Source: an optimization exercise on an open RTL-to-GDS flow (aim: small area, a short achievable clock period and few clock cycles). Production flows keep margins and buffers that such runs may drop.
RTL that was checked went through simulation tests only; none was proved equivalent to the original.
The series may have gaps, and a smaller design here may also do less where the tests do not look.
No functional check of the RTL was part of runs 2 and 3.
Power and IR drop assume default switching activity.

## flow/design.v

```verilog
module regfile ( input [4:0] rs1,      
                 input [4:0] rs2,      
                 input [4:0] rd,       
                 input we,             
                 input [31:0] wdata,   
                 output [31:0] rv1,    
                 output [31:0] rv2,    
                 input clk              
            );
    reg [31:0] internalRegisters [0:31];
    reg [31:0] rv1_r, rv2_r;
    always @(posedge clk) begin
        if (we == 1'b1) begin
            if(rd == 5'd0)
                internalRegisters[rd] <= 32'd0;
            else
                internalRegisters[rd] <= wdata;
        end
    end
    always @(*) begin
        rv1_r = (rs1 == 5'd0) ? 32'd0 : internalRegisters[rs1];
        rv2_r = (rs2 == 5'd0) ? 32'd0 : internalRegisters[rs2];
    end
    assign rv1 = rv1_r;
    assign rv2 = rv2_r;
endmodule
module cpu (
    input clk, 
    input reset,
    output reg [31:0] iaddr,
    input [31:0] idata,
    output reg [31:0] daddr,
    input [31:0] drdata,
    output reg [31:0] dwdata,
    output reg [3:0] dwe
);
    parameter load= 7'b0000011,                                                     
    store= 7'b0100011,
    ALU= 7'b0110011,
    ALUI= 7'b0010011,
    LUI= 7'b0110111,
    AUIPC= 7'b0010111,
    JAL= 7'b1101111,
    JALR= 7'b1100111,
    BRANCH= 7'b1100011;
    reg [31:0] new_iaddr;
    reg [31:0] wdata;
    reg [6:0] opcode;
    reg [2:0] funct3;
    reg [4:0] rd, rs1, rs2;
    reg [0:0] we;
    reg [6:0] imm;
    reg [0:0] flag;
    wire [31:0] rv1, rv2;
    regfile rf(
        .clk(clk),
        .rs1(rs1),
        .rs2(rs2),
        .rd(rd),
        .we(we),
        .wdata(wdata),
        .rv1(rv1),
        .rv2(rv2)
    );
    always @(posedge clk) begin
        if (reset) begin
            iaddr <= 0;
        end else begin 
            if(flag==1) begin
                iaddr <= new_iaddr;
            end
            else begin
                iaddr <= iaddr + 32'd4;
            end
        end
    end
            always @(*) begin
                opcode=idata[6:0];
                rd=idata[11:7];
                funct3=idata[14:12];
                rs1=idata[19:15];
                rs2=idata[24:20];
                imm=idata[31:25];
                if(reset) begin
                    daddr = 0;
                    dwdata = 0;
                    dwe = 0;
                    we=0;
                    new_iaddr=0;
                    flag= 1'b0;
                    wdata=0;
                end else begin
                        case(opcode)
                            load: begin
                                new_iaddr=iaddr;
                                flag= 1'b0;
                                dwdata = 0;
                                dwe = 0;
                                daddr= rv1+{{20{imm[6]}}, imm, rs2};
                                we =1;
                                wdata=0;
                                case(funct3)
                                    3'b000: begin
                                        case(daddr[1:0])
                                            2'b00: wdata= {{24{drdata[7]}}, drdata[7:0]} ;
                                            2'b01: wdata= {{24{drdata[15]}}, drdata[15:8]} ;
                                            2'b10: wdata=  {{24{drdata[23]}}, drdata[23:16]} ;
                                            2'b11: wdata= {{24{drdata[31]}}, drdata[31:24]} ;
                                            default: begin
                                                wdata = 32'b0;
                                                dwdata=0;
                                                dwe = 4'b0;
                                                we =0;
                                                end
                                        endcase
                                    end
                                    3'b001: begin
                                        case(daddr[1:0])
                                            2'b00: wdata= {{16{drdata[15]}}, drdata[15:0]} ;
                                            2'b10: wdata= {{16{drdata[31]}}, drdata[31:16]} ;
                                            default: begin
                                                wdata = 0;
                                                dwe = 4'b0;
                                                we =0;
                                                end
                                        endcase
                                    end
                                    3'b010:wdata=drdata ;
                                    3'b100: begin
                                         case(daddr[1:0])
                                            2'b00: wdata= {24'b0,drdata[7:0]};
                                            2'b01: wdata= {24'b0,drdata[15:8]} ;
                                            2'b10: wdata= {24'b0,drdata[23:16]} ;
                                            2'b11: wdata= {24'b0,drdata[31:24]} ;
                                            default: begin
                                                wdata = 0;
                                                dwe = 0;
                                                we =0;
                                            end
                                        endcase
                                    end
                                    3'b101: begin
                                        case(daddr[1:0])
                                            2'b00: wdata= {16'b0, drdata[15:0]} ;
                                            2'b10: wdata= {16'b0, drdata[31:16]} ;
                                            default: begin
                                                wdata = 0;
                                                dwe = 0;
                                                we =0;
                                                end
                                        endcase
                                    end
                                    default: begin
                                            dwe =0;
                                            we =0;
                                            wdata =0;
                                    end
                                endcase
                            end
                            store: begin
                                new_iaddr=iaddr;
                                flag= 1'b0;
                                daddr= rv1+{{20{imm[6]}}, imm, rd};
                                we = 0;
                                wdata = 0;
                                dwdata=0;
                                case(funct3)
                                    3'b000: begin
                                    dwdata={4{rv2[7:0]}};
                                    case(daddr[1:0])
                                            2'b00: dwe= 4'b0001 ;
                                            2'b01: dwe= 4'b0010 ;
                                            2'b10: dwe= 4'b0100 ;
                                            2'b11: dwe= 4'b1000 ;
                                            default: begin
                                                dwdata = 0;
                                                dwe = 0;
                                                we =0;
                                            end
                                        endcase
                                    end
                                    3'b001: begin
                                        dwdata={2{rv2[15:0]}};
                                        case(daddr[1:0])
                                                2'b00: dwe= 4'b0011 ;
                                                2'b10: dwe= 4'b1100 ;
                                                default: begin
                                                    dwdata = 0;
                                                    dwe = 0;
                                                    we =0;
                                                end
                                            endcase
                                    end
                                    3'b010: begin
                                        dwdata=rv2;
                                        case(daddr[1:0])
                                                2'b00: dwe= 4'b1111 ;
                                                default: begin
                                                    dwdata = 0;
                                                    dwe = 0;
                                                    we =0;
                                                end
                                            endcase
                                    end
                                    default: begin
                                        dwdata = 0;
                                        dwe = 0;
                                        we =0;
                                    end
                                endcase                        
                            end
                            ALU: begin
                                new_iaddr=iaddr;
                                flag= 1'b0;
                                daddr = 0;
                                dwdata = 0;
                                dwe = 0;
                                we=1;
                                case(funct3)
                                3'b000:begin
                                    case(imm)
                                        7'b0000000: wdata= rv1+rv2;
                                        7'b0100000: wdata= rv1-rv2;
                                        default: begin
                                            wdata = 32'b0;                                   
                                            dwe = 0;
                                            we =0;
                                        end
                                    endcase
                                end 
                                3'b001: wdata= rv1<<rv2[4:0];
                                3'b010: begin
                                    if($signed(rv1)<$signed(rv2)) wdata=32'd1;
                                    else wdata=0;
                                end
                                3'b011: begin
                                    if($unsigned(rv1)<$unsigned(rv2)) wdata=32'd1;
                                    else wdata=0;
                                end
                                3'b100: wdata= rv1^rv2;
                                3'b101:begin
                                    case(imm)
                                        7'b0000000: wdata= rv1>>rv2[4:0];
                                        7'b0100000: wdata= $signed(rv1)>>>rv2[4:0];
                                        default: begin
                                            wdata = 0;
                                            dwe = 0;
                                            we =0;
                                        end
                                    endcase
                                end
                                3'b110: wdata= rv1 | rv2;
                                3'b111: wdata= rv1 & rv2;
                                default: begin
                                        wdata = 0;
                                        dwe = 0;
                                        we =0;         
                                end
                                endcase
                            end
                            ALUI: begin
                                daddr = 0;
                                dwdata = 0;
                                dwe = 0;
                                we= 1;
                                new_iaddr=iaddr;
                                flag= 1'b0;
                                case(funct3)
                                    3'b000: wdata= rv1+{{20{idata[31]}}, idata[31:20]};  
                                    3'b001: wdata= rv1<<rs2;
                                    3'b010: begin
                                        if($signed(rv1)<$signed({{20{idata[31]}}, idata[31:20]})) wdata=32'd1;
                                        else wdata=0;
                                    end
                                    3'b011: begin
                                        if($unsigned(rv1)<$unsigned({{20{idata[31]}}, idata[31:20]})) wdata=32'd1;
                                        else wdata=0;
                                    end
                                    3'b100: wdata= rv1^{{20{idata[31]}}, idata[31:20]};
                                    3'b101:begin
                                        case(imm[6:1])
                                            6'b000000: wdata= rv1>>rs2;
                                            6'b010000: wdata= $signed(rv1)>>>rs2;
                                            default: begin
                                                wdata = 0;
                                                dwe = 0;
                                                we =0;
                                            end
                                        endcase
                                    end
                                    3'b110: wdata= rv1 | {{20{idata[31]}}, idata[31:20]};
                                    3'b111: wdata= rv1 & {{20{idata[31]}}, idata[31:20]};
                                    default: begin
                                        wdata = 0;
                                        dwe = 0;
                                        we =0;
                                    end
                                endcase
                            end
                            LUI: begin
                                dwdata = 0;
                                dwe = 0;
                                daddr= 0;
                                we =1;
                                wdata= {idata[31:12], 12'b0};
                                new_iaddr=iaddr;
                                flag= 1'b0;
                            end
                            AUIPC: begin
                                dwdata = 0;
                                dwe = 0;
                                daddr= 0;
                                we =1;
                                wdata= iaddr+{idata[31:12], 12'b0};
                                new_iaddr=iaddr;
                                flag= 1'b0;
                            end
                            JAL: begin
                                dwdata = 0;
                                dwe = 0;
                                daddr= 0;
                                we =1;
                                wdata= iaddr+32'd4;
                                new_iaddr=iaddr+{{12{imm[6]}}, rs1, funct3, rs2[0], imm[5:0], rs2[4:1], 1'b0};
                                flag= 1'b1;
                            end
                            JALR: begin
                                case(funct3)
                                    3'b000: begin
                                        dwdata = 0;
                                        dwe = 0;
                                        daddr= 0;
                                        we =1;
                                        wdata= iaddr+32'd4;
                                        new_iaddr = (rv1+ {{20{imm[6]}}, imm, rs2}) & 32'b11111111111111111111111111111110;
                                        flag= 1'b1;
                                    end
                                    default: begin
                                        dwdata = 0;
                                        dwe = 0;
                                        daddr= 0;
                                        we =0;
                                        wdata= 0;
                                        new_iaddr = iaddr+32'd4;
                                        flag= 1'b0;
                                    end
                                endcase
                            end
                            BRANCH: begin
                                dwdata = 0;
                                dwe = 0;
                                daddr= 0;
                                we =0;
                                wdata=0;
                                flag= 1'b1;
                                case(funct3)
                                    3'b000: begin
                                        if(rv1==rv2) new_iaddr=iaddr+ {{20{imm[6]}}, rd[0], imm[5:0], rd[4:1], 1'b0};
                                        else new_iaddr= iaddr+32'd4;
                                    end
                                    3'b001: begin
                                        if(rv1!=rv2) new_iaddr=iaddr+ {{20{imm[6]}}, rd[0], imm[5:0], rd[4:1], 1'b0};
                                        else new_iaddr= iaddr+32'd4;
                                    end
                                    3'b100: begin
                                        if($signed(rv1)<$signed(rv2)) new_iaddr=iaddr+ {{20{imm[6]}}, rd[0], imm[5:0], rd[4:1], 1'b0};
                                        else new_iaddr= iaddr+32'd4;
                                    end
                                    3'b101: begin
                                        if($signed(rv1)>=$signed(rv2)) new_iaddr=iaddr+ {{20{imm[6]}}, rd[0], imm[5:0], rd[4:1], 1'b0};
                                        else new_iaddr= iaddr+32'd4;
                                    end
                                    3'b110: begin
                                        if($unsigned(rv1)<$unsigned(rv2)) new_iaddr=iaddr+ {{20{imm[6]}}, rd[0], imm[5:0], rd[4:1], 1'b0};
                                        else new_iaddr= iaddr+32'd4;
                                    end
                                    3'b111:  begin
                                        if($unsigned(rv1)>=$unsigned(rv2)) new_iaddr=iaddr+ {{20{imm[6]}}, rd[0], imm[5:0], rd[4:1], 1'b0};
                                        else new_iaddr= iaddr+32'd4;
                                    end
                                    default: new_iaddr= iaddr+32'd4;
                                endcase
                            end
                            default: begin
                                dwdata = 0;
                                dwe = 0;
                                daddr= 0;
                                we =0;
                                wdata=0;
                                flag= 1'b0;
                                new_iaddr= iaddr;
                            end
                        endcase
                end
            end
endmodule
```

## flow/run.sh

```bash
#!/bin/bash
# synth_recipe.tcl (not shown) runs the flow's synth.tcl, then flattens the netlist and writes it again
# the make line also repeats each setting of config.mk as NAME=value (left out here)
make -C /OpenROAD-flow-scripts/flow DESIGN_CONFIG=/design/flow/config.mk WORK_HOME=/design/flow/orfs CLKGATE_MAP_FILE= SYNTH_SCRIPT=/design/flow/synth_recipe.tcl finish
```

## flow/config.mk

```make
export PLATFORM = sky130hd
export DESIGN_NAME = cpu
export DESIGN_NICKNAME = cpu
export VERILOG_FILES = /design/flow/design.v
export SDC_FILE = /design/flow/constraint.sdc
export NUM_CORES = 8
export LEC_CHECK = 0
export CAP_MARGIN = 20
export CORE_MARGIN = 2
export CORE_UTILIZATION = 40
export SETUP_SLACK_MARGIN = 5
export SLEW_MARGIN = 20
export TNS_END_PERCENT = 0
```

## flow/constraint.sdc

```tcl
create_clock -name core_clock -period 10.0 [get_ports {clk}]
set_input_delay 2.0000 -clock core_clock [delete_from_list [all_inputs] [get_ports {clk}]]
set_output_delay 2.0000 -clock core_clock [all_outputs]
set_load 0.01 [all_outputs]
```

### Supply network, run 1

Pins as bars on the die edge.
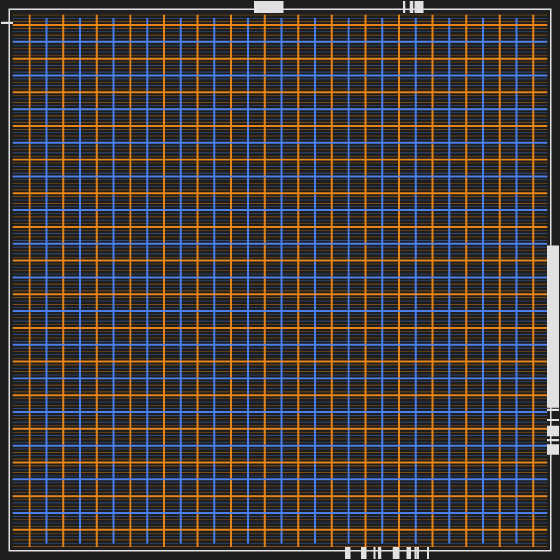
- VSS: orange
- VDD: blue
- met5 straps: 31
- met1 rails: 159
- rows: 158

### Signal routing as the flow saved it, run 1

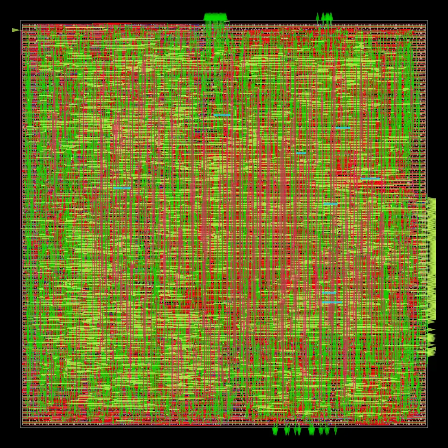
met2 WL: 190,900 µm
WL met3: 51,370 µm
Met1 Wirelength: 163,200 µm
vias: 71,470

### Wiring by layer, run 1

The bar under the picture is 100 µm long.
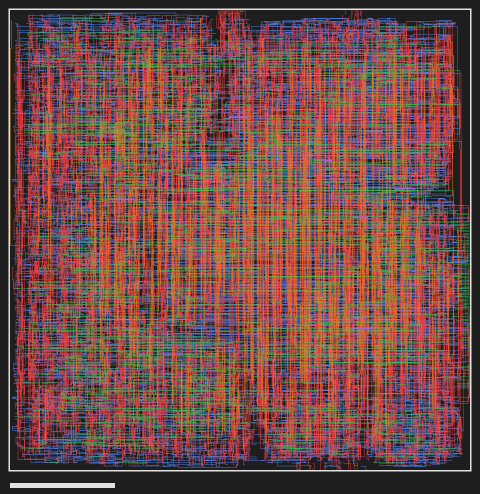
- metal 4: orange (wire length 39.2 mm)
- metal 1: blue (wire length 163 mm)
- metal 2: red (wire length 191 mm)
- metal 3: green (wire length 51.4 mm)
- metal 5: purple (wire length 118 µm)

==> run_results.csv, run 1 <==
group,metric,value,unit
grt,grt_use_met1,56.61,%
synthesis,synth_top_family_by_area,"compound AO/OA/AOI/OAI gates",
floorplanning,start_util,40.30,%
critical_path,reg2reg_setup_slack,3240,ps
power,p_per_area,131.9,nW/µm²
synthesis,synth-main-ff-cell,"edfxtp_1",
power,power.share.sequential,40.4,%
power,power_clock,4.40,mW
cells_and_area,top_regs,"rf.internalRegisters (1024), iaddr (31)",
worst_hold_path,hold_end,"iaddr[1]",
cells_and_area,multi_input_comb_cells,5122,
synthesis,seq_area_frac_synth,41.93,%
cells_and_area,buffers,879,
critical_path,worst-path-buf-inv,5,
placement,place.gp.congestion,1.096,
timing,finalCritPeriodShare,83.08,%
cells_and_area,multi_input_area_share,47.03,%
synthesis,yosys_warnings,2,
timing,whs,649.6,ps
run_status,status,"complete, no violations",
cells_and_area,n_all_inverters,179,
worst_hold_path,hp-start,"iaddr[1]",
critical_path,cp.arrival,6310,ps
power,combinationalPower,2.67,mW
grt,grt_first_pass_wirelength,594500,µm
synthesis,synth_fp_nets,7235,
timing,fin_crit,8308,ps
critical_path,worstSetupPathType,"input pin to primary output",
floorplanning,core_area,185600,µm²
power,combPwrFrac,22.5,%
timing,slew-limit-headroom,7.172,%
synthesis,synthTopCellsByCount,"1,024 x edfxtp_1, 535 x nand2_1, 533 x a21oi_1",
cells_and_area,final_common_cell,"edfxtp_1",
grt,use_met2,67.37,%
drt,wire_per_inst,44.78,µm
synthesis,synthMuxAreaShare,17.30,%
clocking,cts.htree.levels,3,
drt,drt_iter0_drc,10680,
cells_and_area,drive_gt1_share,23.55,%
floorplanning,io_pins,166,
synthesis,synthArstFlopShare,0,%
cells_and_area,fin_area,89950,µm²
cells_and_area,final-clk-cell-share,4.249,%
synthesis,synth_edf_count,1024,
critical_path,cp_max_fo,45,
synthesis,synth_fa_ha_area_share,4.452,%
cells_and_area,nets,7676,
timing,fin_worst_skew,78.99,ps
power,irDropWorstVdd,0.1815,mV
critical_path,r2r_cells,18,
floorplanning,chipHeight,436.5,µm
cells_and_area,stdcell_count,9933,
synthesis,synth-seq-cells,1055,
cells_and_area,nonClkBufAreaFrac,9.598,%
timing,setup_viol,0,
synthesis,synth_top_area_share,41.10,%
clocking,cts_root_buffer,"clkbuf_16",
power,power,11.86,mW
critical_path,worstPathRequired,8000,ps
cells_and_area,nFillCells,16830,
clocking,hold_buffers,0,
synthesis,synth_compound_area_share,19.17,%
timing,worstMarginPinSlew,1392,ps
grt,antenna_found_initial,28,
critical_path,crit_cells,11,
grt,grt_max_degree,75,
grt,grt_pass1_vias,67750,
floorplanning,die_w,436.5,µm
critical_path,max_stage_delay,1010,ps
clocking,clk_latency,810,ps
critical_path,slowest_stage,"o311ai_0",
critical_path,crit_chain,"buf_8, inv_2, nand2_4, buf_4, o22ai_1, o311ai_0, o21ai_0, buf_4, a22oi_1, a21oi_1, clkdlybuf4s50_1",
power,power_leader,"sequential cells",
cells_and_area,ff_latch_area,31370,µm²
power,switchingPower,3.712,mW
placement,dpl.hpwl,319000,µm
grt,top_usage_layer,"met2",
grt,globalRouteOverflowTotal,0,
critical_path,crit_top_cell,"buf_4",
cells_and_area,utilization,48.46,%
power,p_sw_share,31.30,%
clocking,clkSinkCount,1055,
floorplanning,n_tap_cell,2480,
synthesis,netlist.top_cell.by_area,"edfxtp_1",
critical_path,end_kind,"primary output",
timing,slew_viol_final,0,
critical_path,cp_top_family,"buffers and inverters",
power,leakagePower,33.67,nW
drt,top_layer,"met5",
cells_and_area,layout_common_cells,"1,024 x edfxtp_1, 590 x buf_4, 517 x nand2_1",
drt,drtAntennaViolNets,0,
timing,fmax,0.1204,GHz
clocking,numCtsBuffers,111,
job,max_cap_viol_count,0,
timing,rsz0062_at_grt,"true",
floorplanning,placementRows,158,
synthesis,syn-cell-area,74810,µm²
timing,finalHoldViolCount,0,
critical_path,r2r-end,"rf.internalRegisters[13][19]",
cells_and_area,area_growth,20.24,%
cells_and_area,num_antenna_cells,12,
power,clkPwrFrac,37.1,%
synthesis,synthXorXnorAreaFrac,1.873,%
cells_and_area,largest_reg_flops,1024,
cells_and_area,top_register,"rf.internalRegisters",
clocking,clk_path_buf_depth,3,
clocking,tritoncts,"built",
synthesis,synthTopCellsByArea,"edfxtp_1 41%, mux4_2 10%, mux2i_1 5.0%, ha_1 4.3%, a21oi_1 3.6%",
timing,final.setup.tns,0,ps
Testbench counts for the RTL of run 1, summed over its fixed seeds: cycles 81,405.
--- run 2 (changed files replaced; the others as in run 1) ---
==> flow/design.v <==
module cpu (
    input clk,
    input reset,
    output reg [31:0] iaddr,
    input [31:0] idata,
    output reg [31:0] daddr,
    input [31:0] drdata,
    output reg [31:0] dwdata,
    output reg [3:0] dwe
);
    reg [31:0] pc;
    reg [31:0] rf [1:31];
    reg        xv;           
    reg [31:0] xa, xb;       
    reg [11:0] ximm;         
    reg [31:0] xtgt;         
    reg [31:0] xlink;        
    reg [4:0]  xrd;
    reg        xwen;         
    reg [2:0]  xf3;
    reg        xalt;         
    reg        xload, xstore, xbr, xjalr, xjal, xpred;
    wire [12:0] alo = {1'b0, xa[11:0]} + {1'b0, ximm};
    wire [19:0] ahi_p = xa[31:12] + 20'd1;
    wire [19:0] ahi_m = xa[31:12] - 20'd1;
    wire [19:0] ahi = (alo[12] == ximm[11]) ? xa[31:12] : (alo[12] ? ahi_p : ahi_m);
    wire [31:0] addr = {ahi, alo[11:0]};
    wire [31:0] sum = xalt ? (xa - xb) : (xa + xb);
    wire        lts = $signed(xa) < $signed(xb);
    wire        ltu = xa < xb;
    wire [4:0]  sh = xb[4:0];
    wire [31:0] sra = $signed(xa) >>> sh;
    reg  [31:0] alu;
    always @(*) begin
        case (xf3)
            3'b000: alu = sum;
            3'b001: alu = xa << sh;
            3'b010: alu = {31'd0, lts};
            3'b011: alu = {31'd0, ltu};
            3'b100: alu = xa ^ xb;
            3'b101: alu = xalt ? sra : (xa >> sh);
            3'b110: alu = xa | xb;
            default: alu = xa & xb;
        endcase
    end
    reg [31:0] ld;
    always @(*) begin
        case (xf3[1:0])
            2'b00: begin
                case (addr[1:0])
                    2'b00: ld[7:0] = drdata[7:0];
                    2'b01: ld[7:0] = drdata[15:8];
                    2'b10: ld[7:0] = drdata[23:16];
                    default: ld[7:0] = drdata[31:24];
                endcase
                ld[31:8] = {24{ld[7] & ~xf3[2]}};
            end
            2'b01: begin
                ld[15:0] = addr[1] ? drdata[31:16] : drdata[15:0];
                ld[31:16] = {16{ld[15] & ~xf3[2]}};
            end
            default: ld = drdata;
        endcase
    end
    wire [31:0] xres = xload ? ld : ((xjal | xjalr) ? xlink : alu);
    wire        xwe = xv & xwen & ~(xload & (xf3[1:0] == 2'b01) & addr[0]);
    reg cond;
    always @(*) begin
        case (xf3)
            3'b000: cond = (xa == xb);
            3'b001: cond = (xa != xb);
            3'b100: cond = lts;
            3'b101: cond = ~lts;
            3'b110: cond = ltu;
            3'b111: cond = ~ltu;
            default: cond = 1'b0;
        endcase
    end
    wire        taken = xbr & cond;
    wire        redir = xv & (xjalr | (xbr & (taken != xpred)));
    wire [31:0] rtgt = xjalr ? {addr[31:1], 1'b0} : (taken ? xtgt : xlink);
    always @(*) begin
        daddr = addr;
        dwdata = xb;
        dwe = 4'd0;
        if (xv & xstore & ~reset) begin
            case (xf3[1:0])
                2'b00: dwe = 4'b0001 << addr[1:0];
                2'b01: dwe = addr[0] ? 4'b0000 : (addr[1] ? 4'b1100 : 4'b0011);
                2'b10: dwe = (addr[1:0] == 2'b00) ? 4'b1111 : 4'b0000;
                default: dwe = 4'b0000;
            endcase
        end
    end
    always @(posedge clk) begin
        if (xwe) rf[xrd] <= xres;
    end
    always @(*) iaddr = pc;
    wire [6:0] op  = idata[6:0];
    wire [4:0] rd  = idata[11:7];
    wire [2:0] f3  = idata[14:12];
    wire [4:0] rs1 = idata[19:15];
    wire [4:0] rs2 = idata[24:20];
    wire [6:0] f7  = idata[31:25];
    wire is_load  = (op == 7'b0000011) & (f3 != 3'b011) & (f3[2:1] != 2'b11);
    wire is_store = (op == 7'b0100011) & ~f3[2] & (f3[1:0] != 2'b11);
    wire is_alu   = (op == 7'b0110011) &
                    ~(((f3 == 3'b000) | (f3 == 3'b101)) & ((f7 != 7'b0000000) & (f7 != 7'b0100000)));
    wire is_alui  = (op == 7'b0010011) &
                    ~((f3 == 3'b101) & (idata[31:26] != 6'b000000) & (idata[31:26] != 6'b010000));
    wire is_lui   = (op == 7'b0110111);
    wire is_auipc = (op == 7'b0010111);
    wire is_jal   = (op == 7'b1101111);
    wire is_jalr  = (op == 7'b1100111) & (f3 == 3'b000);
    wire is_br    = (op == 7'b1100011);
    wire [31:0] imm_i = {{20{idata[31]}}, idata[31:20]};
    wire [31:0] imm_u = {idata[31:12], 12'd0};
    wire [31:0] imm_b = {{20{idata[31]}}, idata[7], idata[30:25], idata[11:8], 1'b0};
    wire [31:0] imm_j = {{12{idata[31]}}, idata[19:12], idata[20], idata[30:21], 1'b0};
    wire [31:0] ftgt  = pc + (is_jal ? imm_j : imm_b);
    wire [31:0] flink = pc + 32'd4;
    wire        fpred = is_jal | (is_br & idata[31]);
    wire [31:0] r1 = (rs1 == 5'd0) ? 32'd0 : ((xwe & (xrd == rs1)) ? xres : rf[rs1]);
    wire [31:0] r2 = (rs2 == 5'd0) ? 32'd0 : ((xwe & (xrd == rs2)) ? xres : rf[rs2]);
    always @(posedge clk) begin
        if (reset) begin
            pc <= 32'd0;
            xv <= 1'b0;
        end else begin
            pc <= redir ? rtgt : (fpred ? ftgt : flink);
            xv <= ~redir;
        end
        xa <= is_lui ? 32'd0 : (is_auipc ? pc : r1);
        xb <= is_store ? (f3[1] ? r2 : (f3[0] ? {2{r2[15:0]}} : {4{r2[7:0]}})) :
              is_alui ? imm_i :
              (is_lui | is_auipc) ? imm_u : r2;
        ximm <= is_store ? {idata[31:25], idata[11:7]} : idata[31:20];
        xtgt <= ftgt;
        xlink <= flink;
        xrd <= rd;
        xwen <= (rd != 5'd0) & (is_load | is_alu | is_alui | is_lui | is_auipc | is_jal | is_jalr);
        xf3 <= (is_lui | is_auipc) ? 3'b000 : f3;
        xalt <= (is_alu | (is_alui & (f3 == 3'b101))) & idata[30];
        xload <= is_load;
        xstore <= is_store;
        xbr <= is_br;
        xjalr <= is_jalr;
        xjal <= is_jal;
        xpred <= fpred;
    end
endmodule
### Supply network, run 2

Pins as bars on the die edge.
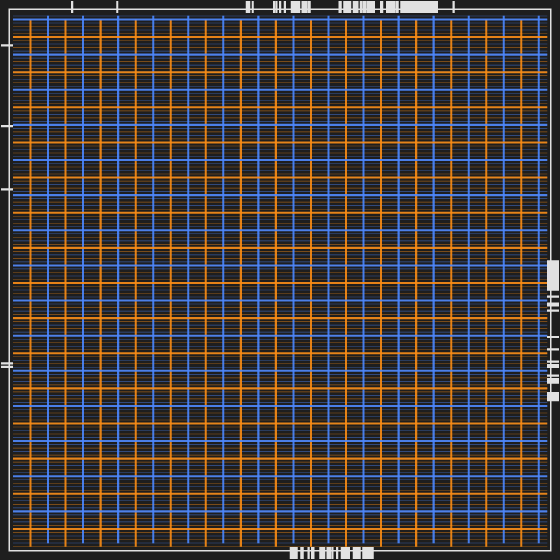
- VDD: blue
- VSS: orange
- rows: 151
- met1 rails: 152
- signal pins: 166
peak supply drop: 0.1460 mV
Die Height: 418.1 µm
die width: 418.1 µm
core area: 169,800 µm²

==> run_results.csv, run 2 <==
group,metric,value,unit
run_status,status,"complete, no violations",
drt,drtAntennaViolNets,0,
power,p_sw_share,32.21,%
drt,dr_wl_met3,26590,µm
timing,setup_viol,0,
placement,dpl.hpwl,196500,µm
synthesis,synth_top_area_share,43.44,%
clocking,tritoncts,"built",
grt,top_usage_layer,"met2",
clocking,clk_latency,780,ps
timing,finalCritPeriodShare,70.19,%
synthesis,synthTopCellsByArea,"edfxtp_1 43%, mux4_2 21%, dfxtp_1 5.5%, ha_1 2.9%, mux2i_1 2.8%",
critical_path,cp_top_family,"compound AO/OA/AOI/OAI gates",
timing,worstMarginPinSlew,1246,ps
critical_path,worstPathRequired,8000,ps
cells_and_area,nonClkBufAreaFrac,4.212,%
drt,top_layer,"met5",
critical_path,max_stage_delay,390,ps
critical_path,worstSetupPathType,"flop to primary output",
timing,slew-limit-headroom,15.88,%
power,power,14.17,mW
power,switchingPower,4.563,mW
clocking,numCtsBuffers,120,
power,leakagePower,26.50,nW
timing,fmax,0.1425,GHz
cells_and_area,layout_common_cells,"992 x edfxtp_1, 644 x mux4_2, 355 x nor2_1",
synthesis,synth_edf_count,992,
floorplanning,io_pins,166,
critical_path,slowest_stage,"o41ai_4",
clocking,cts_root_buffer,"clkbuf_16",
power,power.share.sequential,40.3,%
synthesis,synthXorXnorAreaFrac,1.443,%
synthesis,synth_fa_ha_area_share,3.029,%
drt,wirelength_met1,105400,µm
cells_and_area,multi_input_comb_cells,3449,
cells_and_area,num_antenna_cells,6,
floorplanning,placementRows,151,
grt,grt_max_degree,103,
cells_and_area,area_growth,13.14,%
timing,final.setup.tns,0,ps
### Cells colored by class, run 2

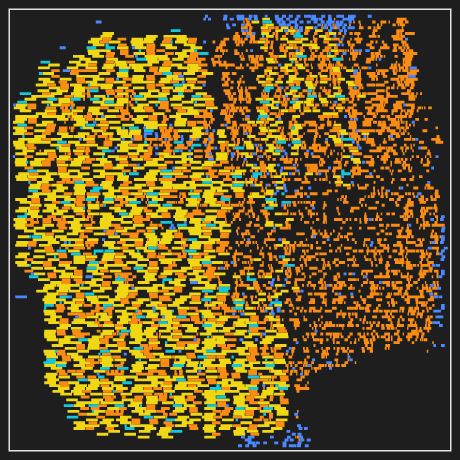
- combinational and other logic: orange (cells 3,585)
- clock drivers and dummy loads: cyan (cells 225)
- remaining buffers and delay cells: blue (cells 375)
- sequential cells: yellow (cells 1,180)

## Run 3: files that changed since run 2, shown whole
==> flow/design.v <==
module cpu (
    input clk,
    input reset,
    output reg [31:0] iaddr,
    input [31:0] idata,
    output reg [31:0] daddr,
    input [31:0] drdata,
    output reg [31:0] dwdata,
    output reg [3:0] dwe
);
    reg [31:0] pc;
    reg [31:0] rf [1:31];
    reg        xv;
    reg [31:0] xa, xb;
    reg [11:0] ximm;
    reg [31:0] xtgt;         
    reg [31:0] xlink;        
    reg [4:0]  xrd;
    reg        xfw1, xfw2;   
    reg        xstl;         
    reg        xwen;
    reg [2:0]  xf3;
    reg        xalt, xload, xstore, xbr, xjalr, xjal, xut, xpred;
    reg [31:0] mres;         
    reg [31:0] mdw;
    reg [3:0]  mdwe;
    reg [4:0]  mrd;
    reg        mwe, mload;
    reg [2:0]  mf3;
    reg [31:0] ld;
    always @(*) begin
        case (mf3[1:0])
            2'b00: begin
                case (mres[1:0])
                    2'b00: ld[7:0] = drdata[7:0];
                    2'b01: ld[7:0] = drdata[15:8];
                    2'b10: ld[7:0] = drdata[23:16];
                    default: ld[7:0] = drdata[31:24];
                endcase
                ld[31:8] = {24{ld[7] & ~mf3[2]}};
            end
            2'b01: begin
                ld[15:0] = mres[1] ? drdata[31:16] : drdata[15:0];
                ld[31:16] = {16{ld[15] & ~mf3[2]}};
            end
            default: ld = drdata;
        endcase
    end
    wire [31:0] mwdata = mload ? ld : mres;
    always @(*) begin
        daddr = mres;
        dwdata = mdw;
        dwe = mdwe & {4{~reset}};
    end
    always @(posedge clk) begin
        if (mwe) rf[mrd] <= mwdata;
    end
    wire stall = xv & xstl;
    wire [31:0] a = xfw1 ? mres : xa;
    wire [31:0] b = xfw2 ? mres : xb;
    wire [31:0] addr = a + {{20{ximm[11]}}, ximm};
    wire [31:0] sum = xalt ? (a - b) : (a + b);
    reg [31:0] lt_t, eq_t;
    reg [15:0] lt1, eq1;
    reg [7:0]  lt2, eq2;
    reg [3:0]  lt3, eq3;
    reg [1:0]  lt4, eq4;
    integer k;
    always @(*) begin
        lt_t = ~a & b;
        eq_t = ~(a ^ b);
        for (k = 0; k < 16; k = k + 1) begin
            lt1[k] = lt_t[2*k+1] | (eq_t[2*k+1] & lt_t[2*k]);
            eq1[k] = eq_t[2*k+1] & eq_t[2*k];
        end
        for (k = 0; k < 8; k = k + 1) begin
            lt2[k] = lt1[2*k+1] | (eq1[2*k+1] & lt1[2*k]);
            eq2[k] = eq1[2*k+1] & eq1[2*k];
        end
        for (k = 0; k < 4; k = k + 1) begin
            lt3[k] = lt2[2*k+1] | (eq2[2*k+1] & lt2[2*k]);
            eq3[k] = eq2[2*k+1] & eq2[2*k];
        end
        for (k = 0; k < 2; k = k + 1) begin
            lt4[k] = lt3[2*k+1] | (eq3[2*k+1] & lt3[2*k]);
            eq4[k] = eq3[2*k+1] & eq3[2*k];
        end
    end
    wire ltu = lt4[1] | (eq4[1] & lt4[0]);
    wire eq  = eq4[1] & eq4[0];
    wire lts = ltu ^ a[31] ^ b[31];
    wire [4:0]  sh = b[4:0];
    wire [31:0] sra = $signed(a) >>> sh;
    reg  [31:0] alu;
    always @(*) begin
        case (xf3)
            3'b000: alu = sum;
            3'b001: alu = a << sh;
            3'b010: alu = {31'd0, lts};
            3'b011: alu = {31'd0, ltu};
            3'b100: alu = a ^ b;
            3'b101: alu = xalt ? sra : (a >> sh);
            3'b110: alu = a | b;
            default: alu = a & b;
        endcase
    end
    wire        cmp   = xf3[2] ? (xf3[1] ? ltu : lts) : eq;
    wire        cond  = (cmp ^ xf3[0]) & (xf3[2:1] != 2'b01);
    wire        xgo   = xv & ~xstl;
    wire        redir = xgo & ((xjalr & ~xpred) | (xbr & (cond ^ xpred)));
    wire [31:0] rtgt  = xjalr ? {addr[31:1], 1'b0} : (xpred ? xlink : xtgt);
    reg [3:0] sdwe;
    always @(*) begin
        case (xf3[1:0])
            2'b00: sdwe = 4'b0001 << addr[1:0];
            2'b01: sdwe = addr[0] ? 4'b0000 : (addr[1] ? 4'b1100 : 4'b0011);
            2'b10: sdwe = (addr[1:0] == 2'b00) ? 4'b1111 : 4'b0000;
            default: sdwe = 4'b0000;
        endcase
    end
    wire xwe = xgo & xwen & ~(xload & (xf3[1:0] == 2'b01) & addr[0]);
    always @(posedge clk) begin
        if (reset) begin
            mwe <= 1'b0;
            mdwe <= 4'd0;
        end else begin
            mwe <= xwe;
            mdwe <= (xgo & xstore) ? sdwe : 4'd0;
        end
        mres <= (xload | xstore) ? addr : ((xjal | xjalr) ? xlink : (xut ? xtgt : alu));
        mdw <= xf3[1] ? b : (xf3[0] ? {2{b[15:0]}} : {4{b[7:0]}});
        mrd <= xrd;
        mload <= xload;
        mf3 <= xf3;
    end
    always @(*) iaddr = pc;
    wire [6:0] op  = idata[6:0];
    wire [4:0] rd  = idata[11:7];
    wire [2:0] f3  = idata[14:12];
    wire [4:0] rs1 = idata[19:15];
    wire [4:0] rs2 = idata[24:20];
    wire [6:0] f7  = idata[31:25];
    wire is_load  = (op == 7'b0000011) & (f3 != 3'b011) & (f3[2:1] != 2'b11);
    wire is_store = (op == 7'b0100011) & ~f3[2] & (f3[1:0] != 2'b11);
    wire is_alu   = (op == 7'b0110011) &
                    ~(((f3 == 3'b000) | (f3 == 3'b101)) & ((f7 != 7'b0000000) & (f7 != 7'b0100000)));
    wire is_alui  = (op == 7'b0010011) &
                    ~((f3 == 3'b101) & (idata[31:26] != 6'b000000) & (idata[31:26] != 6'b010000));
    wire is_lui   = (op == 7'b0110111);
    wire is_auipc = (op == 7'b0010111);
    wire is_jal   = (op == 7'b1101111);
    wire is_jalr  = (op == 7'b1100111) & (f3 == 3'b000);
    wire is_br    = (op == 7'b1100011);
    wire use1 = is_load | is_store | is_alu | is_alui | is_jalr | is_br;
    wire use2 = is_store | is_alu | is_br;
    wire wen  = (rd != 5'd0) & (is_load | is_alu | is_alui | is_lui | is_auipc | is_jal | is_jalr);
    wire [31:0] imm_i = {{20{idata[31]}}, idata[31:20]};
    wire [20:0] imm_jb = is_jal ? {idata[31], idata[19:12], idata[20], idata[30:21], 1'b0}
                                : {{9{idata[31]}}, idata[7], idata[30:25], idata[11:8], 1'b0};
    wire [21:0] tlo    = {1'b0, pc[20:0]} + {1'b0, imm_jb};
    wire [10:0] pch_p  = pc[31:21] + 11'd1;
    wire [10:0] pch_m  = pc[31:21] - 11'd1;
    wire [10:0] thi    = (tlo[21] == idata[31]) ? pc[31:21] : (tlo[21] ? pch_p : pch_m);
    wire [31:0] ftgt   = {thi, tlo[20:0]};
    wire [31:0] flink  = pc + 32'd4;
    wire [19:0] ahi    = pc[31:12] + idata[31:12];
    wire [31:0] fut    = is_lui ? {idata[31:12], 12'd0} : {ahi, pc[11:0]};
    wire        x1busy = (xv & xwen & (xrd == 5'd1)) | (mwe & (mrd == 5'd1));
    wire        xut_w  = xv & xwen & xut;
    wire        jx     = xut_w & (xrd == rs1);
    wire        j0     = (rs1 == 5'd0);
    wire        jr1    = (rs1 == 5'd1) & (idata[31:20] == 12'd0) & ~x1busy;
    wire        jf     = j0 | jx | jr1;
    wire [12:0] jlo    = {1'b0, xtgt[11:0]} + {1'b0, idata[31:20]};
    wire [19:0] xth_p  = xtgt[31:12] + 20'd1;
    wire [19:0] xth_m  = xtgt[31:12] - 20'd1;
    wire [19:0] jhi    = (jlo[12] == idata[31]) ? xtgt[31:12] : (jlo[12] ? xth_p : xth_m);
    wire [31:0] jtgt   = j0 ? {imm_i[31:1], 1'b0} : (jx ? {jhi, jlo[11:1], 1'b0} : {rf[1][31:1], 1'b0});
    wire        fjmp  = is_jal | (is_br & idata[31]) | (is_jalr & jf);
    wire [31:0] fnext = is_jalr ? jtgt : ftgt;
    wire [31:0] r1 = (rs1 == 5'd0) ? 32'd0 : ((mwe & (mrd == rs1)) ? mwdata : rf[rs1]);
    wire [31:0] r2 = (rs2 == 5'd0) ? 32'd0 : ((mwe & (mrd == rs2)) ? mwdata : rf[rs2]);
    wire        xnw = xv & xwen;
    wire        fw1 = xnw & use1 & (xrd == rs1);
    wire        fw2 = xnw & use2 & (xrd == rs2);
    wire [31:0] pc_f = stall ? pc : (fjmp ? fnext : flink);
    always @(posedge clk) begin
        if (reset) begin
            pc <= 32'd0;
            xv <= 1'b0;
        end else begin
            pc <= redir ? rtgt : pc_f;
            if (~stall) xv <= ~redir;
        end
        if (stall) begin
            if (mwe & (mrd == xrd_rs1)) xa <= mwdata;
            if (mwe & (mrd == xrd_rs2)) xb <= mwdata;
            xfw1 <= 1'b0;
            xfw2 <= 1'b0;
            xstl <= 1'b0;
        end else begin
            xa <= r1;
            xb <= is_alui ? imm_i : r2;
            xfw1 <= fw1;
            xfw2 <= fw2;
            xstl <= (fw1 | fw2) & xload;
            ximm <= is_store ? {idata[31:25], idata[11:7]} : idata[31:20];
            xtgt <= (is_lui | is_auipc) ? fut : ftgt;
            xlink <= flink;
            xrd <= rd;
            xrd_rs1 <= use1 ? rs1 : 5'd0;
            xrd_rs2 <= use2 ? rs2 : 5'd0;
            xwen <= wen;
            xf3 <= f3;
            xalt <= (is_alu | (is_alui & (f3 == 3'b101))) & idata[30];
            xload <= is_load;
            xstore <= is_store;
            xbr <= is_br;
            xjalr <= is_jalr;
            xjal <= is_jal;
            xut <= is_lui | is_auipc;
            xpred <= fjmp;
        end
    end
    reg [4:0] xrd_rs1, xrd_rs2;
endmodule
### Wiring by layer, run 3

The bar under the picture is 100 µm long.
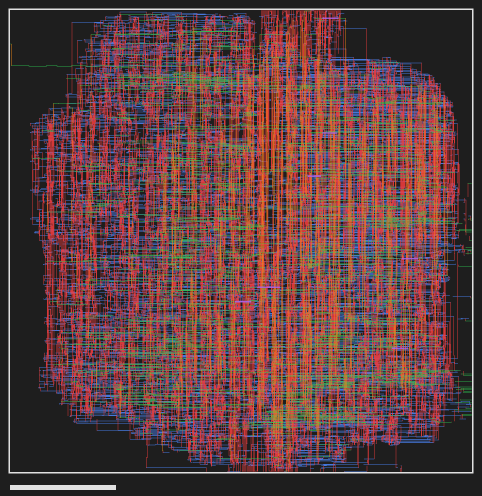
- metal 4: orange (wire length 24.0 mm)
- metal 2: red (wire length 145 mm)
- metal 1: blue (wire length 119 mm)
- metal 3: green (wire length 29.1 mm)
- metal 5: purple (wire length 99.4 µm)

==> run_results.csv, run 3 <==
group,metric,value,unit
run_status,status,"complete, no violations",
timing,worstMarginPinSlew,1264,ps
synthesis,synthXorXnorAreaFrac,2.349,%
cells_and_area,final-clk-cell-share,5.301,%
synthesis,synth-main-ff-cell,"edfxtp_1",
drt,via_count,58050,
synthesis,synth_fa_ha_area_share,4.140,%
clocking,hold_buffers,0,
power,irDropWorstVdd,0.1312,mV
cells_and_area,num_antenna_cells,5,
synthesis,synthArstFlopShare,0,%
drt,drtAntennaViolNets,0,
grt,use_met3,6.827,%
synthesis,syn_avg_cell_area,12.31,µm²
synthesis,seq_area_frac_synth,49.24,%
critical_path,cp_top_family,"buffers and inverters",
power,power_clock,5.23,mW
critical_path,cp_max_fo,26,
timing,final.setup.tns,0,ps
synthesis,synthMuxAreaShare,20.26,%
critical_path,crit_cells,28,
grt,use_met2,50.49,%
floorplanning,core_area,187400,µm²
drt,wl_met2,144700,µm
grt,top_usage_layer,"met2",
timing,finalHoldViolCount,0,
power,clkPwrFrac,35.0,%
cells_and_area,drive_gt1_share,16.74,%
cells_and_area,top_register,"rf",
timing,setup_viol,0,
cells_and_area,multi_input_area_share,42.67,%
cells_and_area,ff_latch_area,37090,µm²
floorplanning,n_tap_cell,2495,
power,combPwrFrac,22.4,%
synthesis,synthTopCellsByArea,"edfxtp_1 46%, mux4_2 13%, mux2i_1 6.4%, ha_1 4.0%, dfxtp_1 3.0%",
clocking,clkSinkCount,1273,
cells_and_area,nonClkBufAreaFrac,4.222,%
clocking,clk_path_buf_depth,3,
critical_path,worst-path-buf-inv,22,
power,combinationalPower,3.35,mW
clocking,numCtsBuffers,141,
worst_hold_path,hold_end,"mrd[3]",
synthesis,synth_compound_area_share,13.37,%
grt,grt_pass1_vias,55940,
clocking,cts.htree.levels,4,
timing,fmax,0.1610,GHz
cells_and_area,layout_common_cells,"1,159 x edfxtp_1, 473 x mux2i_1, 450 x a21oi_1",
cells_and_area,area_growth,13.65,%
critical_path,end_kind,"flop",
timing,slew-limit-headroom,15.34,%
floorplanning,io_pins,166,
grt,grt_max_degree,145,
drt,dr_wl_met3,29120,µm
timing,finalCritPeriodShare,62.12,%
synthesis,synth_edf_count,1159,
synthesis,synth_fp_nets,6429,
critical_path,worstSetupPathType,"input pin to flop",
critical_path,crit_top_cell,"buf_4",
critical_path,r2r-end,"pc[19]",
critical_path,rr_startpoint,"mres[29]",
drt,wire_per_inst,35.88,µm
power,power,14.94,mW
power,p_per_area,174.6,nW/µm²
synthesis,synth_top_family_by_area,"multiplexers",
worst_hold_path,whs_path_depth,0,
cells_and_area,stdcell_count,8834,
cells_and_area,largest_reg_flops,992,
clocking,cts_setup_buffers,40,
placement,dpl.hpwl,217900,µm
timing,rsz0062_at_grt,"true",
timing,whs,470.1,ps
drt,routed_wl,316900,µm
synthesis,yosys_warnings,1,
cells_and_area,fin_area,85580,µm²
power,power_leader,"sequential cells",
drt,top_layer,"met5",
grt,grt_first_pass_wirelength,438900,µm
worst_hold_path,hp-start,"xrd[3]",
timing,fin_worst_skew,47.40,ps
critical_path,reg2reg_setup_slack,3820,ps
critical_path,slowest_stage,"or4_1",
drt,wirelength_met1,119000,µm
grt,antenna_found_initial,13,
cells_and_area,utilization,45.67,%
power,switchingPower,4.737,mW
synthesis,synthTopCellsByCount,"1,159 x edfxtp_1, 480 x mux2i_1, 465 x nor2_1",
cells_and_area,final_common_cell,"edfxtp_1",
synthesis,netlist.top_cell.by_area,"edfxtp_1",
drt,drt_iter0_drc,7577,
job,max_cap_viol_count,0,
grt,globalRouteOverflowTotal,0,
timing,fin_crit,6212,ps
clocking,cts_root_buffer,"clkbuf_16",
power,p_sw_share,31.70,%
placement,place.gp.congestion,1.037,
timing,slew_viol_final,0,
synthesis,synth_top_area_share,46.21,%
critical_path,r2r_cells,14,
clocking,clk_latency,840,ps
floorplanning,chipHeight,437.9,µm
synthesis,synth-seq-cells,1273,
critical_path,cp.arrival,6870,ps
clocking,tritoncts,"built",
cells_and_area,buffers,394,
synthesis,syn-cell-area,75310,µm²
cells_and_area,nFillCells,16940,
### Zoomed window, run 3

Region (204, 292) to (234, 322) µm. Cells in gray, sequential cells in the stronger gray; small squares are vias.
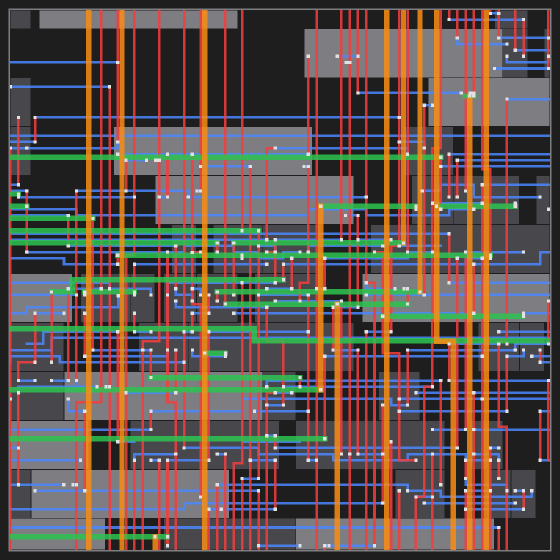
- metal 3: green
- metal 2: red
- metal 1: blue
- metal 4: orange
- most frequent: edfxtp_1 (8), nor2_1 (4)
- netlist names of flops here include: `rf` (8)
- cells with their middle in the window: 36
- sequential cells in the window: 8

### Cells colored by class, run 3

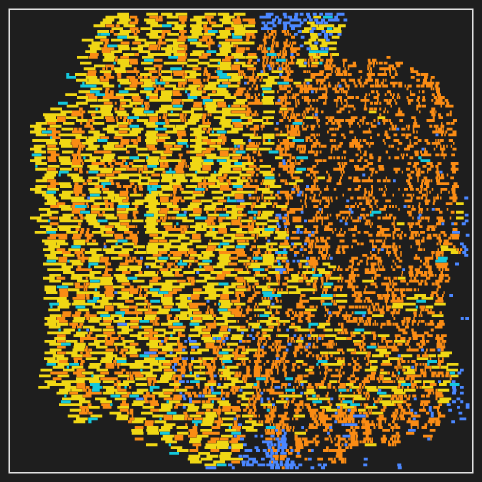

==> run 4: a larger rewrite; changed files in full <==
removed: flow/run.sh
==> flow/design.v <==
module pfx_add #(parameter W = 32) (
    input  [W-1:0] a,
    input  [W-1:0] b,
    input          ci,
    output [W-1:0] s,
    output         co
);
    reg [W-1:0] g, p, gg, pp;
    integer i, l;
    always @(*) begin
        g = a & b;
        p = a ^ b;
        g[0] = g[0] | (p[0] & ci);
        gg = g;
        pp = p;
        for (l = 0; (1 << l) < W; l = l + 1)
            for (i = 0; i < W; i = i + 1)
                if ((i >> l) & 1) begin
                    gg[i] = gg[i] | (pp[i] & gg[((i >> l) << l) - 1]);
                    pp[i] = pp[i] & pp[((i >> l) << l) - 1];
                end
    end
    assign s  = p ^ {gg[W-2:0], ci};
    assign co = gg[W-1];
endmodule
module imm_add #(parameter W = 12) (
    input  [31:0]  x,
    input  [W-1:0] imm,
    output [31:0]  s
);
    wire [W-1:0] lo;
    wire         c;
    pfx_add #(W) u_lo (.a(x[W-1:0]), .b(imm), .ci(1'b0), .s(lo), .co(c));
    wire [31-W:0] hp = x[31:W] + 1'b1;
    wire [31-W:0] hm = x[31:W] - 1'b1;
    assign s = {(c == imm[W-1]) ? x[31:W] : (c ? hp : hm), lo};
endmodule
module cpu (
    input clk,
    input reset,
    output reg [31:0] iaddr,
    input [31:0] idata,
    output reg [31:0] daddr,
    input [31:0] drdata,
    output reg [31:0] dwdata,
    output reg [3:0] dwe
);
    reg [31:1] pc_r;         
    wire [31:0] pc = {pc_r, 1'b0};
    reg [31:0] rf [1:31];
    reg        xv;
    reg [31:0] xa, xb;       
    reg [11:0] ximm;
    reg [31:1] xtgt_r;       
    wire [31:0] xtgt = {xtgt_r, 1'b0};
    reg [4:0]  xrd;
    reg        xwen;
    reg [2:0]  xf3;
    reg        xsub, xsra, xload, xstore, xbr, xjalr, xpred;
    reg        s_add, s_sll, s_slt, s_sltu, s_xor, s_sr, s_or, s_and, s_link, s_tgt;
    reg [31:0] mres;         
    reg [31:0] mdw;
    reg [3:0]  mdwe;
    reg [4:0]  mrd;
    reg        mwe, mload;
    reg [2:0]  mf3;
    reg [31:0] ld;
    always @(*) begin
        case (mf3[1:0])
            2'b00: begin
                case (mres[1:0])
                    2'b00: ld[7:0] = drdata[7:0];
                    2'b01: ld[7:0] = drdata[15:8];
                    2'b10: ld[7:0] = drdata[23:16];
                    default: ld[7:0] = drdata[31:24];
                endcase
                ld[31:8] = {24{ld[7] & ~mf3[2]}};
            end
            2'b01: begin
                ld[15:0] = mres[1] ? drdata[31:16] : drdata[15:0];
                ld[31:16] = {16{ld[15] & ~mf3[2]}};
            end
            default: ld = drdata;
        endcase
    end
    wire [31:0] mwdata = mload ? ld : mres;
    always @(*) begin
        daddr = mres;
        dwdata = mdw;
        dwe = mdwe & {4{~reset}};
    end
    always @(posedge clk) begin
        if (mwe) rf[mrd] <= mwdata;
    end
    wire [31:0] a = xa;
    wire [31:0] b = xb;
    wire [31:0] addr;
    imm_add #(12) u_addr (.x(a), .imm(ximm), .s(addr));
    wire [31:0] sum;
    pfx_add #(32) u_sum (.a(a), .b(b), .ci(xsub), .s(sum), .co());
    reg [31:0] lt_t, eq_t;
    reg [15:0] lt1, eq1;
    reg [7:0]  lt2, eq2;
    reg [3:0]  lt3, eq3;
    reg [1:0]  lt4, eq4;
    integer k;
    always @(*) begin
        lt_t = ~a & b;
        eq_t = ~(a ^ b);
        for (k = 0; k < 16; k = k + 1) begin
            lt1[k] = lt_t[2*k+1] | (eq_t[2*k+1] & lt_t[2*k]);
            eq1[k] = eq_t[2*k+1] & eq_t[2*k];
        end
        for (k = 0; k < 8; k = k + 1) begin
            lt2[k] = lt1[2*k+1] | (eq1[2*k+1] & lt1[2*k]);
            eq2[k] = eq1[2*k+1] & eq1[2*k];
        end
        for (k = 0; k < 4; k = k + 1) begin
            lt3[k] = lt2[2*k+1] | (eq2[2*k+1] & lt2[2*k]);
            eq3[k] = eq2[2*k+1] & eq2[2*k];
        end
        for (k = 0; k < 2; k = k + 1) begin
            lt4[k] = lt3[2*k+1] | (eq3[2*k+1] & lt3[2*k]);
            eq4[k] = eq3[2*k+1] & eq3[2*k];
        end
    end
    wire ltu = lt4[1] | (eq4[1] & lt4[0]);
    wire eq  = eq4[1] & eq4[0];
    wire lts = ltu ^ a[31] ^ b[31];
    reg  [31:0] a_rev, sh_out_rev;
    integer m;
    always @(*) for (m = 0; m < 32; m = m + 1) a_rev[m] = a[31-m];
    wire [31:0] sh_in   = s_sll ? a_rev : a;
    wire        sh_fill = xsra & a[31];
    wire [31:0] sh_out  = $signed({sh_fill, sh_in}) >>> b[4:0];
    always @(*) for (m = 0; m < 32; m = m + 1) sh_out_rev[m] = sh_out[31-m];
    wire [31:0] xres = ({32{s_add}}  & sum)
                     | ({32{s_sll}}  & sh_out_rev)
                     | ({32{s_sr}}   & sh_out)
                     | ({32{s_xor}}  & (a ^ b))
                     | ({32{s_or}}   & (a | b))
                     | ({32{s_and}}  & (a & b))
                     | ({32{s_link}} & b)
                     | ({32{s_tgt}}  & xtgt)
                     | {31'd0, (s_slt & lts) | (s_sltu & ltu)};
    wire        cmp   = xf3[2] ? (xf3[1] ? ltu : lts) : eq;
    wire        cond  = (cmp ^ xf3[0]) & (xf3[2:1] != 2'b01);
    wire        redir = xv & ((xjalr & ~xpred) | (xbr & (cond ^ xpred)));
    wire [31:0] rtgt  = xjalr ? {addr[31:1], 1'b0} : xtgt;
    reg [3:0] sdwe;
    always @(*) begin
        case (xf3[1:0])
            2'b00: sdwe = 4'b0001 << addr[1:0];
            2'b01: sdwe = addr[0] ? 4'b0000 : (addr[1] ? 4'b1100 : 4'b0011);
            2'b10: sdwe = (addr[1:0] == 2'b00) ? 4'b1111 : 4'b0000;
            default: sdwe = 4'b0000;
        endcase
    end
    wire xwe = xv & xwen & ~(xload & (xf3[1:0] == 2'b01) & addr[0]);
    always @(posedge clk) begin
        if (reset) begin
            mwe <= 1'b0;
            mdwe <= 4'd0;
        end else begin
            mwe <= xwe;
            mdwe <= (xv & xstore) ? sdwe : 4'd0;
        end
        mres <= (xload | xstore) ? addr : xres;
        mdw <= xf3[1] ? b : (xf3[0] ? {2{b[15:0]}} : {4{b[7:0]}});
        mrd <= xrd;
        mload <= xload;
        mf3 <= xf3;
    end
    always @(*) iaddr = pc;
    wire [6:0] op  = idata[6:0];
    wire [4:0] rd  = idata[11:7];
    wire [2:0] f3  = idata[14:12];
    wire [4:0] rs1 = idata[19:15];
    wire [4:0] rs2 = idata[24:20];
    wire [6:0] f7  = idata[31:25];
    wire is_load  = (op == 7'b0000011) & (f3 != 3'b011) & (f3[2:1] != 2'b11);
    wire is_store = (op == 7'b0100011) & ~f3[2] & (f3[1:0] != 2'b11);
    wire alu_ok   = ~(((f3 == 3'b000) | (f3 == 3'b101)) & ((f7 != 7'b0000000) & (f7 != 7'b0100000)));
    wire is_alu   = (op == 7'b0110011) & alu_ok;
    wire alui_ok  = ~((f3 == 3'b101) & (idata[31:26] != 6'b000000) & (idata[31:26] != 6'b010000));
    wire is_alui  = (op == 7'b0010011) & alui_ok;
    wire is_lui   = (op == 7'b0110111);
    wire is_auipc = (op == 7'b0010111);
    wire is_jal   = (op == 7'b1101111);
    wire is_jalr  = (op == 7'b1100111) & (f3 == 3'b000);
    wire is_br    = (op == 7'b1100011);
    wire is_op    = is_alu | is_alui;
    wire is_sub   = is_alu & (f3 == 3'b000) & idata[30];
    wire use1 = is_load | is_store | is_op | is_jalr | is_br;
    wire use2 = is_store | is_alu | is_br;
    wire wen  = (rd != 5'd0) & (is_load | is_op | is_lui | is_auipc | is_jal | is_jalr);
    wire [31:0] imm_i = {{20{idata[31]}}, idata[31:20]};
    wire        sgn   = idata[31];
    wire [31:0] tgt_b, tgt_j;
    imm_add #(13) u_tb (.x(pc), .imm({sgn, idata[7], idata[30:25], idata[11:8], 1'b0}), .s(tgt_b));
    imm_add #(21) u_tj (.x(pc), .imm({sgn, idata[19:12], idata[20], idata[30:21], 1'b0}), .s(tgt_j));
    wire [31:0] flink = pc + 32'd4;
    wire [19:0] ahi;
    pfx_add #(20) u_ahi (.a(pc[31:12]), .b(idata[31:12]), .ci(1'b0), .s(ahi), .co());
    wire [31:0] fut   = is_lui ? {idata[31:12], 12'd0} : {ahi, pc[11:0]};
    wire        x1busy = (xv & xwen & (xrd == 5'd1)) | (mwe & (mrd == 5'd1));
    wire        jx     = xv & xwen & s_tgt & (xrd == rs1);
    wire        j0     = (rs1 == 5'd0);
    wire        jr1    = (rs1 == 5'd1) & (idata[31:20] == 12'd0) & ~x1busy;
    wire        jf     = j0 | jx | jr1;
    wire [31:0] jsum;
    imm_add #(12) u_jsum (.x(xtgt), .imm(idata[31:20]), .s(jsum));
    wire [31:0] jtgt   = j0 ? {imm_i[31:1], 1'b0} : (jx ? {jsum[31:1], 1'b0} : {rf[1][31:1], 1'b0});
    reg  [31:0] rf1, rf2;
    integer n;
    always @(*) begin
        rf1 = 32'd0;
        rf2 = 32'd0;
        for (n = 1; n < 32; n = n + 1) begin
            rf1 = rf1 | (rf[n] & {32{rs1 == n}});
            rf2 = rf2 | (rf[n] & {32{rs2 == n}});
        end
    end
    wire        mb1 = mwe & (mrd == rs1);
    wire        mb2 = mwe & (mrd == rs2);
    wire [31:0] r1  = mb1 ? mwdata : rf1;
    wire [31:0] r2  = mb2 ? mwdata : rf2;
    wire        xnw  = xv & xwen;
    wire        fw1  = xnw & (xrd == rs1);
    wire        fw2  = xnw & (xrd == rs2);
    wire        fstall = xload & ((fw1 & use1) | (fw2 & use2));
    wire        fjmp  = is_jal | (is_br & sgn) | (is_jalr & jf);
    wire [31:0] fnext = is_jalr ? jtgt : (is_jal ? tgt_j : tgt_b);
    wire [31:0] pc_f  = fstall ? pc : (fjmp ? fnext : flink);
    wire [31:0] opa = fw1 ? xres : r1;
    wire [31:0] opb = fw2 ? xres : r2;
    always @(posedge clk) begin
        if (reset) begin
            pc_r <= 31'd0;
            xv <= 1'b0;
        end else begin
            pc_r <= redir ? rtgt[31:1] : pc_f[31:1];
            xv <= ~redir & ~fstall;
        end
        xa <= opa;
        xb <= is_alui ? imm_i : ((is_jal | is_jalr) ? flink : (is_sub ? ~opb : opb));
        ximm <= is_store ? {idata[31:25], idata[11:7]} : idata[31:20];
        xtgt_r <= (is_lui | is_auipc) ? fut[31:1] : (sgn ? flink[31:1] : tgt_b[31:1]);
        xrd <= rd;
        xwen <= wen;
        xf3 <= f3;
        xsub <= is_sub;
        xsra <= idata[30] & (f3 == 3'b101);
        xload <= is_load;
        xstore <= is_store;
        xbr <= is_br;
        xjalr <= is_jalr;
        xpred <= fjmp;
        s_add  <= is_op & (f3 == 3'b000);
        s_sll  <= is_op & (f3 == 3'b001);
        s_slt  <= is_op & (f3 == 3'b010);
        s_sltu <= is_op & (f3 == 3'b011);
        s_xor  <= is_op & (f3 == 3'b100);
        s_sr   <= is_op & (f3 == 3'b101);
        s_or   <= is_op & (f3 == 3'b110);
        s_and  <= is_op & (f3 == 3'b111);
        s_link <= is_jal | is_jalr;
        s_tgt  <= is_lui | is_auipc;
    end
endmodule
==> flow/flow/run.sh <==
#!/bin/bash
# Layout flow: the standard ORFS flow (standard.sh) with these changes:
#  - synthesis keeps adders as plain logic for ABC (no full/half-adder cell
#    extraction), so ABC can restructure carry logic for delay;
#  - port buffers are buf_4 cells instead of the default delay-type buffer;
set -euo pipefail
bash standard.sh \
    ADDER_MAP_FILE= \
    "BUFFER_PORTS_ARGS=-buffer_cell sky130_fd_sc_hd__buf_4" \
    SETUP_SLACK_MARGIN=5.7 \
    TNS_END_PERCENT=100 \
    finish > orfs_make.log 2>&1
==> flow/standard.sh <==
#!/bin/bash
# synth_recipe.tcl (not shown) runs the flow's synth.tcl, then flattens the netlist and writes it again
# the make line also repeats each setting of config.mk as NAME=value (left out here)
make -C /OpenROAD-flow-scripts/flow DESIGN_CONFIG=/design/flow/config.mk WORK_HOME=/design/flow/orfs CLKGATE_MAP_FILE= SYNTH_SCRIPT=/design/flow/synth_recipe.tcl "${@:-finish}"
### Cells colored by class, run 4

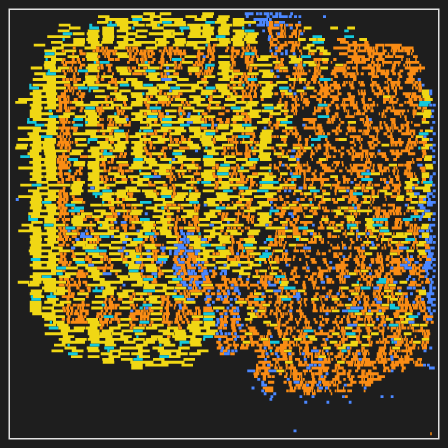
- sequential cells: yellow (cells 1,235)
- remaining buffers and delay cells: blue (cells 510)
- clock drivers and dummy loads: cyan (cells 242)
- combinational and other logic: orange (cells 4,298)
fin util: 47.47%
core area: 162,200 µm²
Seq/total area: 45.03%
row count: 148
post-route cell area: 77,010 µm²

### Zoomed window, run 4

Region (189, 270) to (219, 300) µm. Cells in gray, sequential cells in the stronger gray; small squares are vias.
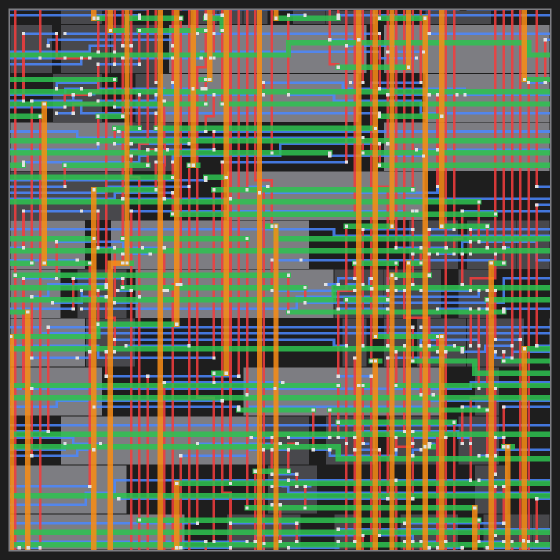
- metal 1: blue
- metal 4: orange
- metal 3: green
- metal 2: red
- sequential cells in the window: 13
- cells with their middle in the window: 42
- most frequent: a22oi_1 (15), edfxtp_1 (13), nand2_1 (4)
- netlist names of flops here include: `rf` (13)

==> run_results.csv, run 4 <==
group,metric,value,unit
cells_and_area,multi_input_area_share,39.44,%
timing,final.setup.tns,0,ps
critical_path,crit_chain,"buf_12, or2_4, buf_4, nor2_4, buf_6, a221oi_1, nand3_1, nor4_4, a21oi_2, nand2_1, o21ai_0, a211oi_1, o41ai_1, o221ai_1",
clocking,cts.htree.levels,4,
critical_path,worstPathRequired,10720,ps
synthesis,yosys_warnings,6,
power,switchingPower,3.937,mW
cells_and_area,n_all_inverters,73,
cells_and_area,stdcell_count,8478,
drt,routed_wl,357200,µm
cells_and_area,layout_common_cells,"992 x edfxtp_1, 699 x a22oi_1, 437 x nand2_1",
clocking,tritoncts,"built",
critical_path,rr_startpoint,"xb[13]",
critical_path,slowest_stage,"nor4_4",
floorplanning,chipHeight,407.5,µm
synthesis,synth-seq-cells,1235,
power,power,13.25,mW
grt,top_usage_layer,"met2",
synthesis,synthArstFlopShare,0,%
synthesis,synth_top_area_share,45.74,%
critical_path,cp_top_family,"compound AO/OA/AOI/OAI gates",
synthesis,synthMuxAreaShare,3.871,%
timing,fin_worst_skew,52.57,ps
placement,place.gp.congestion,1.035,
synthesis,seq_area_frac_synth,53.21,%
grt,use_met3,18.94,%
power,combPwrFrac,16.2,%
synthesis,synth_top_family_by_area,"compound AO/OA/AOI/OAI gates",
cells_and_area,nFillCells,14790,
drt,wl_met2,140400,µm
timing,fin_crit,4582,ps
cells_and_area,final-clk-cell-share,5.840,%
cells_and_area,nonClkBufAreaFrac,5.726,%
power,clkPwrFrac,39.1,%
timing,worstMarginPinSlew,1148,ps
run_status,status,"complete, no violations",
drt,drtAntennaViolNets,0,
power,power_leader,"sequential cells",
synthesis,netlist.top_cell.by_area,"edfxtp_1",
synthesis,synth_edf_count,992,
cells_and_area,multi_input_comb_cells,4225,
grt,grt_use_met1,49.17,%
power,combinationalPower,2.14,mW
timing,fmax,0.2182,GHz
grt,grt_first_pass_wirelength,476400,µm
cells_and_area,num_antenna_cells,18,
critical_path,worst-path-buf-inv,3,
cells_and_area,nets,6245,
critical_path,worstSetupPathType,"input pin to flop",
clocking,cts_setup_buffers,74,
clocking,numCtsBuffers,134,
clocking,cts_root_buffer,"clkbuf_16",
timing,finalHoldViolCount,0,
synthesis,synthTopCellsByArea,"edfxtp_1 46%, a22oi_1 8.1%, dfxtp_1 7.5%, nor2_1 2.7%, xnor2_1 2.7%",
floorplanning,io_pins,166,
timing,slew-limit-headroom,23.47,%
synthesis,syn_avg_cell_area,10.69,µm²
power,power.share.sequential,44.7,%
timing,whs,467.4,ps
timing,finalCritPeriodShare,45.82,%
timing,rsz0062_at_grt,"true",
clocking,clk_latency,830,ps
worst_hold_path,hp-start,"xrd[1]",
grt,use_met2,57.04,%
synthesis,synthTopCellsByCount,"992 x edfxtp_1, 703 x a22oi_1, 475 x nor2_1",
cells_and_area,buffers,510,
floorplanning,n_tap_cell,2175,
grt,globalRouteOverflowTotal,0,
drt,top_layer,"met5",
power,p_sw_share,29.72,%
cells_and_area,top_register,"rf",
critical_path,end_kind,"flop",
power,power_clock,5.18,mW
power,leakagePower,26.23,nW
cells_and_area,drive_gt1_share,19.54,%
drt,dr_wl_met3,62080,µm
Testbench counts for the RTL of run 4, summed over its fixed seeds: cycles 86,738.
==> inputs of run 5 (changes only) <==
--- a/flow/design.v
+++ b/flow/design.v
@@ -56,7 +56,9 @@
     reg [4:0]  xrd;
     reg        xwen;
     reg [2:0]  xf3;
-    reg        xsub, xsra, xload, xstore, xbr, xjalr, xpred;
+    reg        xsub, xsra, xload, xstore;
+    reg        xb_eq, xb_lt, xb_ltu, xb_inv, xb_never;
+    reg        xj_unres;     
     reg        s_add, s_sll, s_slt, s_sltu, s_xor, s_sr, s_or, s_and, s_link, s_tgt;
     reg [31:0] mres;         
     reg [31:0] mdw;
@@ -143,10 +145,9 @@
                      | ({32{s_link}} & b)
                      | ({32{s_tgt}}  & xtgt)
                      | {31'd0, (s_slt & lts) | (s_sltu & ltu)};
-    wire        cmp   = xf3[2] ? (xf3[1] ? ltu : lts) : eq;
-    wire        cond  = (cmp ^ xf3[0]) & (xf3[2:1] != 2'b01);
-    wire        redir = xv & ((xjalr & ~xpred) | (xbr & (cond ^ xpred)));
-    wire [31:0] rtgt  = xjalr ? {addr[31:1], 1'b0} : xtgt;
+    wire        redir = xv & (xj_unres | xb_never | (xb_eq & (eq ^ xb_inv))
+                              | (xb_lt & (lts ^ xb_inv)) | (xb_ltu & (ltu ^ xb_inv)));
+    wire [31:0] rtgt  = xj_unres ? {addr[31:1], 1'b0} : xtgt;
     reg [3:0] sdwe;
     always @(*) begin
         case (xf3[1:0])
@@ -229,7 +230,22 @@
     wire        fw1  = xnw & (xrd == rs1);
     wire        fw2  = xnw & (xrd == rs2);
     wire        fstall = xload & ((fw1 & use1) | (fw2 & use2));
-    wire        fjmp  = is_jal | (is_br & sgn) | (is_jalr & jf);
+    reg  [31:0] zt;
+    integer q;
+    always @(*) for (q = 0; q < 32; q = q + 1)
+        zt[q] = (xa[q] ^ xb[q]) ^ ((q == 0) ? 1'b0 : (xa[q-1] | xb[q-1]));
+    wire        z_x   = ~|zt;
+    wire        s_x   = sum[31];
+    wire        xadd  = xnw & s_add & ~xsub;
+    wire        lp1   = xadd & fw1 & (rs2 == 5'd0);     
+    wire        lp2   = xadd & fw2 & (rs1 == 5'd0);     
+    wire        l_eq  = z_x;
+    wire        l_lts = lp1 ? s_x : (~s_x & ~z_x);
+    wire        l_ltu = lp2 & ~z_x;
+    wire        l_cmp = f3[2] ? (f3[1] ? l_ltu : l_lts) : l_eq;
+    wire        l_tk  = (l_cmp ^ f3[0]) & (f3[2:1] != 2'b01);
+    wire        bpred = (lp1 | lp2) ? l_tk : sgn;
+    wire        fjmp  = is_jal | (is_br & bpred) | (is_jalr & jf);
     wire [31:0] fnext = is_jalr ? jtgt : (is_jal ? tgt_j : tgt_b);
     wire [31:0] pc_f  = fstall ? pc : (fjmp ? fnext : flink);
     wire [31:0] opa = fw1 ? xres : r1;
@@ -245,7 +261,7 @@
         xa <= opa;
         xb <= is_alui ? imm_i : ((is_jal | is_jalr) ? flink : (is_sub ? ~opb : opb));
         ximm <= is_store ? {idata[31:25], idata[11:7]} : idata[31:20];
-        xtgt_r <= (is_lui | is_auipc) ? fut[31:1] : (sgn ? flink[31:1] : tgt_b[31:1]);
+        xtgt_r <= (is_lui | is_auipc) ? fut[31:1] : (bpred ? flink[31:1] : tgt_b[31:1]);
         xrd <= rd;
         xwen <= wen;
         xf3 <= f3;
@@ -253,9 +269,12 @@
         xsra <= idata[30] & (f3 == 3'b101);
         xload <= is_load;
         xstore <= is_store;
-        xbr <= is_br;
-        xjalr <= is_jalr;
-        xpred <= fjmp;
+        xb_eq  <= is_br & (f3[2:1] == 2'b00);
+        xb_lt  <= is_br & (f3[2:1] == 2'b10);
+        xb_ltu <= is_br & (f3[2:1] == 2'b11);
+        xb_inv <= bpred ^ f3[0];
+        xb_never <= is_br & (f3[2:1] == 2'b01) & bpred;
+        xj_unres <= is_jalr & ~jf;
         s_add  <= is_op & (f3 == 3'b000);
         s_sll  <= is_op & (f3 == 3'b001);
         s_slt  <= is_op & (f3 == 3'b010);
==> flow/flow/run.sh (replaced) <==
#!/bin/bash
# Layout flow: the standard ORFS flow (standard.sh) with these changes:
#  - synthesis keeps adders as plain logic for ABC (no full/half-adder cell
#    extraction), so ABC can restructure carry logic for delay;
#  - port buffers are buf_4 cells instead of the default delay-type buffer;
#  - timing repair works on all endpoints and aims past the clock period;
set -euo pipefail
bash standard.sh \
    ADDER_MAP_FILE= \
    "BUFFER_PORTS_ARGS=-buffer_cell sky130_fd_sc_hd__buf_4" \
    SETUP_SLACK_MARGIN=5.5 \
    TNS_END_PERCENT=100 \
    "CTS_ARGS=-sink_clustering_enable -repair_clock_nets -dont_use_dummy_load -buf_list sky130_fd_sc_hd__clkbuf_8 -sink_clustering_size 50" \
    finish > orfs_make.log 2>&1
==> run_results.csv, run 5 <==
group,metric,value,unit
grt,top_usage_layer,"met2",
cells_and_area,layout_common_cells,"992 x edfxtp_1, 494 x a22oi_1, 442 x buf_4",
floorplanning,core_area,162400,µm²
cells_and_area,top_register,"rf",
timing,final.setup.tns,0,ps
clocking,hold_buffers,0,
floorplanning,die_w,408.0,µm
cells_and_area,multi_input_area_share,40.42,%
timing,finalHoldViolCount,0,
synthesis,syn-cell-area,65300,µm²
placement,dpl.hpwl,219800,µm
power,leakagePower,25.76,nW
synthesis,synth-seq-cells,1238,
drt,drt_iter0_drc,16160,
cells_and_area,area_growth,17.17,%
run_status,status,"complete, no violations",
critical_path,worstSetupPathType,"input pin to flop",
placement,place.gp.congestion,1.061,
worst_hold_path,hold_end,"mdw[7]",
timing,finalCritPeriodShare,46.73,%
synthesis,synth_fp_nets,6113,
synthesis,synth_top_area_share,45.62,%
clocking,numCtsBuffers,203,
floorplanning,io_pins,166,
synthesis,synthTopCellsByCount,"992 x edfxtp_1, 497 x a22oi_1, 480 x nor2_1",
cells_and_area,final-clk-cell-share,3.652,%
floorplanning,placementRows,148,
power,p_per_area,167.3,nW/µm²
critical_path,reg2reg_setup_slack,5410,ps
cells_and_area,fin_area,76510,µm²
grt,globalRouteOverflowTotal,0,
timing,fin_crit,4673,ps
synthesis,synthArstFlopShare,0,%
critical_path,r2r_cells,13,
critical_path,cp_max_fo,38,
power,clkPwrFrac,29.2,%
critical_path,crit_top_cell,"buf_4",
synthesis,synth_top_family_by_area,"compound AO/OA/AOI/OAI gates",
critical_path,cp.arrival,5420,ps
critical_path,worst-path-buf-inv,2,
cells_and_area,buffers,534,
cells_and_area,nFillCells,14890,
cells_and_area,ff_latch_area,34800,µm²
drt,wl_met2,146100,µm
synthesis,synth-main-ff-cell,"edfxtp_1",
power,irDropWorstVdd,0.1459,mV
grt,grt_use_met1,50.56,%
clocking,cts_setup_buffers,44,
grt,antenna_found_initial,33,
Testbench counts for the RTL of run 5, summed over its fixed seeds: cycles 85,301.
### Supply network, run 5

Pins as bars on the die edge.
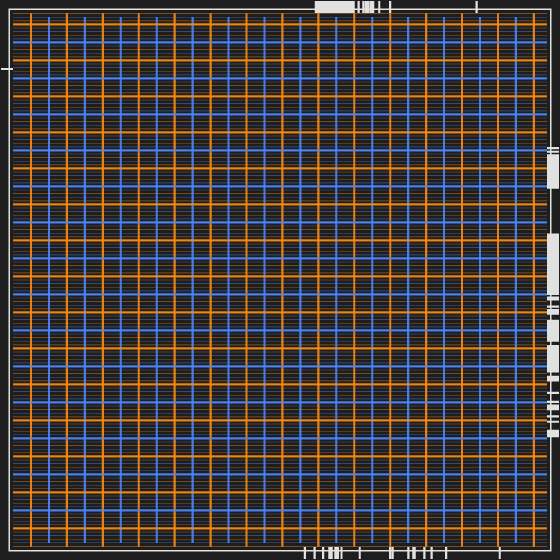
- VDD: blue
- VSS: orange
- met4 straps: 29
- rows: 148
- met5 straps: 29

### Signal routing as the flow saved it, run 5

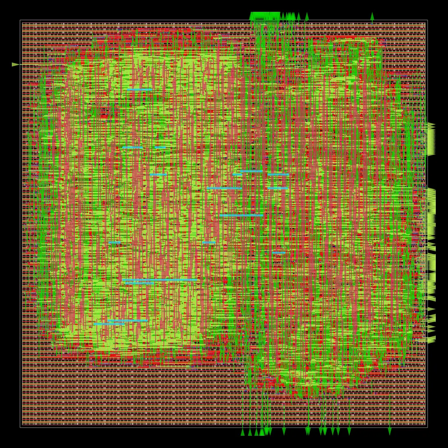
routed wire length per instance: 44.22 µm
vias: 65,290
drt total wl: 372,600 µm

==> inputs of run 6 (changes only) <==
--- a/flow/design.v
+++ b/flow/design.v
@@ -26,12 +26,13 @@
 module imm_add #(parameter W = 12) (
     input  [31:0]  x,
     input  [W-1:0] imm,
-    output [31:0]  s
+    output [31:0]  s,
+    output [31-W:0] hp       
 );
     wire [W-1:0] lo;
     wire         c;
     pfx_add #(W) u_lo (.a(x[W-1:0]), .b(imm), .ci(1'b0), .s(lo), .co(c));
-    wire [31-W:0] hp = x[31:W] + 1'b1;
+    assign hp = x[31:W] + 1'b1;
     wire [31-W:0] hm = x[31:W] - 1'b1;
     assign s = {(c == imm[W-1]) ? x[31:W] : (c ? hp : hm), lo};
 endmodule
@@ -58,6 +59,9 @@
     reg [2:0]  xf3;
     reg        xsub, xsra, xload, xstore;
     reg        xb_eq, xb_lt, xb_ltu, xb_inv, xb_never;
+    reg        xbf, xbp;     
+    reg [3:0]  xbi;          
+    reg [15:0] bht;
     reg        xj_unres;     
     reg        s_add, s_sll, s_slt, s_sltu, s_xor, s_sr, s_or, s_and, s_link, s_tgt;
     reg [31:0] mres;         
@@ -97,7 +101,7 @@
     wire [31:0] a = xa;
     wire [31:0] b = xb;
     wire [31:0] addr;
-    imm_add #(12) u_addr (.x(a), .imm(ximm), .s(addr));
+    imm_add #(12) u_addr (.x(a), .imm(ximm), .s(addr), .hp());
     wire [31:0] sum;
     pfx_add #(32) u_sum (.a(a), .b(b), .ci(xsub), .s(sum), .co());
     reg [31:0] lt_t, eq_t;
@@ -148,6 +152,10 @@
     wire        redir = xv & (xj_unres | xb_never | (xb_eq & (eq ^ xb_inv))
                               | (xb_lt & (lts ^ xb_inv)) | (xb_ltu & (ltu ^ xb_inv)));
     wire [31:0] rtgt  = xj_unres ? {addr[31:1], 1'b0} : xtgt;
+    always @(posedge clk) begin
+        if (reset) bht <= 0;
+        else if (xv & xbf) bht[xbi] <= xbp ^ redir;
+    end
     reg [3:0] sdwe;
     always @(*) begin
         case (xf3[1:0])
@@ -198,9 +206,11 @@
     wire [31:0] imm_i = {{20{idata[31]}}, idata[31:20]};
     wire        sgn   = idata[31];
     wire [31:0] tgt_b, tgt_j;
-    imm_add #(13) u_tb (.x(pc), .imm({sgn, idata[7], idata[30:25], idata[11:8], 1'b0}), .s(tgt_b));
-    imm_add #(21) u_tj (.x(pc), .imm({sgn, idata[19:12], idata[20], idata[30:21], 1'b0}), .s(tgt_j));
-    wire [31:0] flink = pc + 32'd4;
+    wire [31:13] pch1;
+    imm_add #(13) u_tb (.x(pc), .imm({sgn, idata[7], idata[30:25], idata[11:8], 1'b0}), .s(tgt_b), .hp(pch1));
+    imm_add #(21) u_tj (.x(pc), .imm({sgn, idata[19:12], idata[20], idata[30:21], 1'b0}), .s(tgt_j), .hp());
+    wire [11:0] fl_lo = {1'b0, pc[12:2]} + 12'd1;
+    wire [31:0] flink = {fl_lo[11] ? pch1 : pc[31:13], fl_lo[10:0], 2'b00};
     wire [19:0] ahi;
     pfx_add #(20) u_ahi (.a(pc[31:12]), .b(idata[31:12]), .ci(1'b0), .s(ahi), .co());
     wire [31:0] fut   = is_lui ? {idata[31:12], 12'd0} : {ahi, pc[11:0]};
@@ -210,8 +220,7 @@
     wire        jr1    = (rs1 == 5'd1) & (idata[31:20] == 12'd0) & ~x1busy;
     wire        jf     = j0 | jx | jr1;
     wire [31:0] jsum;
-    imm_add #(12) u_jsum (.x(xtgt), .imm(idata[31:20]), .s(jsum));
-    wire [31:0] jtgt   = j0 ? {imm_i[31:1], 1'b0} : (jx ? {jsum[31:1], 1'b0} : {rf[1][31:1], 1'b0});
+    imm_add #(12) u_jsum (.x(xtgt), .imm(idata[31:20]), .s(jsum), .hp());
     reg  [31:0] rf1, rf2;
     integer n;
     always @(*) begin
@@ -244,10 +253,18 @@
     wire        l_ltu = lp2 & ~z_x;
     wire        l_cmp = f3[2] ? (f3[1] ? l_ltu : l_lts) : l_eq;
     wire        l_tk  = (l_cmp ^ f3[0]) & (f3[2:1] != 2'b01);
-    wire        bpred = (lp1 | lp2) ? l_tk : sgn;
+    wire        bpred = (lp1 | lp2) ? l_tk : (sgn | bht[pc[5:2]]);
     wire        fjmp  = is_jal | (is_br & bpred) | (is_jalr & jf);
-    wire [31:0] fnext = is_jalr ? jtgt : (is_jal ? tgt_j : tgt_b);
-    wire [31:0] pc_f  = fstall ? pc : (fjmp ? fnext : flink);
+    wire        ps_st = fstall;
+    wire        ps_j  = ~fstall & is_jal;
+    wire        ps_b  = ~fstall & is_br & bpred;
+    wire        ps_r0 = ~fstall & is_jalr & j0;
+    wire        ps_rx = ~fstall & is_jalr & ~j0 & jx;
+    wire        ps_r1 = ~fstall & is_jalr & ~j0 & ~jx & jr1;
+    wire        ps_l  = ~fstall & ~fjmp;
+    wire [31:0] pc_f  = ({32{ps_st}} & pc) | ({32{ps_j}} & tgt_j) | ({32{ps_b}} & tgt_b)
+                      | ({32{ps_r0}} & imm_i) | ({32{ps_rx}} & jsum) | ({32{ps_r1}} & rf[1])
+                      | ({32{ps_l}} & flink);
     wire [31:0] opa = fw1 ? xres : r1;
     wire [31:0] opb = fw2 ? xres : r2;
     always @(posedge clk) begin
@@ -273,6 +290,9 @@
         xb_lt  <= is_br & (f3[2:1] == 2'b10);
         xb_ltu <= is_br & (f3[2:1] == 2'b11);
         xb_inv <= bpred ^ f3[0];
+        xbf <= is_br & ~sgn;
+        xbp <= bpred;
+        xbi <= pc[5:2];
         xb_never <= is_br & (f3[2:1] == 2'b01) & bpred;
         xj_unres <= is_jalr & ~jf;
         s_add  <= is_op & (f3 == 3'b000);
--- a/flow/flow/run.sh
+++ b/flow/flow/run.sh
@@ -8,7 +8,7 @@
 bash standard.sh \
     ADDER_MAP_FILE= \
     "BUFFER_PORTS_ARGS=-buffer_cell sky130_fd_sc_hd__buf_4" \
-    SETUP_SLACK_MARGIN=5.5 \
+    SETUP_SLACK_MARGIN=5.7 \
     TNS_END_PERCENT=100 \
     "CTS_ARGS=-sink_clustering_enable -repair_clock_nets -dont_use_dummy_load -buf_list sky130_fd_sc_hd__clkbuf_8 -sink_clustering_size 50" \
     finish > orfs_make.log 2>&1
### Zoomed window, run 6

Region (190, 272) to (220, 302) µm. Cells in gray, sequential cells in the stronger gray; small squares are vias.
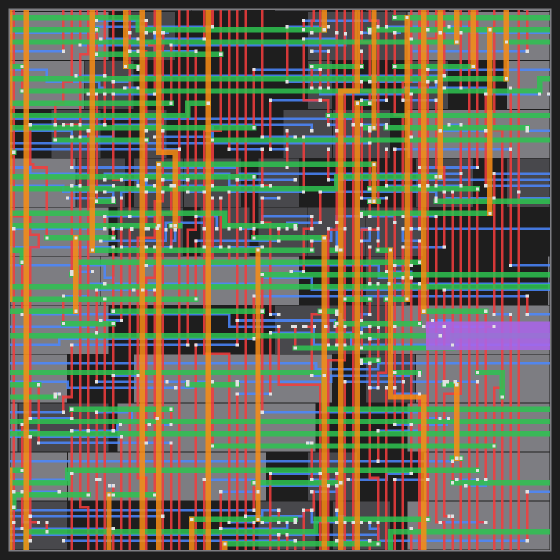
- metal 5: purple
- metal 3: green
- metal 4: orange
- metal 2: red
- metal 1: blue
- most frequent: a22oi_1 (12), edfxtp_1 (11), a22o_1 (4)
- sequential cells in the window: 11
- netlist names of flops here include: `rf` (11)
- cells with their middle in the window: 40

### Signal routing as the flow saved it, run 6

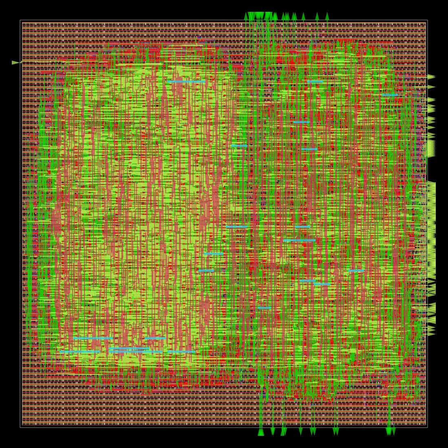
vias: 65,760
WL met3: 64,460 µm
Met1 Wirelength: 125,200 µm
drt total wl: 378,000 µm
GRT Overall Usage: 42.59%

==> run_results.csv, run 6 <==
group,metric,value,unit
placement,place.gp.congestion,1.043,
timing,setup_viol,0,
power,power_leader,"sequential cells",
power,p_per_area,165.1,nW/µm²
cells_and_area,drive_gt1_share,21.04,%
synthesis,synthTopCellsByArea,"edfxtp_1 45%, dfxtp_1 8.1%, a22oi_1 8.1%, xnor2_1 3.2%, nor2_1 2.7%",
power,combPwrFrac,22.8,%
timing,rsz0062_at_grt,"true",
synthesis,syn_avg_cell_area,10.74,µm²
critical_path,rr_startpoint,"xa[1]",
critical_path,crit_chain,"buf_16, o211ai_1, a222oi_1, o21ai_2, o221ai_1, nand4_1, buf_6, a31o_4, a222oi_1, buf_4, o22ai_4, a311oi_2, buf_4, o21a_1, nor3_1, xnor2_1, a21oi_1",
clocking,cts_setup_buffers,97,
power,power.share.sequential,47.7,%
critical_path,worstPathRequired,10760,ps
synthesis,synth-seq-cells,1260,
cells_and_area,final-clk-cell-share,3.628,%
cells_and_area,final_common_cell,"edfxtp_1",
cells_and_area,n_all_inverters,89,
timing,fin_crit,4460,ps
cells_and_area,seq_share,45.30,%
critical_path,cp_top_family,"compound AO/OA/AOI/OAI gates",
cells_and_area,utilization,47.25,%
critical_path,worst-path-buf-inv,4,
job,max_cap_viol_count,0,
cells_and_area,multi_input_comb_cells,4267,
worst_hold_path,hp-start,"xf3[2]",
floorplanning,start_util,40.15,%
grt,grt_pass1_vias,59400,
cells_and_area,buffers,592,
critical_path,cp.arrival,5220,ps
timing,finalCritPeriodShare,44.60,%
timing,worstMarginPinSlew,1280,ps
cells_and_area,nonClkBufAreaFrac,7.083,%
synthesis,syn-cell-area,66090,µm²
synthesis,synth_fa_ha_area_share,0.7194,%
timing,final.setup.tns,0,ps
grt,use_met3,19.19,%
cells_and_area,fin_area,77770,µm²
floorplanning,io_pins,166,
power,power,12.84,mW
clocking,tritoncts,"built",
synthesis,synthTopCellsByCount,"992 x edfxtp_1, 709 x a22oi_1, 475 x nor2_1",
timing,whs,436.5,ps
critical_path,end_kind,"flop",
power,irDropWorstVdd,0.1553,mV
synthesis,yosys_warnings,6,
critical_path,cp_max_fo,5,
drt,wl_met2,150700,µm
clocking,clk_latency,1050,ps
drt,drt_iter0_drc,15460,
cells_and_area,layout_common_cells,"992 x edfxtp_1, 702 x a22oi_1, 490 x buf_4",
grt,use_met2,60.07,%
synthesis,synth_edf_count,992,
worst_hold_path,hold_end,"mf3[2]",
critical_path,worstSetupPathType,"input pin to flop",
synthesis,seq_area_frac_synth,53.19,%
grt,grt_max_degree,60,
grt,grt_use_met1,51.07,%
power,clkPwrFrac,29.4,%
drt,drtAntennaViolNets,0,
cells_and_area,nFillCells,15090,
power,switchingPower,4.234,mW
cells_and_area,nets,6481,
worst_hold_path,whs_path_depth,0,
synthesis,synthArstFlopShare,0,%
cells_and_area,area_growth,17.67,%
cells_and_area,top_register,"rf",
grt,top_usage_layer,"met2",
drt,wire_per_inst,43.79,µm
cells_and_area,multi_input_area_share,39.90,%
timing,slew-limit-headroom,13.73,%
synthesis,synthXorXnorAreaFrac,4.608,%
run_status,status,"complete, no violations",
timing,finalHoldViolCount,0,
clocking,cts.htree.levels,4,
timing,fin_worst_skew,167.9,ps
floorplanning,die_w,410.5,µm
power,leakagePower,26.31,nW
clocking,numCtsBuffers,205,
power,power_clock,3.78,mW
floorplanning,core_area,164600,µm²
power,combinationalPower,2.93,mW
cells_and_area,largest_reg_flops,992,
cells_and_area,stdcell_count,8632,
clocking,clkSinkCount,1260,
synthesis,synth_compound_area_share,21.68,%
grt,grt_first_pass_wirelength,496600,µm
critical_path,slowest_stage,"a222oi_1",
floorplanning,n_tap_cell,2189,
cells_and_area,ff_latch_area,35240,µm²
critical_path,max_stage_delay,610,ps
Testbench counts for the RTL of run 6, summed over its fixed seeds: cycles 83,982.
==> inputs of run 7 (changes only) <==
--- a/flow/design.v
+++ b/flow/design.v
@@ -210,7 +210,7 @@
     imm_add #(13) u_tb (.x(pc), .imm({sgn, idata[7], idata[30:25], idata[11:8], 1'b0}), .s(tgt_b), .hp(pch1));
     imm_add #(21) u_tj (.x(pc), .imm({sgn, idata[19:12], idata[20], idata[30:21], 1'b0}), .s(tgt_j), .hp());
     wire [11:0] fl_lo = {1'b0, pc[12:2]} + 12'd1;
-    wire [31:0] flink = {fl_lo[11] ? pch1 : pc[31:13], fl_lo[10:0], 2'b00};
+    wire [31:0] flink = {fl_lo[11] ? pch1 : pc[31:13], fl_lo[10:0], pc[1:0]};
     wire [19:0] ahi;
     pfx_add #(20) u_ahi (.a(pc[31:12]), .b(idata[31:12]), .ci(1'b0), .s(ahi), .co());
     wire [31:0] fut   = is_lui ? {idata[31:12], 12'd0} : {ahi, pc[11:0]};
### Supply network, run 7

Pins as bars on the die edge.
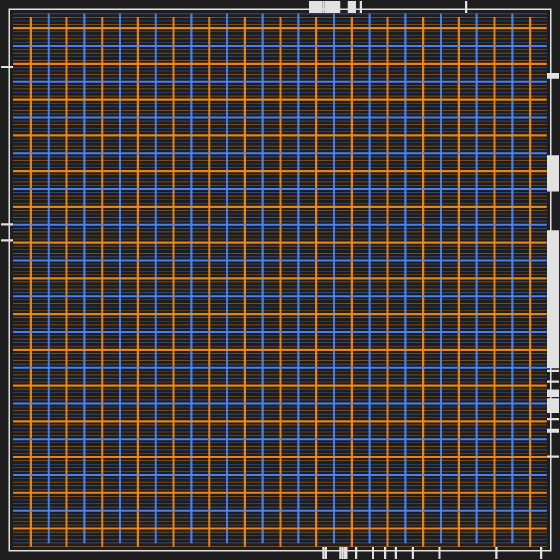
- VDD: blue
- VSS: orange
- met4 straps: 29
- met5 straps: 29
- signal pins: 166
- met1 rails: 150

==> run_results.csv, run 7 <==
group,metric,value,unit
run_status,status,"complete, no violations",
power,power_clock,3.78,mW
timing,finalHoldViolCount,0,
cells_and_area,stdcell_count,8684,
grt,use_met2,58.65,%
critical_path,rr_startpoint,"xa[0]",
synthesis,synthTopCellsByArea,"edfxtp_1 45%, dfxtp_1 8.1%, a22oi_1 8.0%, nand2_1 3.0%, xnor2_1 2.9%",
timing,slew_viol_final,0,
cells_and_area,largest_reg_flops,992,
cells_and_area,drive_gt1_share,21.52,%
clocking,numCtsBuffers,206,
timing,fmax,0.2198,GHz
synthesis,seq_area_frac_synth,53.07,%
drt,wl_met2,146600,µm
clocking,cts.htree.levels,4,
critical_path,cp.arrival,5360,ps
clocking,tritoncts,"built",
cells_and_area,nets,6549,
cells_and_area,buffers,598,
drt,drtAntennaViolNets,0,
timing,setup_viol,0,
floorplanning,placementRows,149,
cells_and_area,layout_common_cells,"992 x edfxtp_1, 696 x a22oi_1, 513 x nand2_1",
power,power,13.10,mW
floorplanning,core_area,164600,µm²
power,p_per_area,167.2,nW/µm²
floorplanning,io_pins,166,
timing,finalCritPeriodShare,45.49,%
synthesis,syn_avg_cell_area,10.65,µm²
synthesis,synthTopCellsByCount,"992 x edfxtp_1, 705 x a22oi_1, 526 x nand2_1",
synthesis,synth-main-ff-cell,"edfxtp_1",
power,irDropWorstVdd,0.1598,mV
critical_path,r2r-end,"xtgt_r[31]",
cells_and_area,n_all_inverters,86,
synthesis,yosys_warnings,6,
synthesis,synthMuxAreaShare,4.167,%
cells_and_area,top_register,"rf",
floorplanning,chipHeight,410.9,µm
synthesis,netlist.top_cell.by_area,"edfxtp_1",
grt,top_usage_layer,"met2",
power,leakagePower,27.01,nW
grt,grt_first_pass_wirelength,496400,µm
critical_path,reg2reg_setup_slack,5630,ps
grt,grt_use_met1,50.64,%
job,max_cap_viol_count,0,
clocking,cts_root_buffer,"clkbuf_8",
drt,top_layer,"met5",
critical_path,cp_max_fo,7,
cells_and_area,ff_latch_area,35220,µm²
critical_path,cp_top_family,"compound AO/OA/AOI/OAI gates",
floorplanning,start_util,40.24,%
grt,globalRouteOverflowTotal,0,
worst_hold_path,whs_path_depth,0,
power,power.share.sequential,47.2,%
synthesis,synthXorXnorAreaFrac,4.337,%
synthesis,synthArstFlopShare,0,%
placement,place.gp.congestion,1.037,
clocking,clk_latency,1030,ps
critical_path,crit_cells,16,
placement,dpl.hpwl,223300,µm
critical_path,crit_top_cell,"a22oi_2",
grt,use_met3,20.51,%
cells_and_area,final-clk-cell-share,3.618,%
timing,slew-limit-headroom,17.15,%
worst_hold_path,hold_end,"mf3[2]",
clocking,cts_setup_buffers,118,
cells_and_area,nFillCells,15010,
cells_and_area,multi_input_area_share,40.15,%
cells_and_area,utilization,47.61,%
drt,dr_wl_met3,66650,µm
synthesis,synth-seq-cells,1260,
power,switchingPower,4.380,mW
critical_path,end_kind,"flop",
drt,wirelength_met1,123500,µm
critical_path,slowest_stage,"o31ai_2",
cells_and_area,seq_share,44.94,%
synthesis,syn-cell-area,66240,µm²
cells_and_area,multi_input_comb_cells,4331,
grt,grt_pass1_vias,59790,
grt,grt_max_degree,59,
cells_and_area,area_growth,18.32,%
Testbench counts for the RTL of run 7, summed over its fixed seeds: cycles 83,982.
### Wiring by layer, run 7

The bar under the picture is 100 µm long.
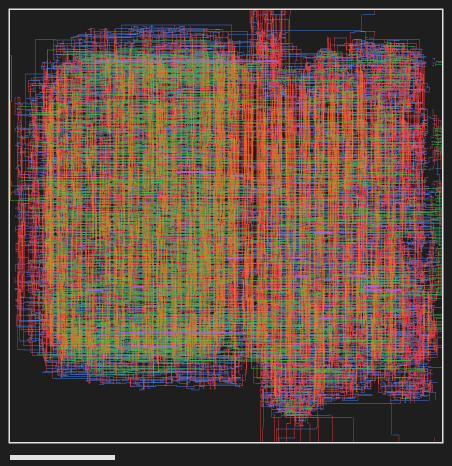
- metal 2: red (wire length 147 mm)
- metal 3: green (wire length 66.7 mm)
- metal 4: orange (wire length 39.2 mm)
- metal 1: blue (wire length 123 mm)
- metal 5: purple (wire length 526 µm)
drt total wl: 376,500 µm
routed wire length per instance: 43.35 µm
GRT Overall Usage: 42.48%
vias: 65,800

### Signal routing as the flow saved it, run 7

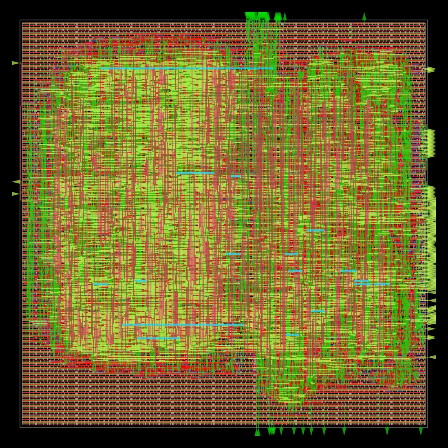

==> inputs of run 8 (changes only) <==
--- a/flow/design.v
+++ b/flow/design.v
@@ -253,7 +253,8 @@
     wire        l_ltu = lp2 & ~z_x;
     wire        l_cmp = f3[2] ? (f3[1] ? l_ltu : l_lts) : l_eq;
     wire        l_tk  = (l_cmp ^ f3[0]) & (f3[2:1] != 2'b01);
-    wire        bpred = (lp1 | lp2) ? l_tk : (sgn | bht[pc[5:2]]);
+    wire        bpred_h = sgn | bht[pc[5:2]];
+    wire        bpred = (lp1 | lp2) ? l_tk : bpred_h;
     wire        fjmp  = is_jal | (is_br & bpred) | (is_jalr & jf);
     wire        ps_st = fstall;
     wire        ps_j  = ~fstall & is_jal;
@@ -278,7 +279,7 @@
         xa <= opa;
         xb <= is_alui ? imm_i : ((is_jal | is_jalr) ? flink : (is_sub ? ~opb : opb));
         ximm <= is_store ? {idata[31:25], idata[11:7]} : idata[31:20];
-        xtgt_r <= (is_lui | is_auipc) ? fut[31:1] : (bpred ? flink[31:1] : tgt_b[31:1]);
+        xtgt_r <= (is_lui | is_auipc) ? fut[31:1] : (bpred_h ? flink[31:1] : tgt_b[31:1]);
         xrd <= rd;
         xwen <= wen;
         xf3 <= f3;
### Signal routing as the flow saved it, run 8

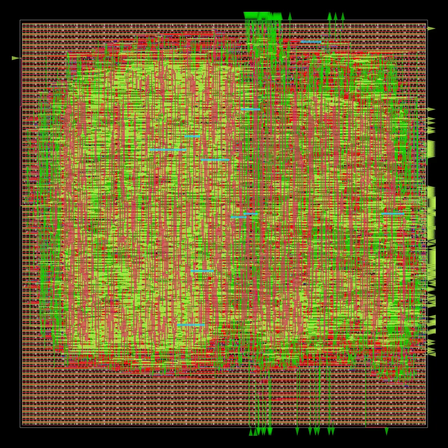
top layer in use: met5
GRT Overall Usage: 41.51%
Met1 Wirelength: 118,300 µm
drt total wl: 370,100 µm

==> run_results.csv, run 8 <==
group,metric,value,unit
timing,worstMarginPinSlew,1214,ps
synthesis,synthTopCellsByArea,"edfxtp_1 45%, dfxtp_1 8.1%, a22oi_1 5.5%, a221oi_1 3.3%, xnor2_1 2.9%",
synthesis,synthMuxAreaShare,4.096,%
grt,grt_pass1_vias,59520,
power,clkPwrFrac,28.8,%
critical_path,end_kind,"flop",
critical_path,worstPathRequired,10860,ps
cells_and_area,area_growth,17.59,%
timing,fmax,0.2170,GHz
cells_and_area,seq_share,45.13,%
grt,grt_use_met1,48.72,%
clocking,clk_latency,1020,ps
floorplanning,core_area,165000,µm²
clocking,clkSinkCount,1260,
synthesis,netlist.top_cell.by_area,"edfxtp_1",
power,p_per_area,165.5,nW/µm²
synthesis,syn_avg_cell_area,10.86,µm²
synthesis,synth-seq-cells,1260,
grt,grt_first_pass_wirelength,487700,µm
critical_path,r2r_cells,14,
critical_path,crit_top_cell,"nand3_1",
synthesis,synthXorXnorAreaFrac,4.471,%
run_status,status,"complete, no violations",
power,leakagePower,26.30,nW
timing,finalHoldViolCount,0,
synthesis,seq_area_frac_synth,52.93,%
cells_and_area,utilization,47.33,%
timing,rsz0062_at_grt,"true",
cells_and_area,nFillCells,14900,
cells_and_area,final-clk-cell-share,3.542,%
power,power_leader,"sequential cells",
timing,whs,455.1,ps
synthesis,synth_fa_ha_area_share,0.8591,%
synthesis,synthTopCellsByCount,"992 x edfxtp_1, 493 x nor2_1, 485 x a22oi_1",
clocking,hold_buffers,0,
clocking,cts.htree.levels,4,
clocking,cts_root_buffer,"clkbuf_8",
synthesis,syn-cell-area,66410,µm²
cells_and_area,multi_input_comb_cells,4225,
grt,globalRouteOverflowTotal,0,
grt,use_met2,56.94,%
synthesis,synth_top_area_share,44.85,%
critical_path,cp_max_fo,23,
grt,top_usage_layer,"met2",
cells_and_area,largest_reg_flops,992,
drt,via_count,66150,
critical_path,max_stage_delay,770,ps
cells_and_area,layout_common_cells,"992 x edfxtp_1, 482 x a22oi_1, 468 x buf_4",
floorplanning,chipHeight,411.5,µm
synthesis,yosys_warnings,6,
floorplanning,n_tap_cell,2189,
placement,dpl.hpwl,218400,µm
power,combinationalPower,3.03,mW
placement,place.gp.congestion,1.053,
power,power,12.93,mW
drt,wire_per_inst,43.28,µm
cells_and_area,buffers,570,
cells_and_area,final_common_cell,"edfxtp_1",
critical_path,cp_top_family,"simple AND/OR/NAND/NOR gates",
critical_path,worst-path-buf-inv,2,
cells_and_area,n_all_inverters,80,
grt,antenna_found_initial,38,
cells_and_area,ff_latch_area,35240,µm²
clocking,clk_path_buf_depth,3,
critical_path,r2r-end,"pc_r[26]",
power,p_sw_share,33.11,%
cells_and_area,fin_area,78090,µm²
Testbench counts for the RTL of run 8, summed over its fixed seeds: cycles 83,982.
### Zoomed window, run 8

Region (191, 273) to (221, 303) µm. Cells in gray, sequential cells in the stronger gray; small squares are vias.
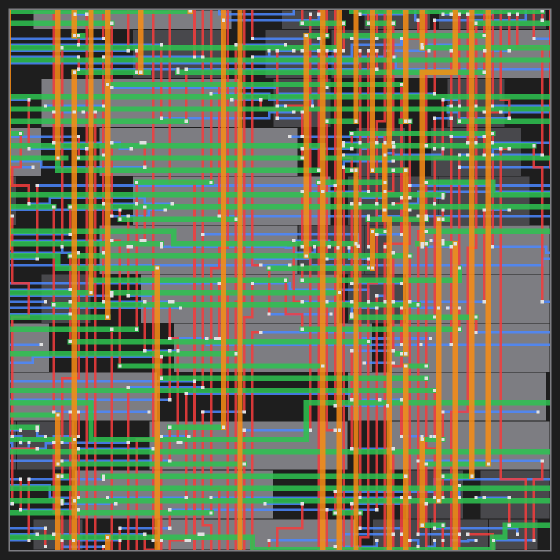
- metal 1: blue
- metal 2: red
- metal 3: green
- metal 4: orange
- sequential cells in the window: 16
- cells with their middle in the window: 38
- netlist names of flops here include: `rf` (16)
- most frequent: edfxtp_1 (16), a22o_1 (5), a221oi_1 (5)

==> inputs of run 9 (changes only) <==
--- a/flow/design.v
+++ b/flow/design.v
@@ -51,9 +51,7 @@
     reg [31:0] rf [1:31];
     reg        xv;
     reg [31:0] xa, xb;       
-    reg [11:0] ximm;
-    reg [31:1] xtgt_r;       
-    wire [31:0] xtgt = {xtgt_r, 1'b0};
+    reg [31:0] xtgt;         
     reg [4:0]  xrd;
     reg        xwen;
     reg [2:0]  xf3;
@@ -63,7 +61,7 @@
     reg [3:0]  xbi;          
     reg [15:0] bht;
     reg        xj_unres;     
-    reg        s_add, s_sll, s_slt, s_sltu, s_xor, s_sr, s_or, s_and, s_link, s_tgt;
+    reg        s_add, s_sll, s_slt, s_sltu, s_xor, s_sr, s_or, s_and, s_tgt;
     reg [31:0] mres;         
     reg [31:0] mdw;
     reg [3:0]  mdwe;
@@ -100,8 +98,6 @@
     end
     wire [31:0] a = xa;
     wire [31:0] b = xb;
-    wire [31:0] addr;
-    imm_add #(12) u_addr (.x(a), .imm(ximm), .s(addr), .hp());
     wire [31:0] sum;
     pfx_add #(32) u_sum (.a(a), .b(b), .ci(xsub), .s(sum), .co());
     reg [31:0] lt_t, eq_t;
@@ -146,11 +142,11 @@
                      | ({32{s_xor}}  & (a ^ b))
                      | ({32{s_or}}   & (a | b))
                      | ({32{s_and}}  & (a & b))
-                     | ({32{s_link}} & b)
                      | ({32{s_tgt}}  & xtgt)
                      | {31'd0, (s_slt & lts) | (s_sltu & ltu)};
     wire        redir = xv & (xj_unres | xb_never | (xb_eq & (eq ^ xb_inv))
                               | (xb_lt & (lts ^ xb_inv)) | (xb_ltu & (ltu ^ xb_inv)));
+    wire [31:0] addr  = sum;        
     wire [31:0] rtgt  = xj_unres ? {addr[31:1], 1'b0} : xtgt;
     always @(posedge clk) begin
         if (reset) bht <= 0;
@@ -174,8 +170,8 @@
             mwe <= xwe;
             mdwe <= (xv & xstore) ? sdwe : 4'd0;
         end
-        mres <= (xload | xstore) ? addr : xres;
-        mdw <= xf3[1] ? b : (xf3[0] ? {2{b[15:0]}} : {4{b[7:0]}});
+        mres <= xres;
+        mdw <= xf3[1] ? xtgt : (xf3[0] ? {2{xtgt[15:0]}} : {4{xtgt[7:0]}});
         mrd <= xrd;
         mload <= xload;
         mf3 <= xf3;
@@ -210,7 +206,7 @@
     imm_add #(13) u_tb (.x(pc), .imm({sgn, idata[7], idata[30:25], idata[11:8], 1'b0}), .s(tgt_b), .hp(pch1));
     imm_add #(21) u_tj (.x(pc), .imm({sgn, idata[19:12], idata[20], idata[30:21], 1'b0}), .s(tgt_j), .hp());
     wire [11:0] fl_lo = {1'b0, pc[12:2]} + 12'd1;
-    wire [31:0] flink = {fl_lo[11] ? pch1 : pc[31:13], fl_lo[10:0], pc[1:0]};
+    wire [31:0] flink = {fl_lo[11] ? pch1 : pc[31:13], fl_lo[10:0], 2'b00};
     wire [19:0] ahi;
     pfx_add #(20) u_ahi (.a(pc[31:12]), .b(idata[31:12]), .ci(1'b0), .s(ahi), .co());
     wire [31:0] fut   = is_lui ? {idata[31:12], 12'd0} : {ahi, pc[11:0]};
@@ -245,7 +241,7 @@
         zt[q] = (xa[q] ^ xb[q]) ^ ((q == 0) ? 1'b0 : (xa[q-1] | xb[q-1]));
     wire        z_x   = ~|zt;
     wire        s_x   = sum[31];
-    wire        xadd  = xnw & s_add & ~xsub;
+    wire        xadd  = xnw & s_add & ~xsub & ~xload;
     wire        lp1   = xadd & fw1 & (rs2 == 5'd0);     
     wire        lp2   = xadd & fw2 & (rs1 == 5'd0);     
     wire        l_eq  = z_x;
@@ -253,8 +249,7 @@
     wire        l_ltu = lp2 & ~z_x;
     wire        l_cmp = f3[2] ? (f3[1] ? l_ltu : l_lts) : l_eq;
     wire        l_tk  = (l_cmp ^ f3[0]) & (f3[2:1] != 2'b01);
-    wire        bpred_h = sgn | bht[pc[5:2]];
-    wire        bpred = (lp1 | lp2) ? l_tk : bpred_h;
+    wire        bpred = (lp1 | lp2) ? l_tk : (sgn | bht[pc[5:2]]);
     wire        fjmp  = is_jal | (is_br & bpred) | (is_jalr & jf);
     wire        ps_st = fstall;
     wire        ps_j  = ~fstall & is_jal;
@@ -277,9 +272,10 @@
             xv <= ~redir & ~fstall;
         end
         xa <= opa;
-        xb <= is_alui ? imm_i : ((is_jal | is_jalr) ? flink : (is_sub ? ~opb : opb));
-        ximm <= is_store ? {idata[31:25], idata[11:7]} : idata[31:20];
-        xtgt_r <= (is_lui | is_auipc) ? fut[31:1] : (bpred_h ? flink[31:1] : tgt_b[31:1]);
+        xb <= (is_alui | is_load | is_jalr) ? imm_i :
+              (is_store ? {{20{idata[31]}}, idata[31:25], idata[11:7]} : (is_sub ? ~opb : opb));
+        xtgt <= is_store ? opb : ((is_lui | is_auipc) ? fut :
+                ((is_jal | is_jalr | bpred) ? flink : tgt_b));
         xrd <= rd;
         xwen <= wen;
         xf3 <= f3;
@@ -296,7 +292,7 @@
         xbi <= pc[5:2];
         xb_never <= is_br & (f3[2:1] == 2'b01) & bpred;
         xj_unres <= is_jalr & ~jf;
-        s_add  <= is_op & (f3 == 3'b000);
+        s_add  <= (is_op & (f3 == 3'b000)) | is_load | is_store;
         s_sll  <= is_op & (f3 == 3'b001);
         s_slt  <= is_op & (f3 == 3'b010);
         s_sltu <= is_op & (f3 == 3'b011);
@@ -304,7 +300,6 @@
         s_sr   <= is_op & (f3 == 3'b101);
         s_or   <= is_op & (f3 == 3'b110);
         s_and  <= is_op & (f3 == 3'b111);
-        s_link <= is_jal | is_jalr;
-        s_tgt  <= is_lui | is_auipc;
+        s_tgt  <= is_lui | is_auipc | is_jal | is_jalr;
     end
 endmodule
--- a/flow/flow/run.sh
+++ b/flow/flow/run.sh
@@ -4,11 +4,15 @@
 #    extraction), so ABC can restructure carry logic for delay;
 #  - port buffers are buf_4 cells instead of the default delay-type buffer;
 #  - timing repair works on all endpoints and aims past the clock period;
+#  - slew and capacitance repair keep a wider margin, so antenna diodes
+#    added after repair do not push a net over its limit;
 set -euo pipefail
 bash standard.sh \
     ADDER_MAP_FILE= \
     "BUFFER_PORTS_ARGS=-buffer_cell sky130_fd_sc_hd__buf_4" \
     SETUP_SLACK_MARGIN=5.7 \
     TNS_END_PERCENT=100 \
+    CAP_MARGIN=35 \
+    SLEW_MARGIN=35 \
     "CTS_ARGS=-sink_clustering_enable -repair_clock_nets -dont_use_dummy_load -buf_list sky130_fd_sc_hd__clkbuf_8 -sink_clustering_size 50" \
     finish > orfs_make.log 2>&1
==> run_results.csv, run 9 <==
group,metric,value,unit
power,power,12.57,mW
power,clkPwrFrac,30.0,%
synthesis,synthTopCellsByArea,"edfxtp_1 46%, a22oi_1 8.1%, dfxtp_1 7.9%, xnor2_1 2.6%, nand2_1 2.6%",
synthesis,synth_edf_count,992,
cells_and_area,utilization,47.96,%
timing,fmax,0.2195,GHz
cells_and_area,layout_common_cells,"992 x edfxtp_1, 694 x a22oi_1, 444 x buf_4",
synthesis,synthMuxAreaShare,3.921,%
clocking,cts_root_buffer,"clkbuf_8",
synthesis,synth-main-ff-cell,"edfxtp_1",
floorplanning,start_util,40.37,%
grt,antenna_found_initial,26,
drt,wirelength_met1,116100,µm
timing,slew-limit-headroom,26.27,%
floorplanning,chipHeight,406.8,µm
grt,use_met3,19.63,%
synthesis,synthArstFlopShare,0,%
synthesis,netlist.top_cell.by_area,"edfxtp_1",
critical_path,worstSetupPathType,"input pin to flop",
power,switchingPower,4.033,mW
placement,place.gp.congestion,1.023,
synthesis,seq_area_frac_synth,53.80,%
timing,setup_viol,0,
critical_path,reg2reg_setup_slack,5580,ps
cells_and_area,drive_gt1_share,21.49,%
drt,wl_met2,145700,µm
run_status,status,"complete, no violations",
critical_path,crit_cells,11,
clocking,hold_buffers,0,
timing,fin_crit,4557,ps
clocking,cts_setup_buffers,102,
clocking,clkSinkCount,1248,
power,irDropWorstVdd,0.1634,mV
synthesis,syn_avg_cell_area,10.78,µm²
grt,grt_max_degree,51,
power,combPwrFrac,21.3,%
synthesis,synth_top_area_share,45.90,%
cells_and_area,nets,6337,
cells_and_area,fin_area,77090,µm²
clocking,cts.htree.levels,4,
cells_and_area,multi_input_comb_cells,4130,
cells_and_area,final-clk-cell-share,3.696,%
critical_path,r2r-end,"pc_r[13]",
power,p_per_area,163.0,nW/µm²
cells_and_area,num_antenna_cells,19,
floorplanning,core_area,160800,µm²
critical_path,r2r_cells,15,
grt,globalRouteOverflowTotal,0,
critical_path,worst-path-buf-inv,4,
timing,worstMarginPinSlew,1106,ps
critical_path,cp_top_family,"simple AND/OR/NAND/NOR gates",
critical_path,crit_chain,"buf_12, buf_4, buf_4, nor2_1, nand2_1, nor2_4, buf_4, a221oi_1, nand4_1, o22ai_1, a21oi_2",
cells_and_area,buffers,579,
cells_and_area,seq_share,45.35,%
drt,top_layer,"met5",
grt,grt_first_pass_wirelength,483300,µm
cells_and_area,multi_input_area_share,39.60,%
timing,fin_worst_skew,158.3,ps
cells_and_area,nFillCells,14610,
floorplanning,placementRows,147,
floorplanning,io_pins,166,
synthesis,syn-cell-area,64900,µm²
power,power.share.sequential,48.7,%
clocking,clk_path_buf_depth,3,
floorplanning,die_w,406.8,µm
drt,via_count,64090,
timing,finalHoldViolCount,0,
synthesis,synth_top_family_by_area,"compound AO/OA/AOI/OAI gates",
power,p_sw_share,32.09,%
critical_path,cp.arrival,5310,ps
cells_and_area,stdcell_count,8448,
synthesis,yosys_warnings,6,
drt,drtAntennaViolNets,0,
drt,routed_wl,364200,µm
critical_path,end_kind,"flop",
floorplanning,n_tap_cell,2160,
placement,dpl.hpwl,219500,µm
cells_and_area,final_common_cell,"edfxtp_1",
power,leakagePower,26.12,nW
critical_path,rr_startpoint,"xb[3]",
timing,slew_viol_final,0,
critical_path,max_stage_delay,830,ps
clocking,numCtsBuffers,207,
grt,grt_pass1_vias,58590,
cells_and_area,largest_reg_flops,992,
synthesis,synth-seq-cells,1248,
worst_hold_path,hp-start,"bht[14]",
cells_and_area,top_register,"rf",
synthesis,synthTopCellsByCount,"992 x edfxtp_1, 698 x a22oi_1, 450 x nand2_1",
critical_path,worstPathRequired,10760,ps
cells_and_area,nonClkBufAreaFrac,7.265,%
drt,drt_iter0_drc,14620,
clocking,clk_latency,1020,ps
synthesis,synth_fp_nets,6084,
job,max_cap_viol_count,0,
critical_path,slowest_stage,"nor2_4",
Testbench counts for the RTL of run 9, summed over its fixed seeds: cycles 83,982.
### Cells colored by class, run 9

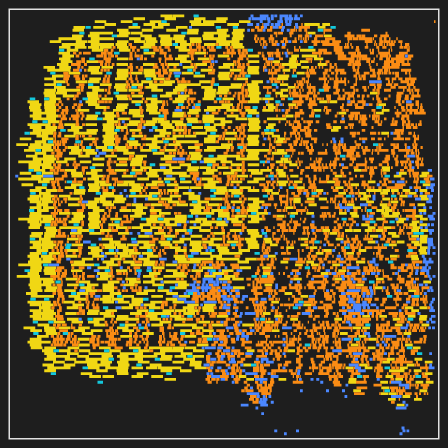
- combinational and other logic: orange (cells 4,235)
- remaining buffers and delay cells: blue (cells 579)
- clock drivers: cyan (cells 207)
- sequential cells: yellow (cells 1,248)

### Signal routing as the flow saved it, run 9

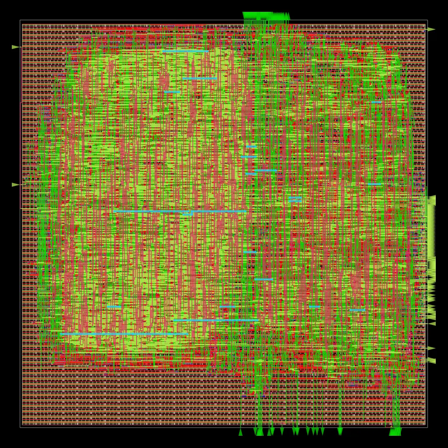
GRT Overall Usage: 42.45%
routed wire length per instance: 43.11 µm

### Wiring by layer, run 9

The bar under the picture is 100 µm long.
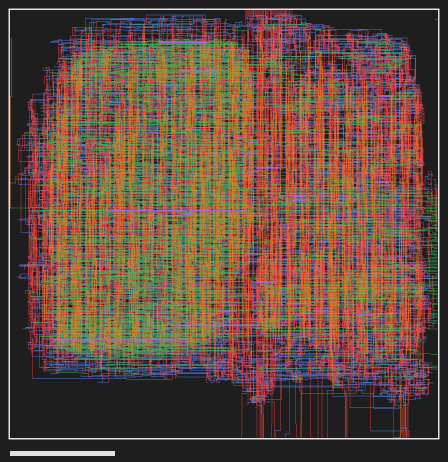

==> inputs of run 10 (changes only) <==
--- a/flow/design.v
+++ b/flow/design.v
@@ -206,7 +206,7 @@
     imm_add #(13) u_tb (.x(pc), .imm({sgn, idata[7], idata[30:25], idata[11:8], 1'b0}), .s(tgt_b), .hp(pch1));
     imm_add #(21) u_tj (.x(pc), .imm({sgn, idata[19:12], idata[20], idata[30:21], 1'b0}), .s(tgt_j), .hp());
     wire [11:0] fl_lo = {1'b0, pc[12:2]} + 12'd1;
-    wire [31:0] flink = {fl_lo[11] ? pch1 : pc[31:13], fl_lo[10:0], 2'b00};
+    wire [31:0] flink = {fl_lo[11] ? pch1 : pc[31:13], fl_lo[10:0], pc[1:0]};
     wire [19:0] ahi;
     pfx_add #(20) u_ahi (.a(pc[31:12]), .b(idata[31:12]), .ci(1'b0), .s(ahi), .co());
     wire [31:0] fut   = is_lui ? {idata[31:12], 12'd0} : {ahi, pc[11:0]};
### Wiring by layer, run 10

The bar under the picture is 100 µm long.
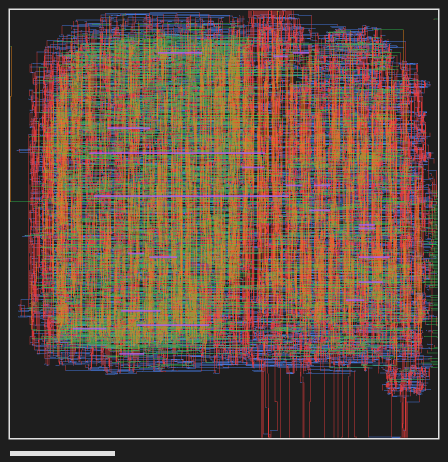
- metal 5: purple (wire length 805 µm)
- metal 3: green (wire length 65.0 mm)
- metal 2: red (wire length 142 mm)
- metal 4: orange (wire length 38.6 mm)
- metal 1: blue (wire length 115 mm)
GRT Overall Usage: 42.05%
routed wire length per instance: 43.51 µm
vias: 63,630
drt total wl: 361,700 µm

==> run_results.csv, run 10 <==
group,metric,value,unit
cells_and_area,final_common_cell,"edfxtp_1",
critical_path,worstPathRequired,10780,ps
clocking,cts_root_buffer,"clkbuf_8",
timing,whs,463.0,ps
grt,antenna_found_initial,27,
synthesis,synth_fp_nets,5928,
cells_and_area,nets,6206,
power,combinationalPower,2.70,mW
drt,top_layer,"met5",
power,p_sw_share,32.29,%
synthesis,syn_avg_cell_area,11.03,µm²
clocking,clkSinkCount,1248,
cells_and_area,largest_reg_flops,992,
cells_and_area,n_all_inverters,104,
floorplanning,n_tap_cell,2160,
timing,slew_viol_final,0,
job,max_cap_viol_count,0,
worst_hold_path,hold_end,"mrd[1]",
floorplanning,die_w,406.1,µm
cells_and_area,buffers,586,
critical_path,worstSetupPathType,"flop to flop",
power,clkPwrFrac,29.8,%
grt,grt_first_pass_wirelength,477600,µm
cells_and_area,nFillCells,14410,
critical_path,reg2reg_setup_slack,5300,ps
critical_path,crit_cells,16,
clocking,cts_setup_buffers,119,
cells_and_area,ff_latch_area,34960,µm²
grt,globalRouteOverflowTotal,0,
critical_path,crit_chain,"xnor2_1, or4_4, a21oi_1, o21ai_0, a31oi_1, nor3_4, a2111oi_4, nor4b_4, buf_4, nor3_4, buf_12, buf_12, mux2i_2, nor3_1, a21oi_1, mux2i_1",
timing,worstMarginPinSlew,1089,ps
timing,rsz0062_at_grt,"true",
floorplanning,placementRows,147,
critical_path,slowest_stage,"dfxtp_1",
critical_path,worst-path-buf-inv,3,
timing,fmax,0.2128,GHz
cells_and_area,nonClkBufAreaFrac,7.052,%
timing,fin_worst_skew,115.3,ps
synthesis,synth_top_family_by_area,"compound AO/OA/AOI/OAI gates",
synthesis,seq_area_frac_synth,53.98,%
power,p_per_area,163.8,nW/µm²
synthesis,synth-main-ff-cell,"edfxtp_1",
cells_and_area,drive_gt1_share,22.96,%
timing,finalHoldViolCount,0,
synthesis,synthTopCellsByArea,"edfxtp_1 46%, dfxtp_1 7.9%, a22oi_1 6.1%, a221oi_1 3.4%, a22o_1 2.8%",
critical_path,end_kind,"flop",
clocking,clk_latency,980,ps
power,power_leader,"sequential cells",
synthesis,synthArstFlopShare,0,%
placement,place.gp.congestion,1.049,
drt,drtAntennaViolNets,0,
run_status,status,"complete, no violations",
critical_path,cp.arrival,5480,ps
power,combPwrFrac,21.5,%
critical_path,rr_startpoint,"xa[23]",
cells_and_area,multi_input_area_share,39.62,%
grt,grt_max_degree,61,
drt,wirelength_met1,115400,µm
drt,dr_wl_met3,65040,µm
critical_path,cp_top_family,"compound AO/OA/AOI/OAI gates",
floorplanning,io_pins,166,
power,switchingPower,4.058,mW
cells_and_area,multi_input_comb_cells,3997,
timing,setup_viol,0,
cells_and_area,area_growth,18.61,%
power,leakagePower,25.62,nW
grt,grt_use_met1,48.66,%
grt,use_met2,58.24,%
cells_and_area,layout_common_cells,"992 x edfxtp_1, 522 x a22oi_1, 464 x buf_4",
worst_hold_path,hp-start,"xrd[1]",
synthesis,synthMuxAreaShare,4.117,%
synthesis,synth_top_area_share,46.06,%
clocking,cts.htree.levels,4,
power,power_clock,3.74,mW
critical_path,max_stage_delay,660,ps
synthesis,synthTopCellsByCount,"992 x edfxtp_1, 525 x a22oi_1, 449 x nor2_1",
Testbench counts for the RTL of run 10, summed over its fixed seeds: cycles 83,982.
### Supply network, run 10

Pins as bars on the die edge.
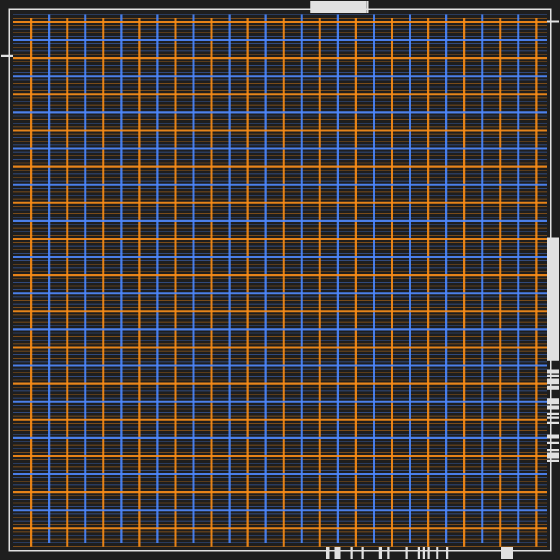
- VSS: orange
- VDD: blue
- met5 straps: 29
- rows: 147
- signal pins: 166
core area: 160,600 µm²
peak supply drop: 0.1503 mV
Die Height: 406.1 µm

==> inputs of run 11 (changes only) <==
--- a/flow/design.v
+++ b/flow/design.v
@@ -249,7 +249,8 @@
     wire        l_ltu = lp2 & ~z_x;
     wire        l_cmp = f3[2] ? (f3[1] ? l_ltu : l_lts) : l_eq;
     wire        l_tk  = (l_cmp ^ f3[0]) & (f3[2:1] != 2'b01);
-    wire        bpred = (lp1 | lp2) ? l_tk : (sgn | bht[pc[5:2]]);
+    wire        bpred_h = sgn | bht[pc[5:2]];
+    wire        bpred = (lp1 | lp2) ? l_tk : bpred_h;
     wire        fjmp  = is_jal | (is_br & bpred) | (is_jalr & jf);
     wire        ps_st = fstall;
     wire        ps_j  = ~fstall & is_jal;
@@ -275,7 +276,7 @@
         xb <= (is_alui | is_load | is_jalr) ? imm_i :
               (is_store ? {{20{idata[31]}}, idata[31:25], idata[11:7]} : (is_sub ? ~opb : opb));
         xtgt <= is_store ? opb : ((is_lui | is_auipc) ? fut :
-                ((is_jal | is_jalr | bpred) ? flink : tgt_b));
+                ((is_jal | is_jalr | bpred_h) ? flink : tgt_b));
         xrd <= rd;
         xwen <= wen;
         xf3 <= f3;
### Supply network, run 11

Pins as bars on the die edge.
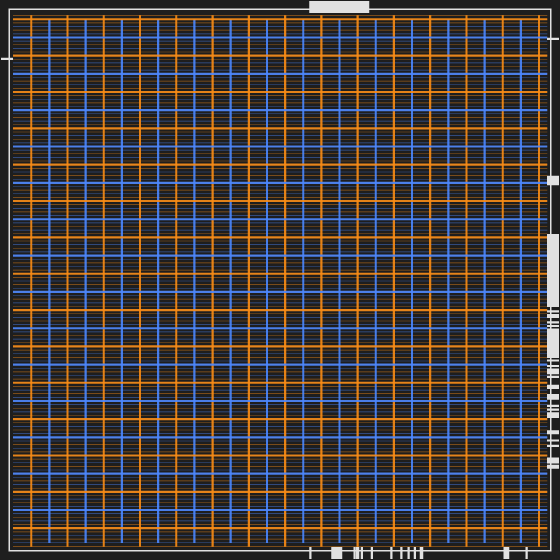
- VDD: blue
- VSS: orange
- signal pins: 166
- met1 rails: 147
die width: 404.1 µm
Die Height: 404.1 µm
peak supply drop: 0.1642 mV

### Signal routing as the flow saved it, run 11

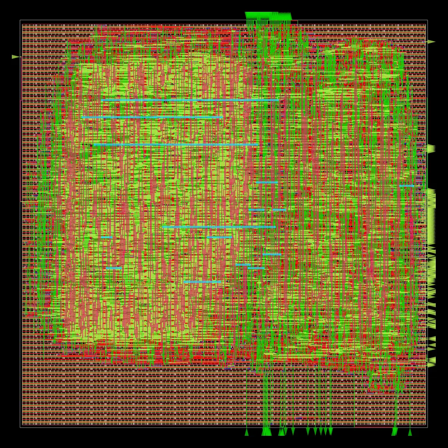
Met1 Wirelength: 116,400 µm
vias: 63,030
WL met3: 61,070 µm

==> run_results.csv, run 11 <==
group,metric,value,unit
timing,setup_viol,0,
cells_and_area,final_common_cell,"edfxtp_1",
run_status,status,"complete, no violations",
cells_and_area,largest_reg_flops,992,
timing,worstMarginPinSlew,1115,ps
critical_path,reg2reg_setup_slack,5500,ps
timing,finalCritPeriodShare,45.47,%
grt,globalRouteOverflowTotal,0,
power,leakagePower,25.17,nW
drt,routed_wl,355900,µm
critical_path,cp_max_fo,25,
timing,rsz0062_at_grt,"true",
critical_path,r2r_cells,18,
clocking,tritoncts,"built",
timing,fin_crit,4547,ps
clocking,clk_path_buf_depth,3,
floorplanning,start_util,40.33,%
worst_hold_path,whs_path_depth,2,
cells_and_area,ff_latch_area,34970,µm²
synthesis,syn_avg_cell_area,10.92,µm²
clocking,cts.htree.levels,4,
drt,drtAntennaViolNets,0,
cells_and_area,multi_input_comb_cells,4010,
grt,grt_use_met1,49.55,%
power,p_per_area,174.3,nW/µm²
critical_path,rr_startpoint,"xb[0]",
worst_hold_path,hold_end,"bht[10]",
clocking,numCtsBuffers,206,
critical_path,worst-path-buf-inv,2,
timing,slew-limit-headroom,25.69,%
critical_path,worstPathRequired,10770,ps
synthesis,synth-main-ff-cell,"edfxtp_1",
power,combinationalPower,3.10,mW
synthesis,synthMuxAreaShare,3.358,%
clocking,cts_root_buffer,"clkbuf_8",
clocking,clkSinkCount,1248,
grt,use_met2,58.29,%
power,p_sw_share,33.55,%
cells_and_area,layout_common_cells,"992 x edfxtp_1, 548 x a22oi_1, 446 x buf_4",
grt,grt_pass1_vias,57060,
timing,slew_viol_final,0,
critical_path,r2r-end,"pc_r[13]",
drt,wire_per_inst,43.40,µm
floorplanning,placementRows,146,
timing,whs,492.5,ps
timing,fin_worst_skew,126.3,ps
clocking,hold_buffers,0,
critical_path,cp.arrival,5320,ps
timing,fmax,0.2199,GHz
cells_and_area,buffers,548,
Testbench counts for the RTL of run 11, summed over its fixed seeds: cycles 83,982.

==> notes/layouts.md <==
Pictures saved along the way, in no particular order.

Signal routing as the flow saved it.
image #1
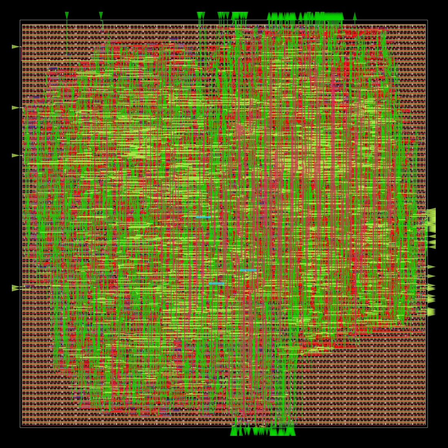
image #2
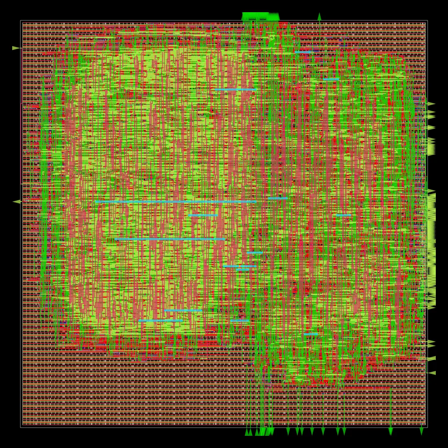
image #3
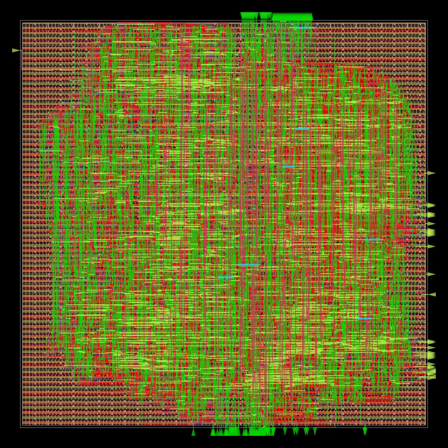
| from | picture |
|---|---|
| run 4 | image #2 |
| run 3 | image #3 |
| run 2 | image #1 |
The one with the highest track usage is image #2.


==> layout pictures side by side <==
Wiring by layer.
The bar under the picture is 100 µm long.
shot_01.png
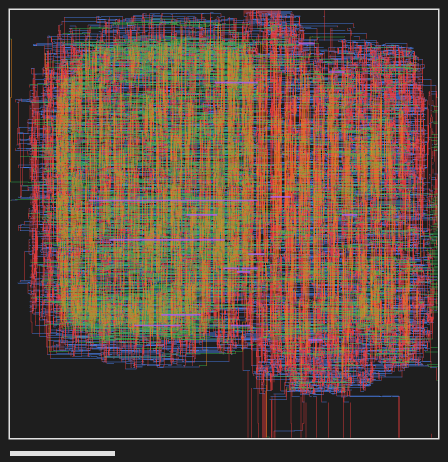
shot_02.png
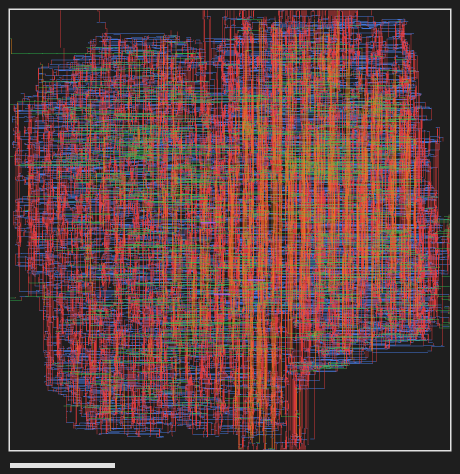
shot_03.png
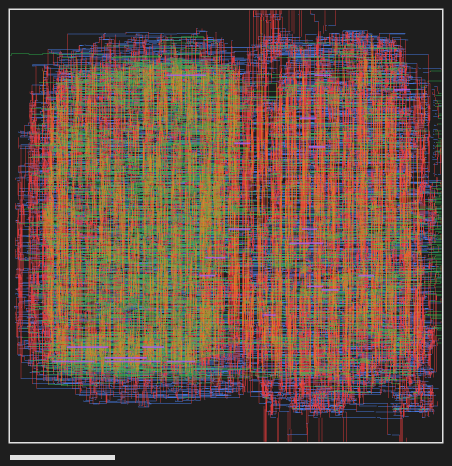
- least wire: shot_02.png
- shot_02.png = run 2
- shot_03.png = run 6
- shot_01.png = run 4

Key to shot_01.png:
- metal 5: purple (wire length 552 µm)
- metal 3: green (wire length 62.1 mm)
- metal 1: blue (wire length 117 mm)
- metal 4: orange (wire length 36.7 mm)
- metal 2: red (wire length 140 mm)

## port drivers added, routing unchanged
The flow's constraints put no driver on any port. The routed layouts listed below were extracted and timed again, unchanged, in two steps. Step 1: set_driving_cell puts a clkbuf_16 on clk and a buf_2 on each other input, an assumption about the parent block. Step 2, shift: input delay + t, output delay - t, t = (earliest + latest rising clock arrival at the registers) / 2. This alone moves slack from input paths to output paths. Three values: ideal, step 1, step 2; two values: the first two.
run | t, ns | setup WS [ns] | worst setup path after step 2 | slew at the worst register clock pin (ns)
run 1 | 0.859 | 1.692 / 1.167 / 0.564 | input to register | 0.08 / 0.08
run 2 | 0.832 | 2.981 / 2.901 / 2.686 | input to register | 0.07 / 0.07
run 3 | 0.905 | 3.788 / 3.695 / 2.790 | input to register | 0.08 / 0.08
run 4 | 0.896 | 5.418 / 5.413 / 4.517 | input to register | 0.07 / 0.07
run 5 | 1.050 | 5.327 / 5.376 / 4.327 | input to register | 0.07 / 0.07
run 6 | 1.057 | 5.540 / 5.425 / 4.368 | input to register | 0.07 / 0.07
run 7 | 1.022 | 5.451 / 5.329 / 4.307 | input to register | 0.07 / 0.07
run 8 | 1.028 | 5.392 / 5.346 / 4.318 | input to register | 0.07 / 0.07
run 9 | 1.015 | 5.443 / 5.371 / 4.356 | input to register | 0.07 / 0.07
run 10 | 0.990 | 5.300 / 5.244 / 4.254 | input to register | 0.07 / 0.07
run 11 | 1.033 | 5.453 / 5.487 / 4.454 | input to register | 0.07 / 0.07
After both steps setup and hold are still met in every run listed. For run 6, which loses most, drivers alone change the setup slack by -0.115 ns; drivers and shift together by -1.172 ns.
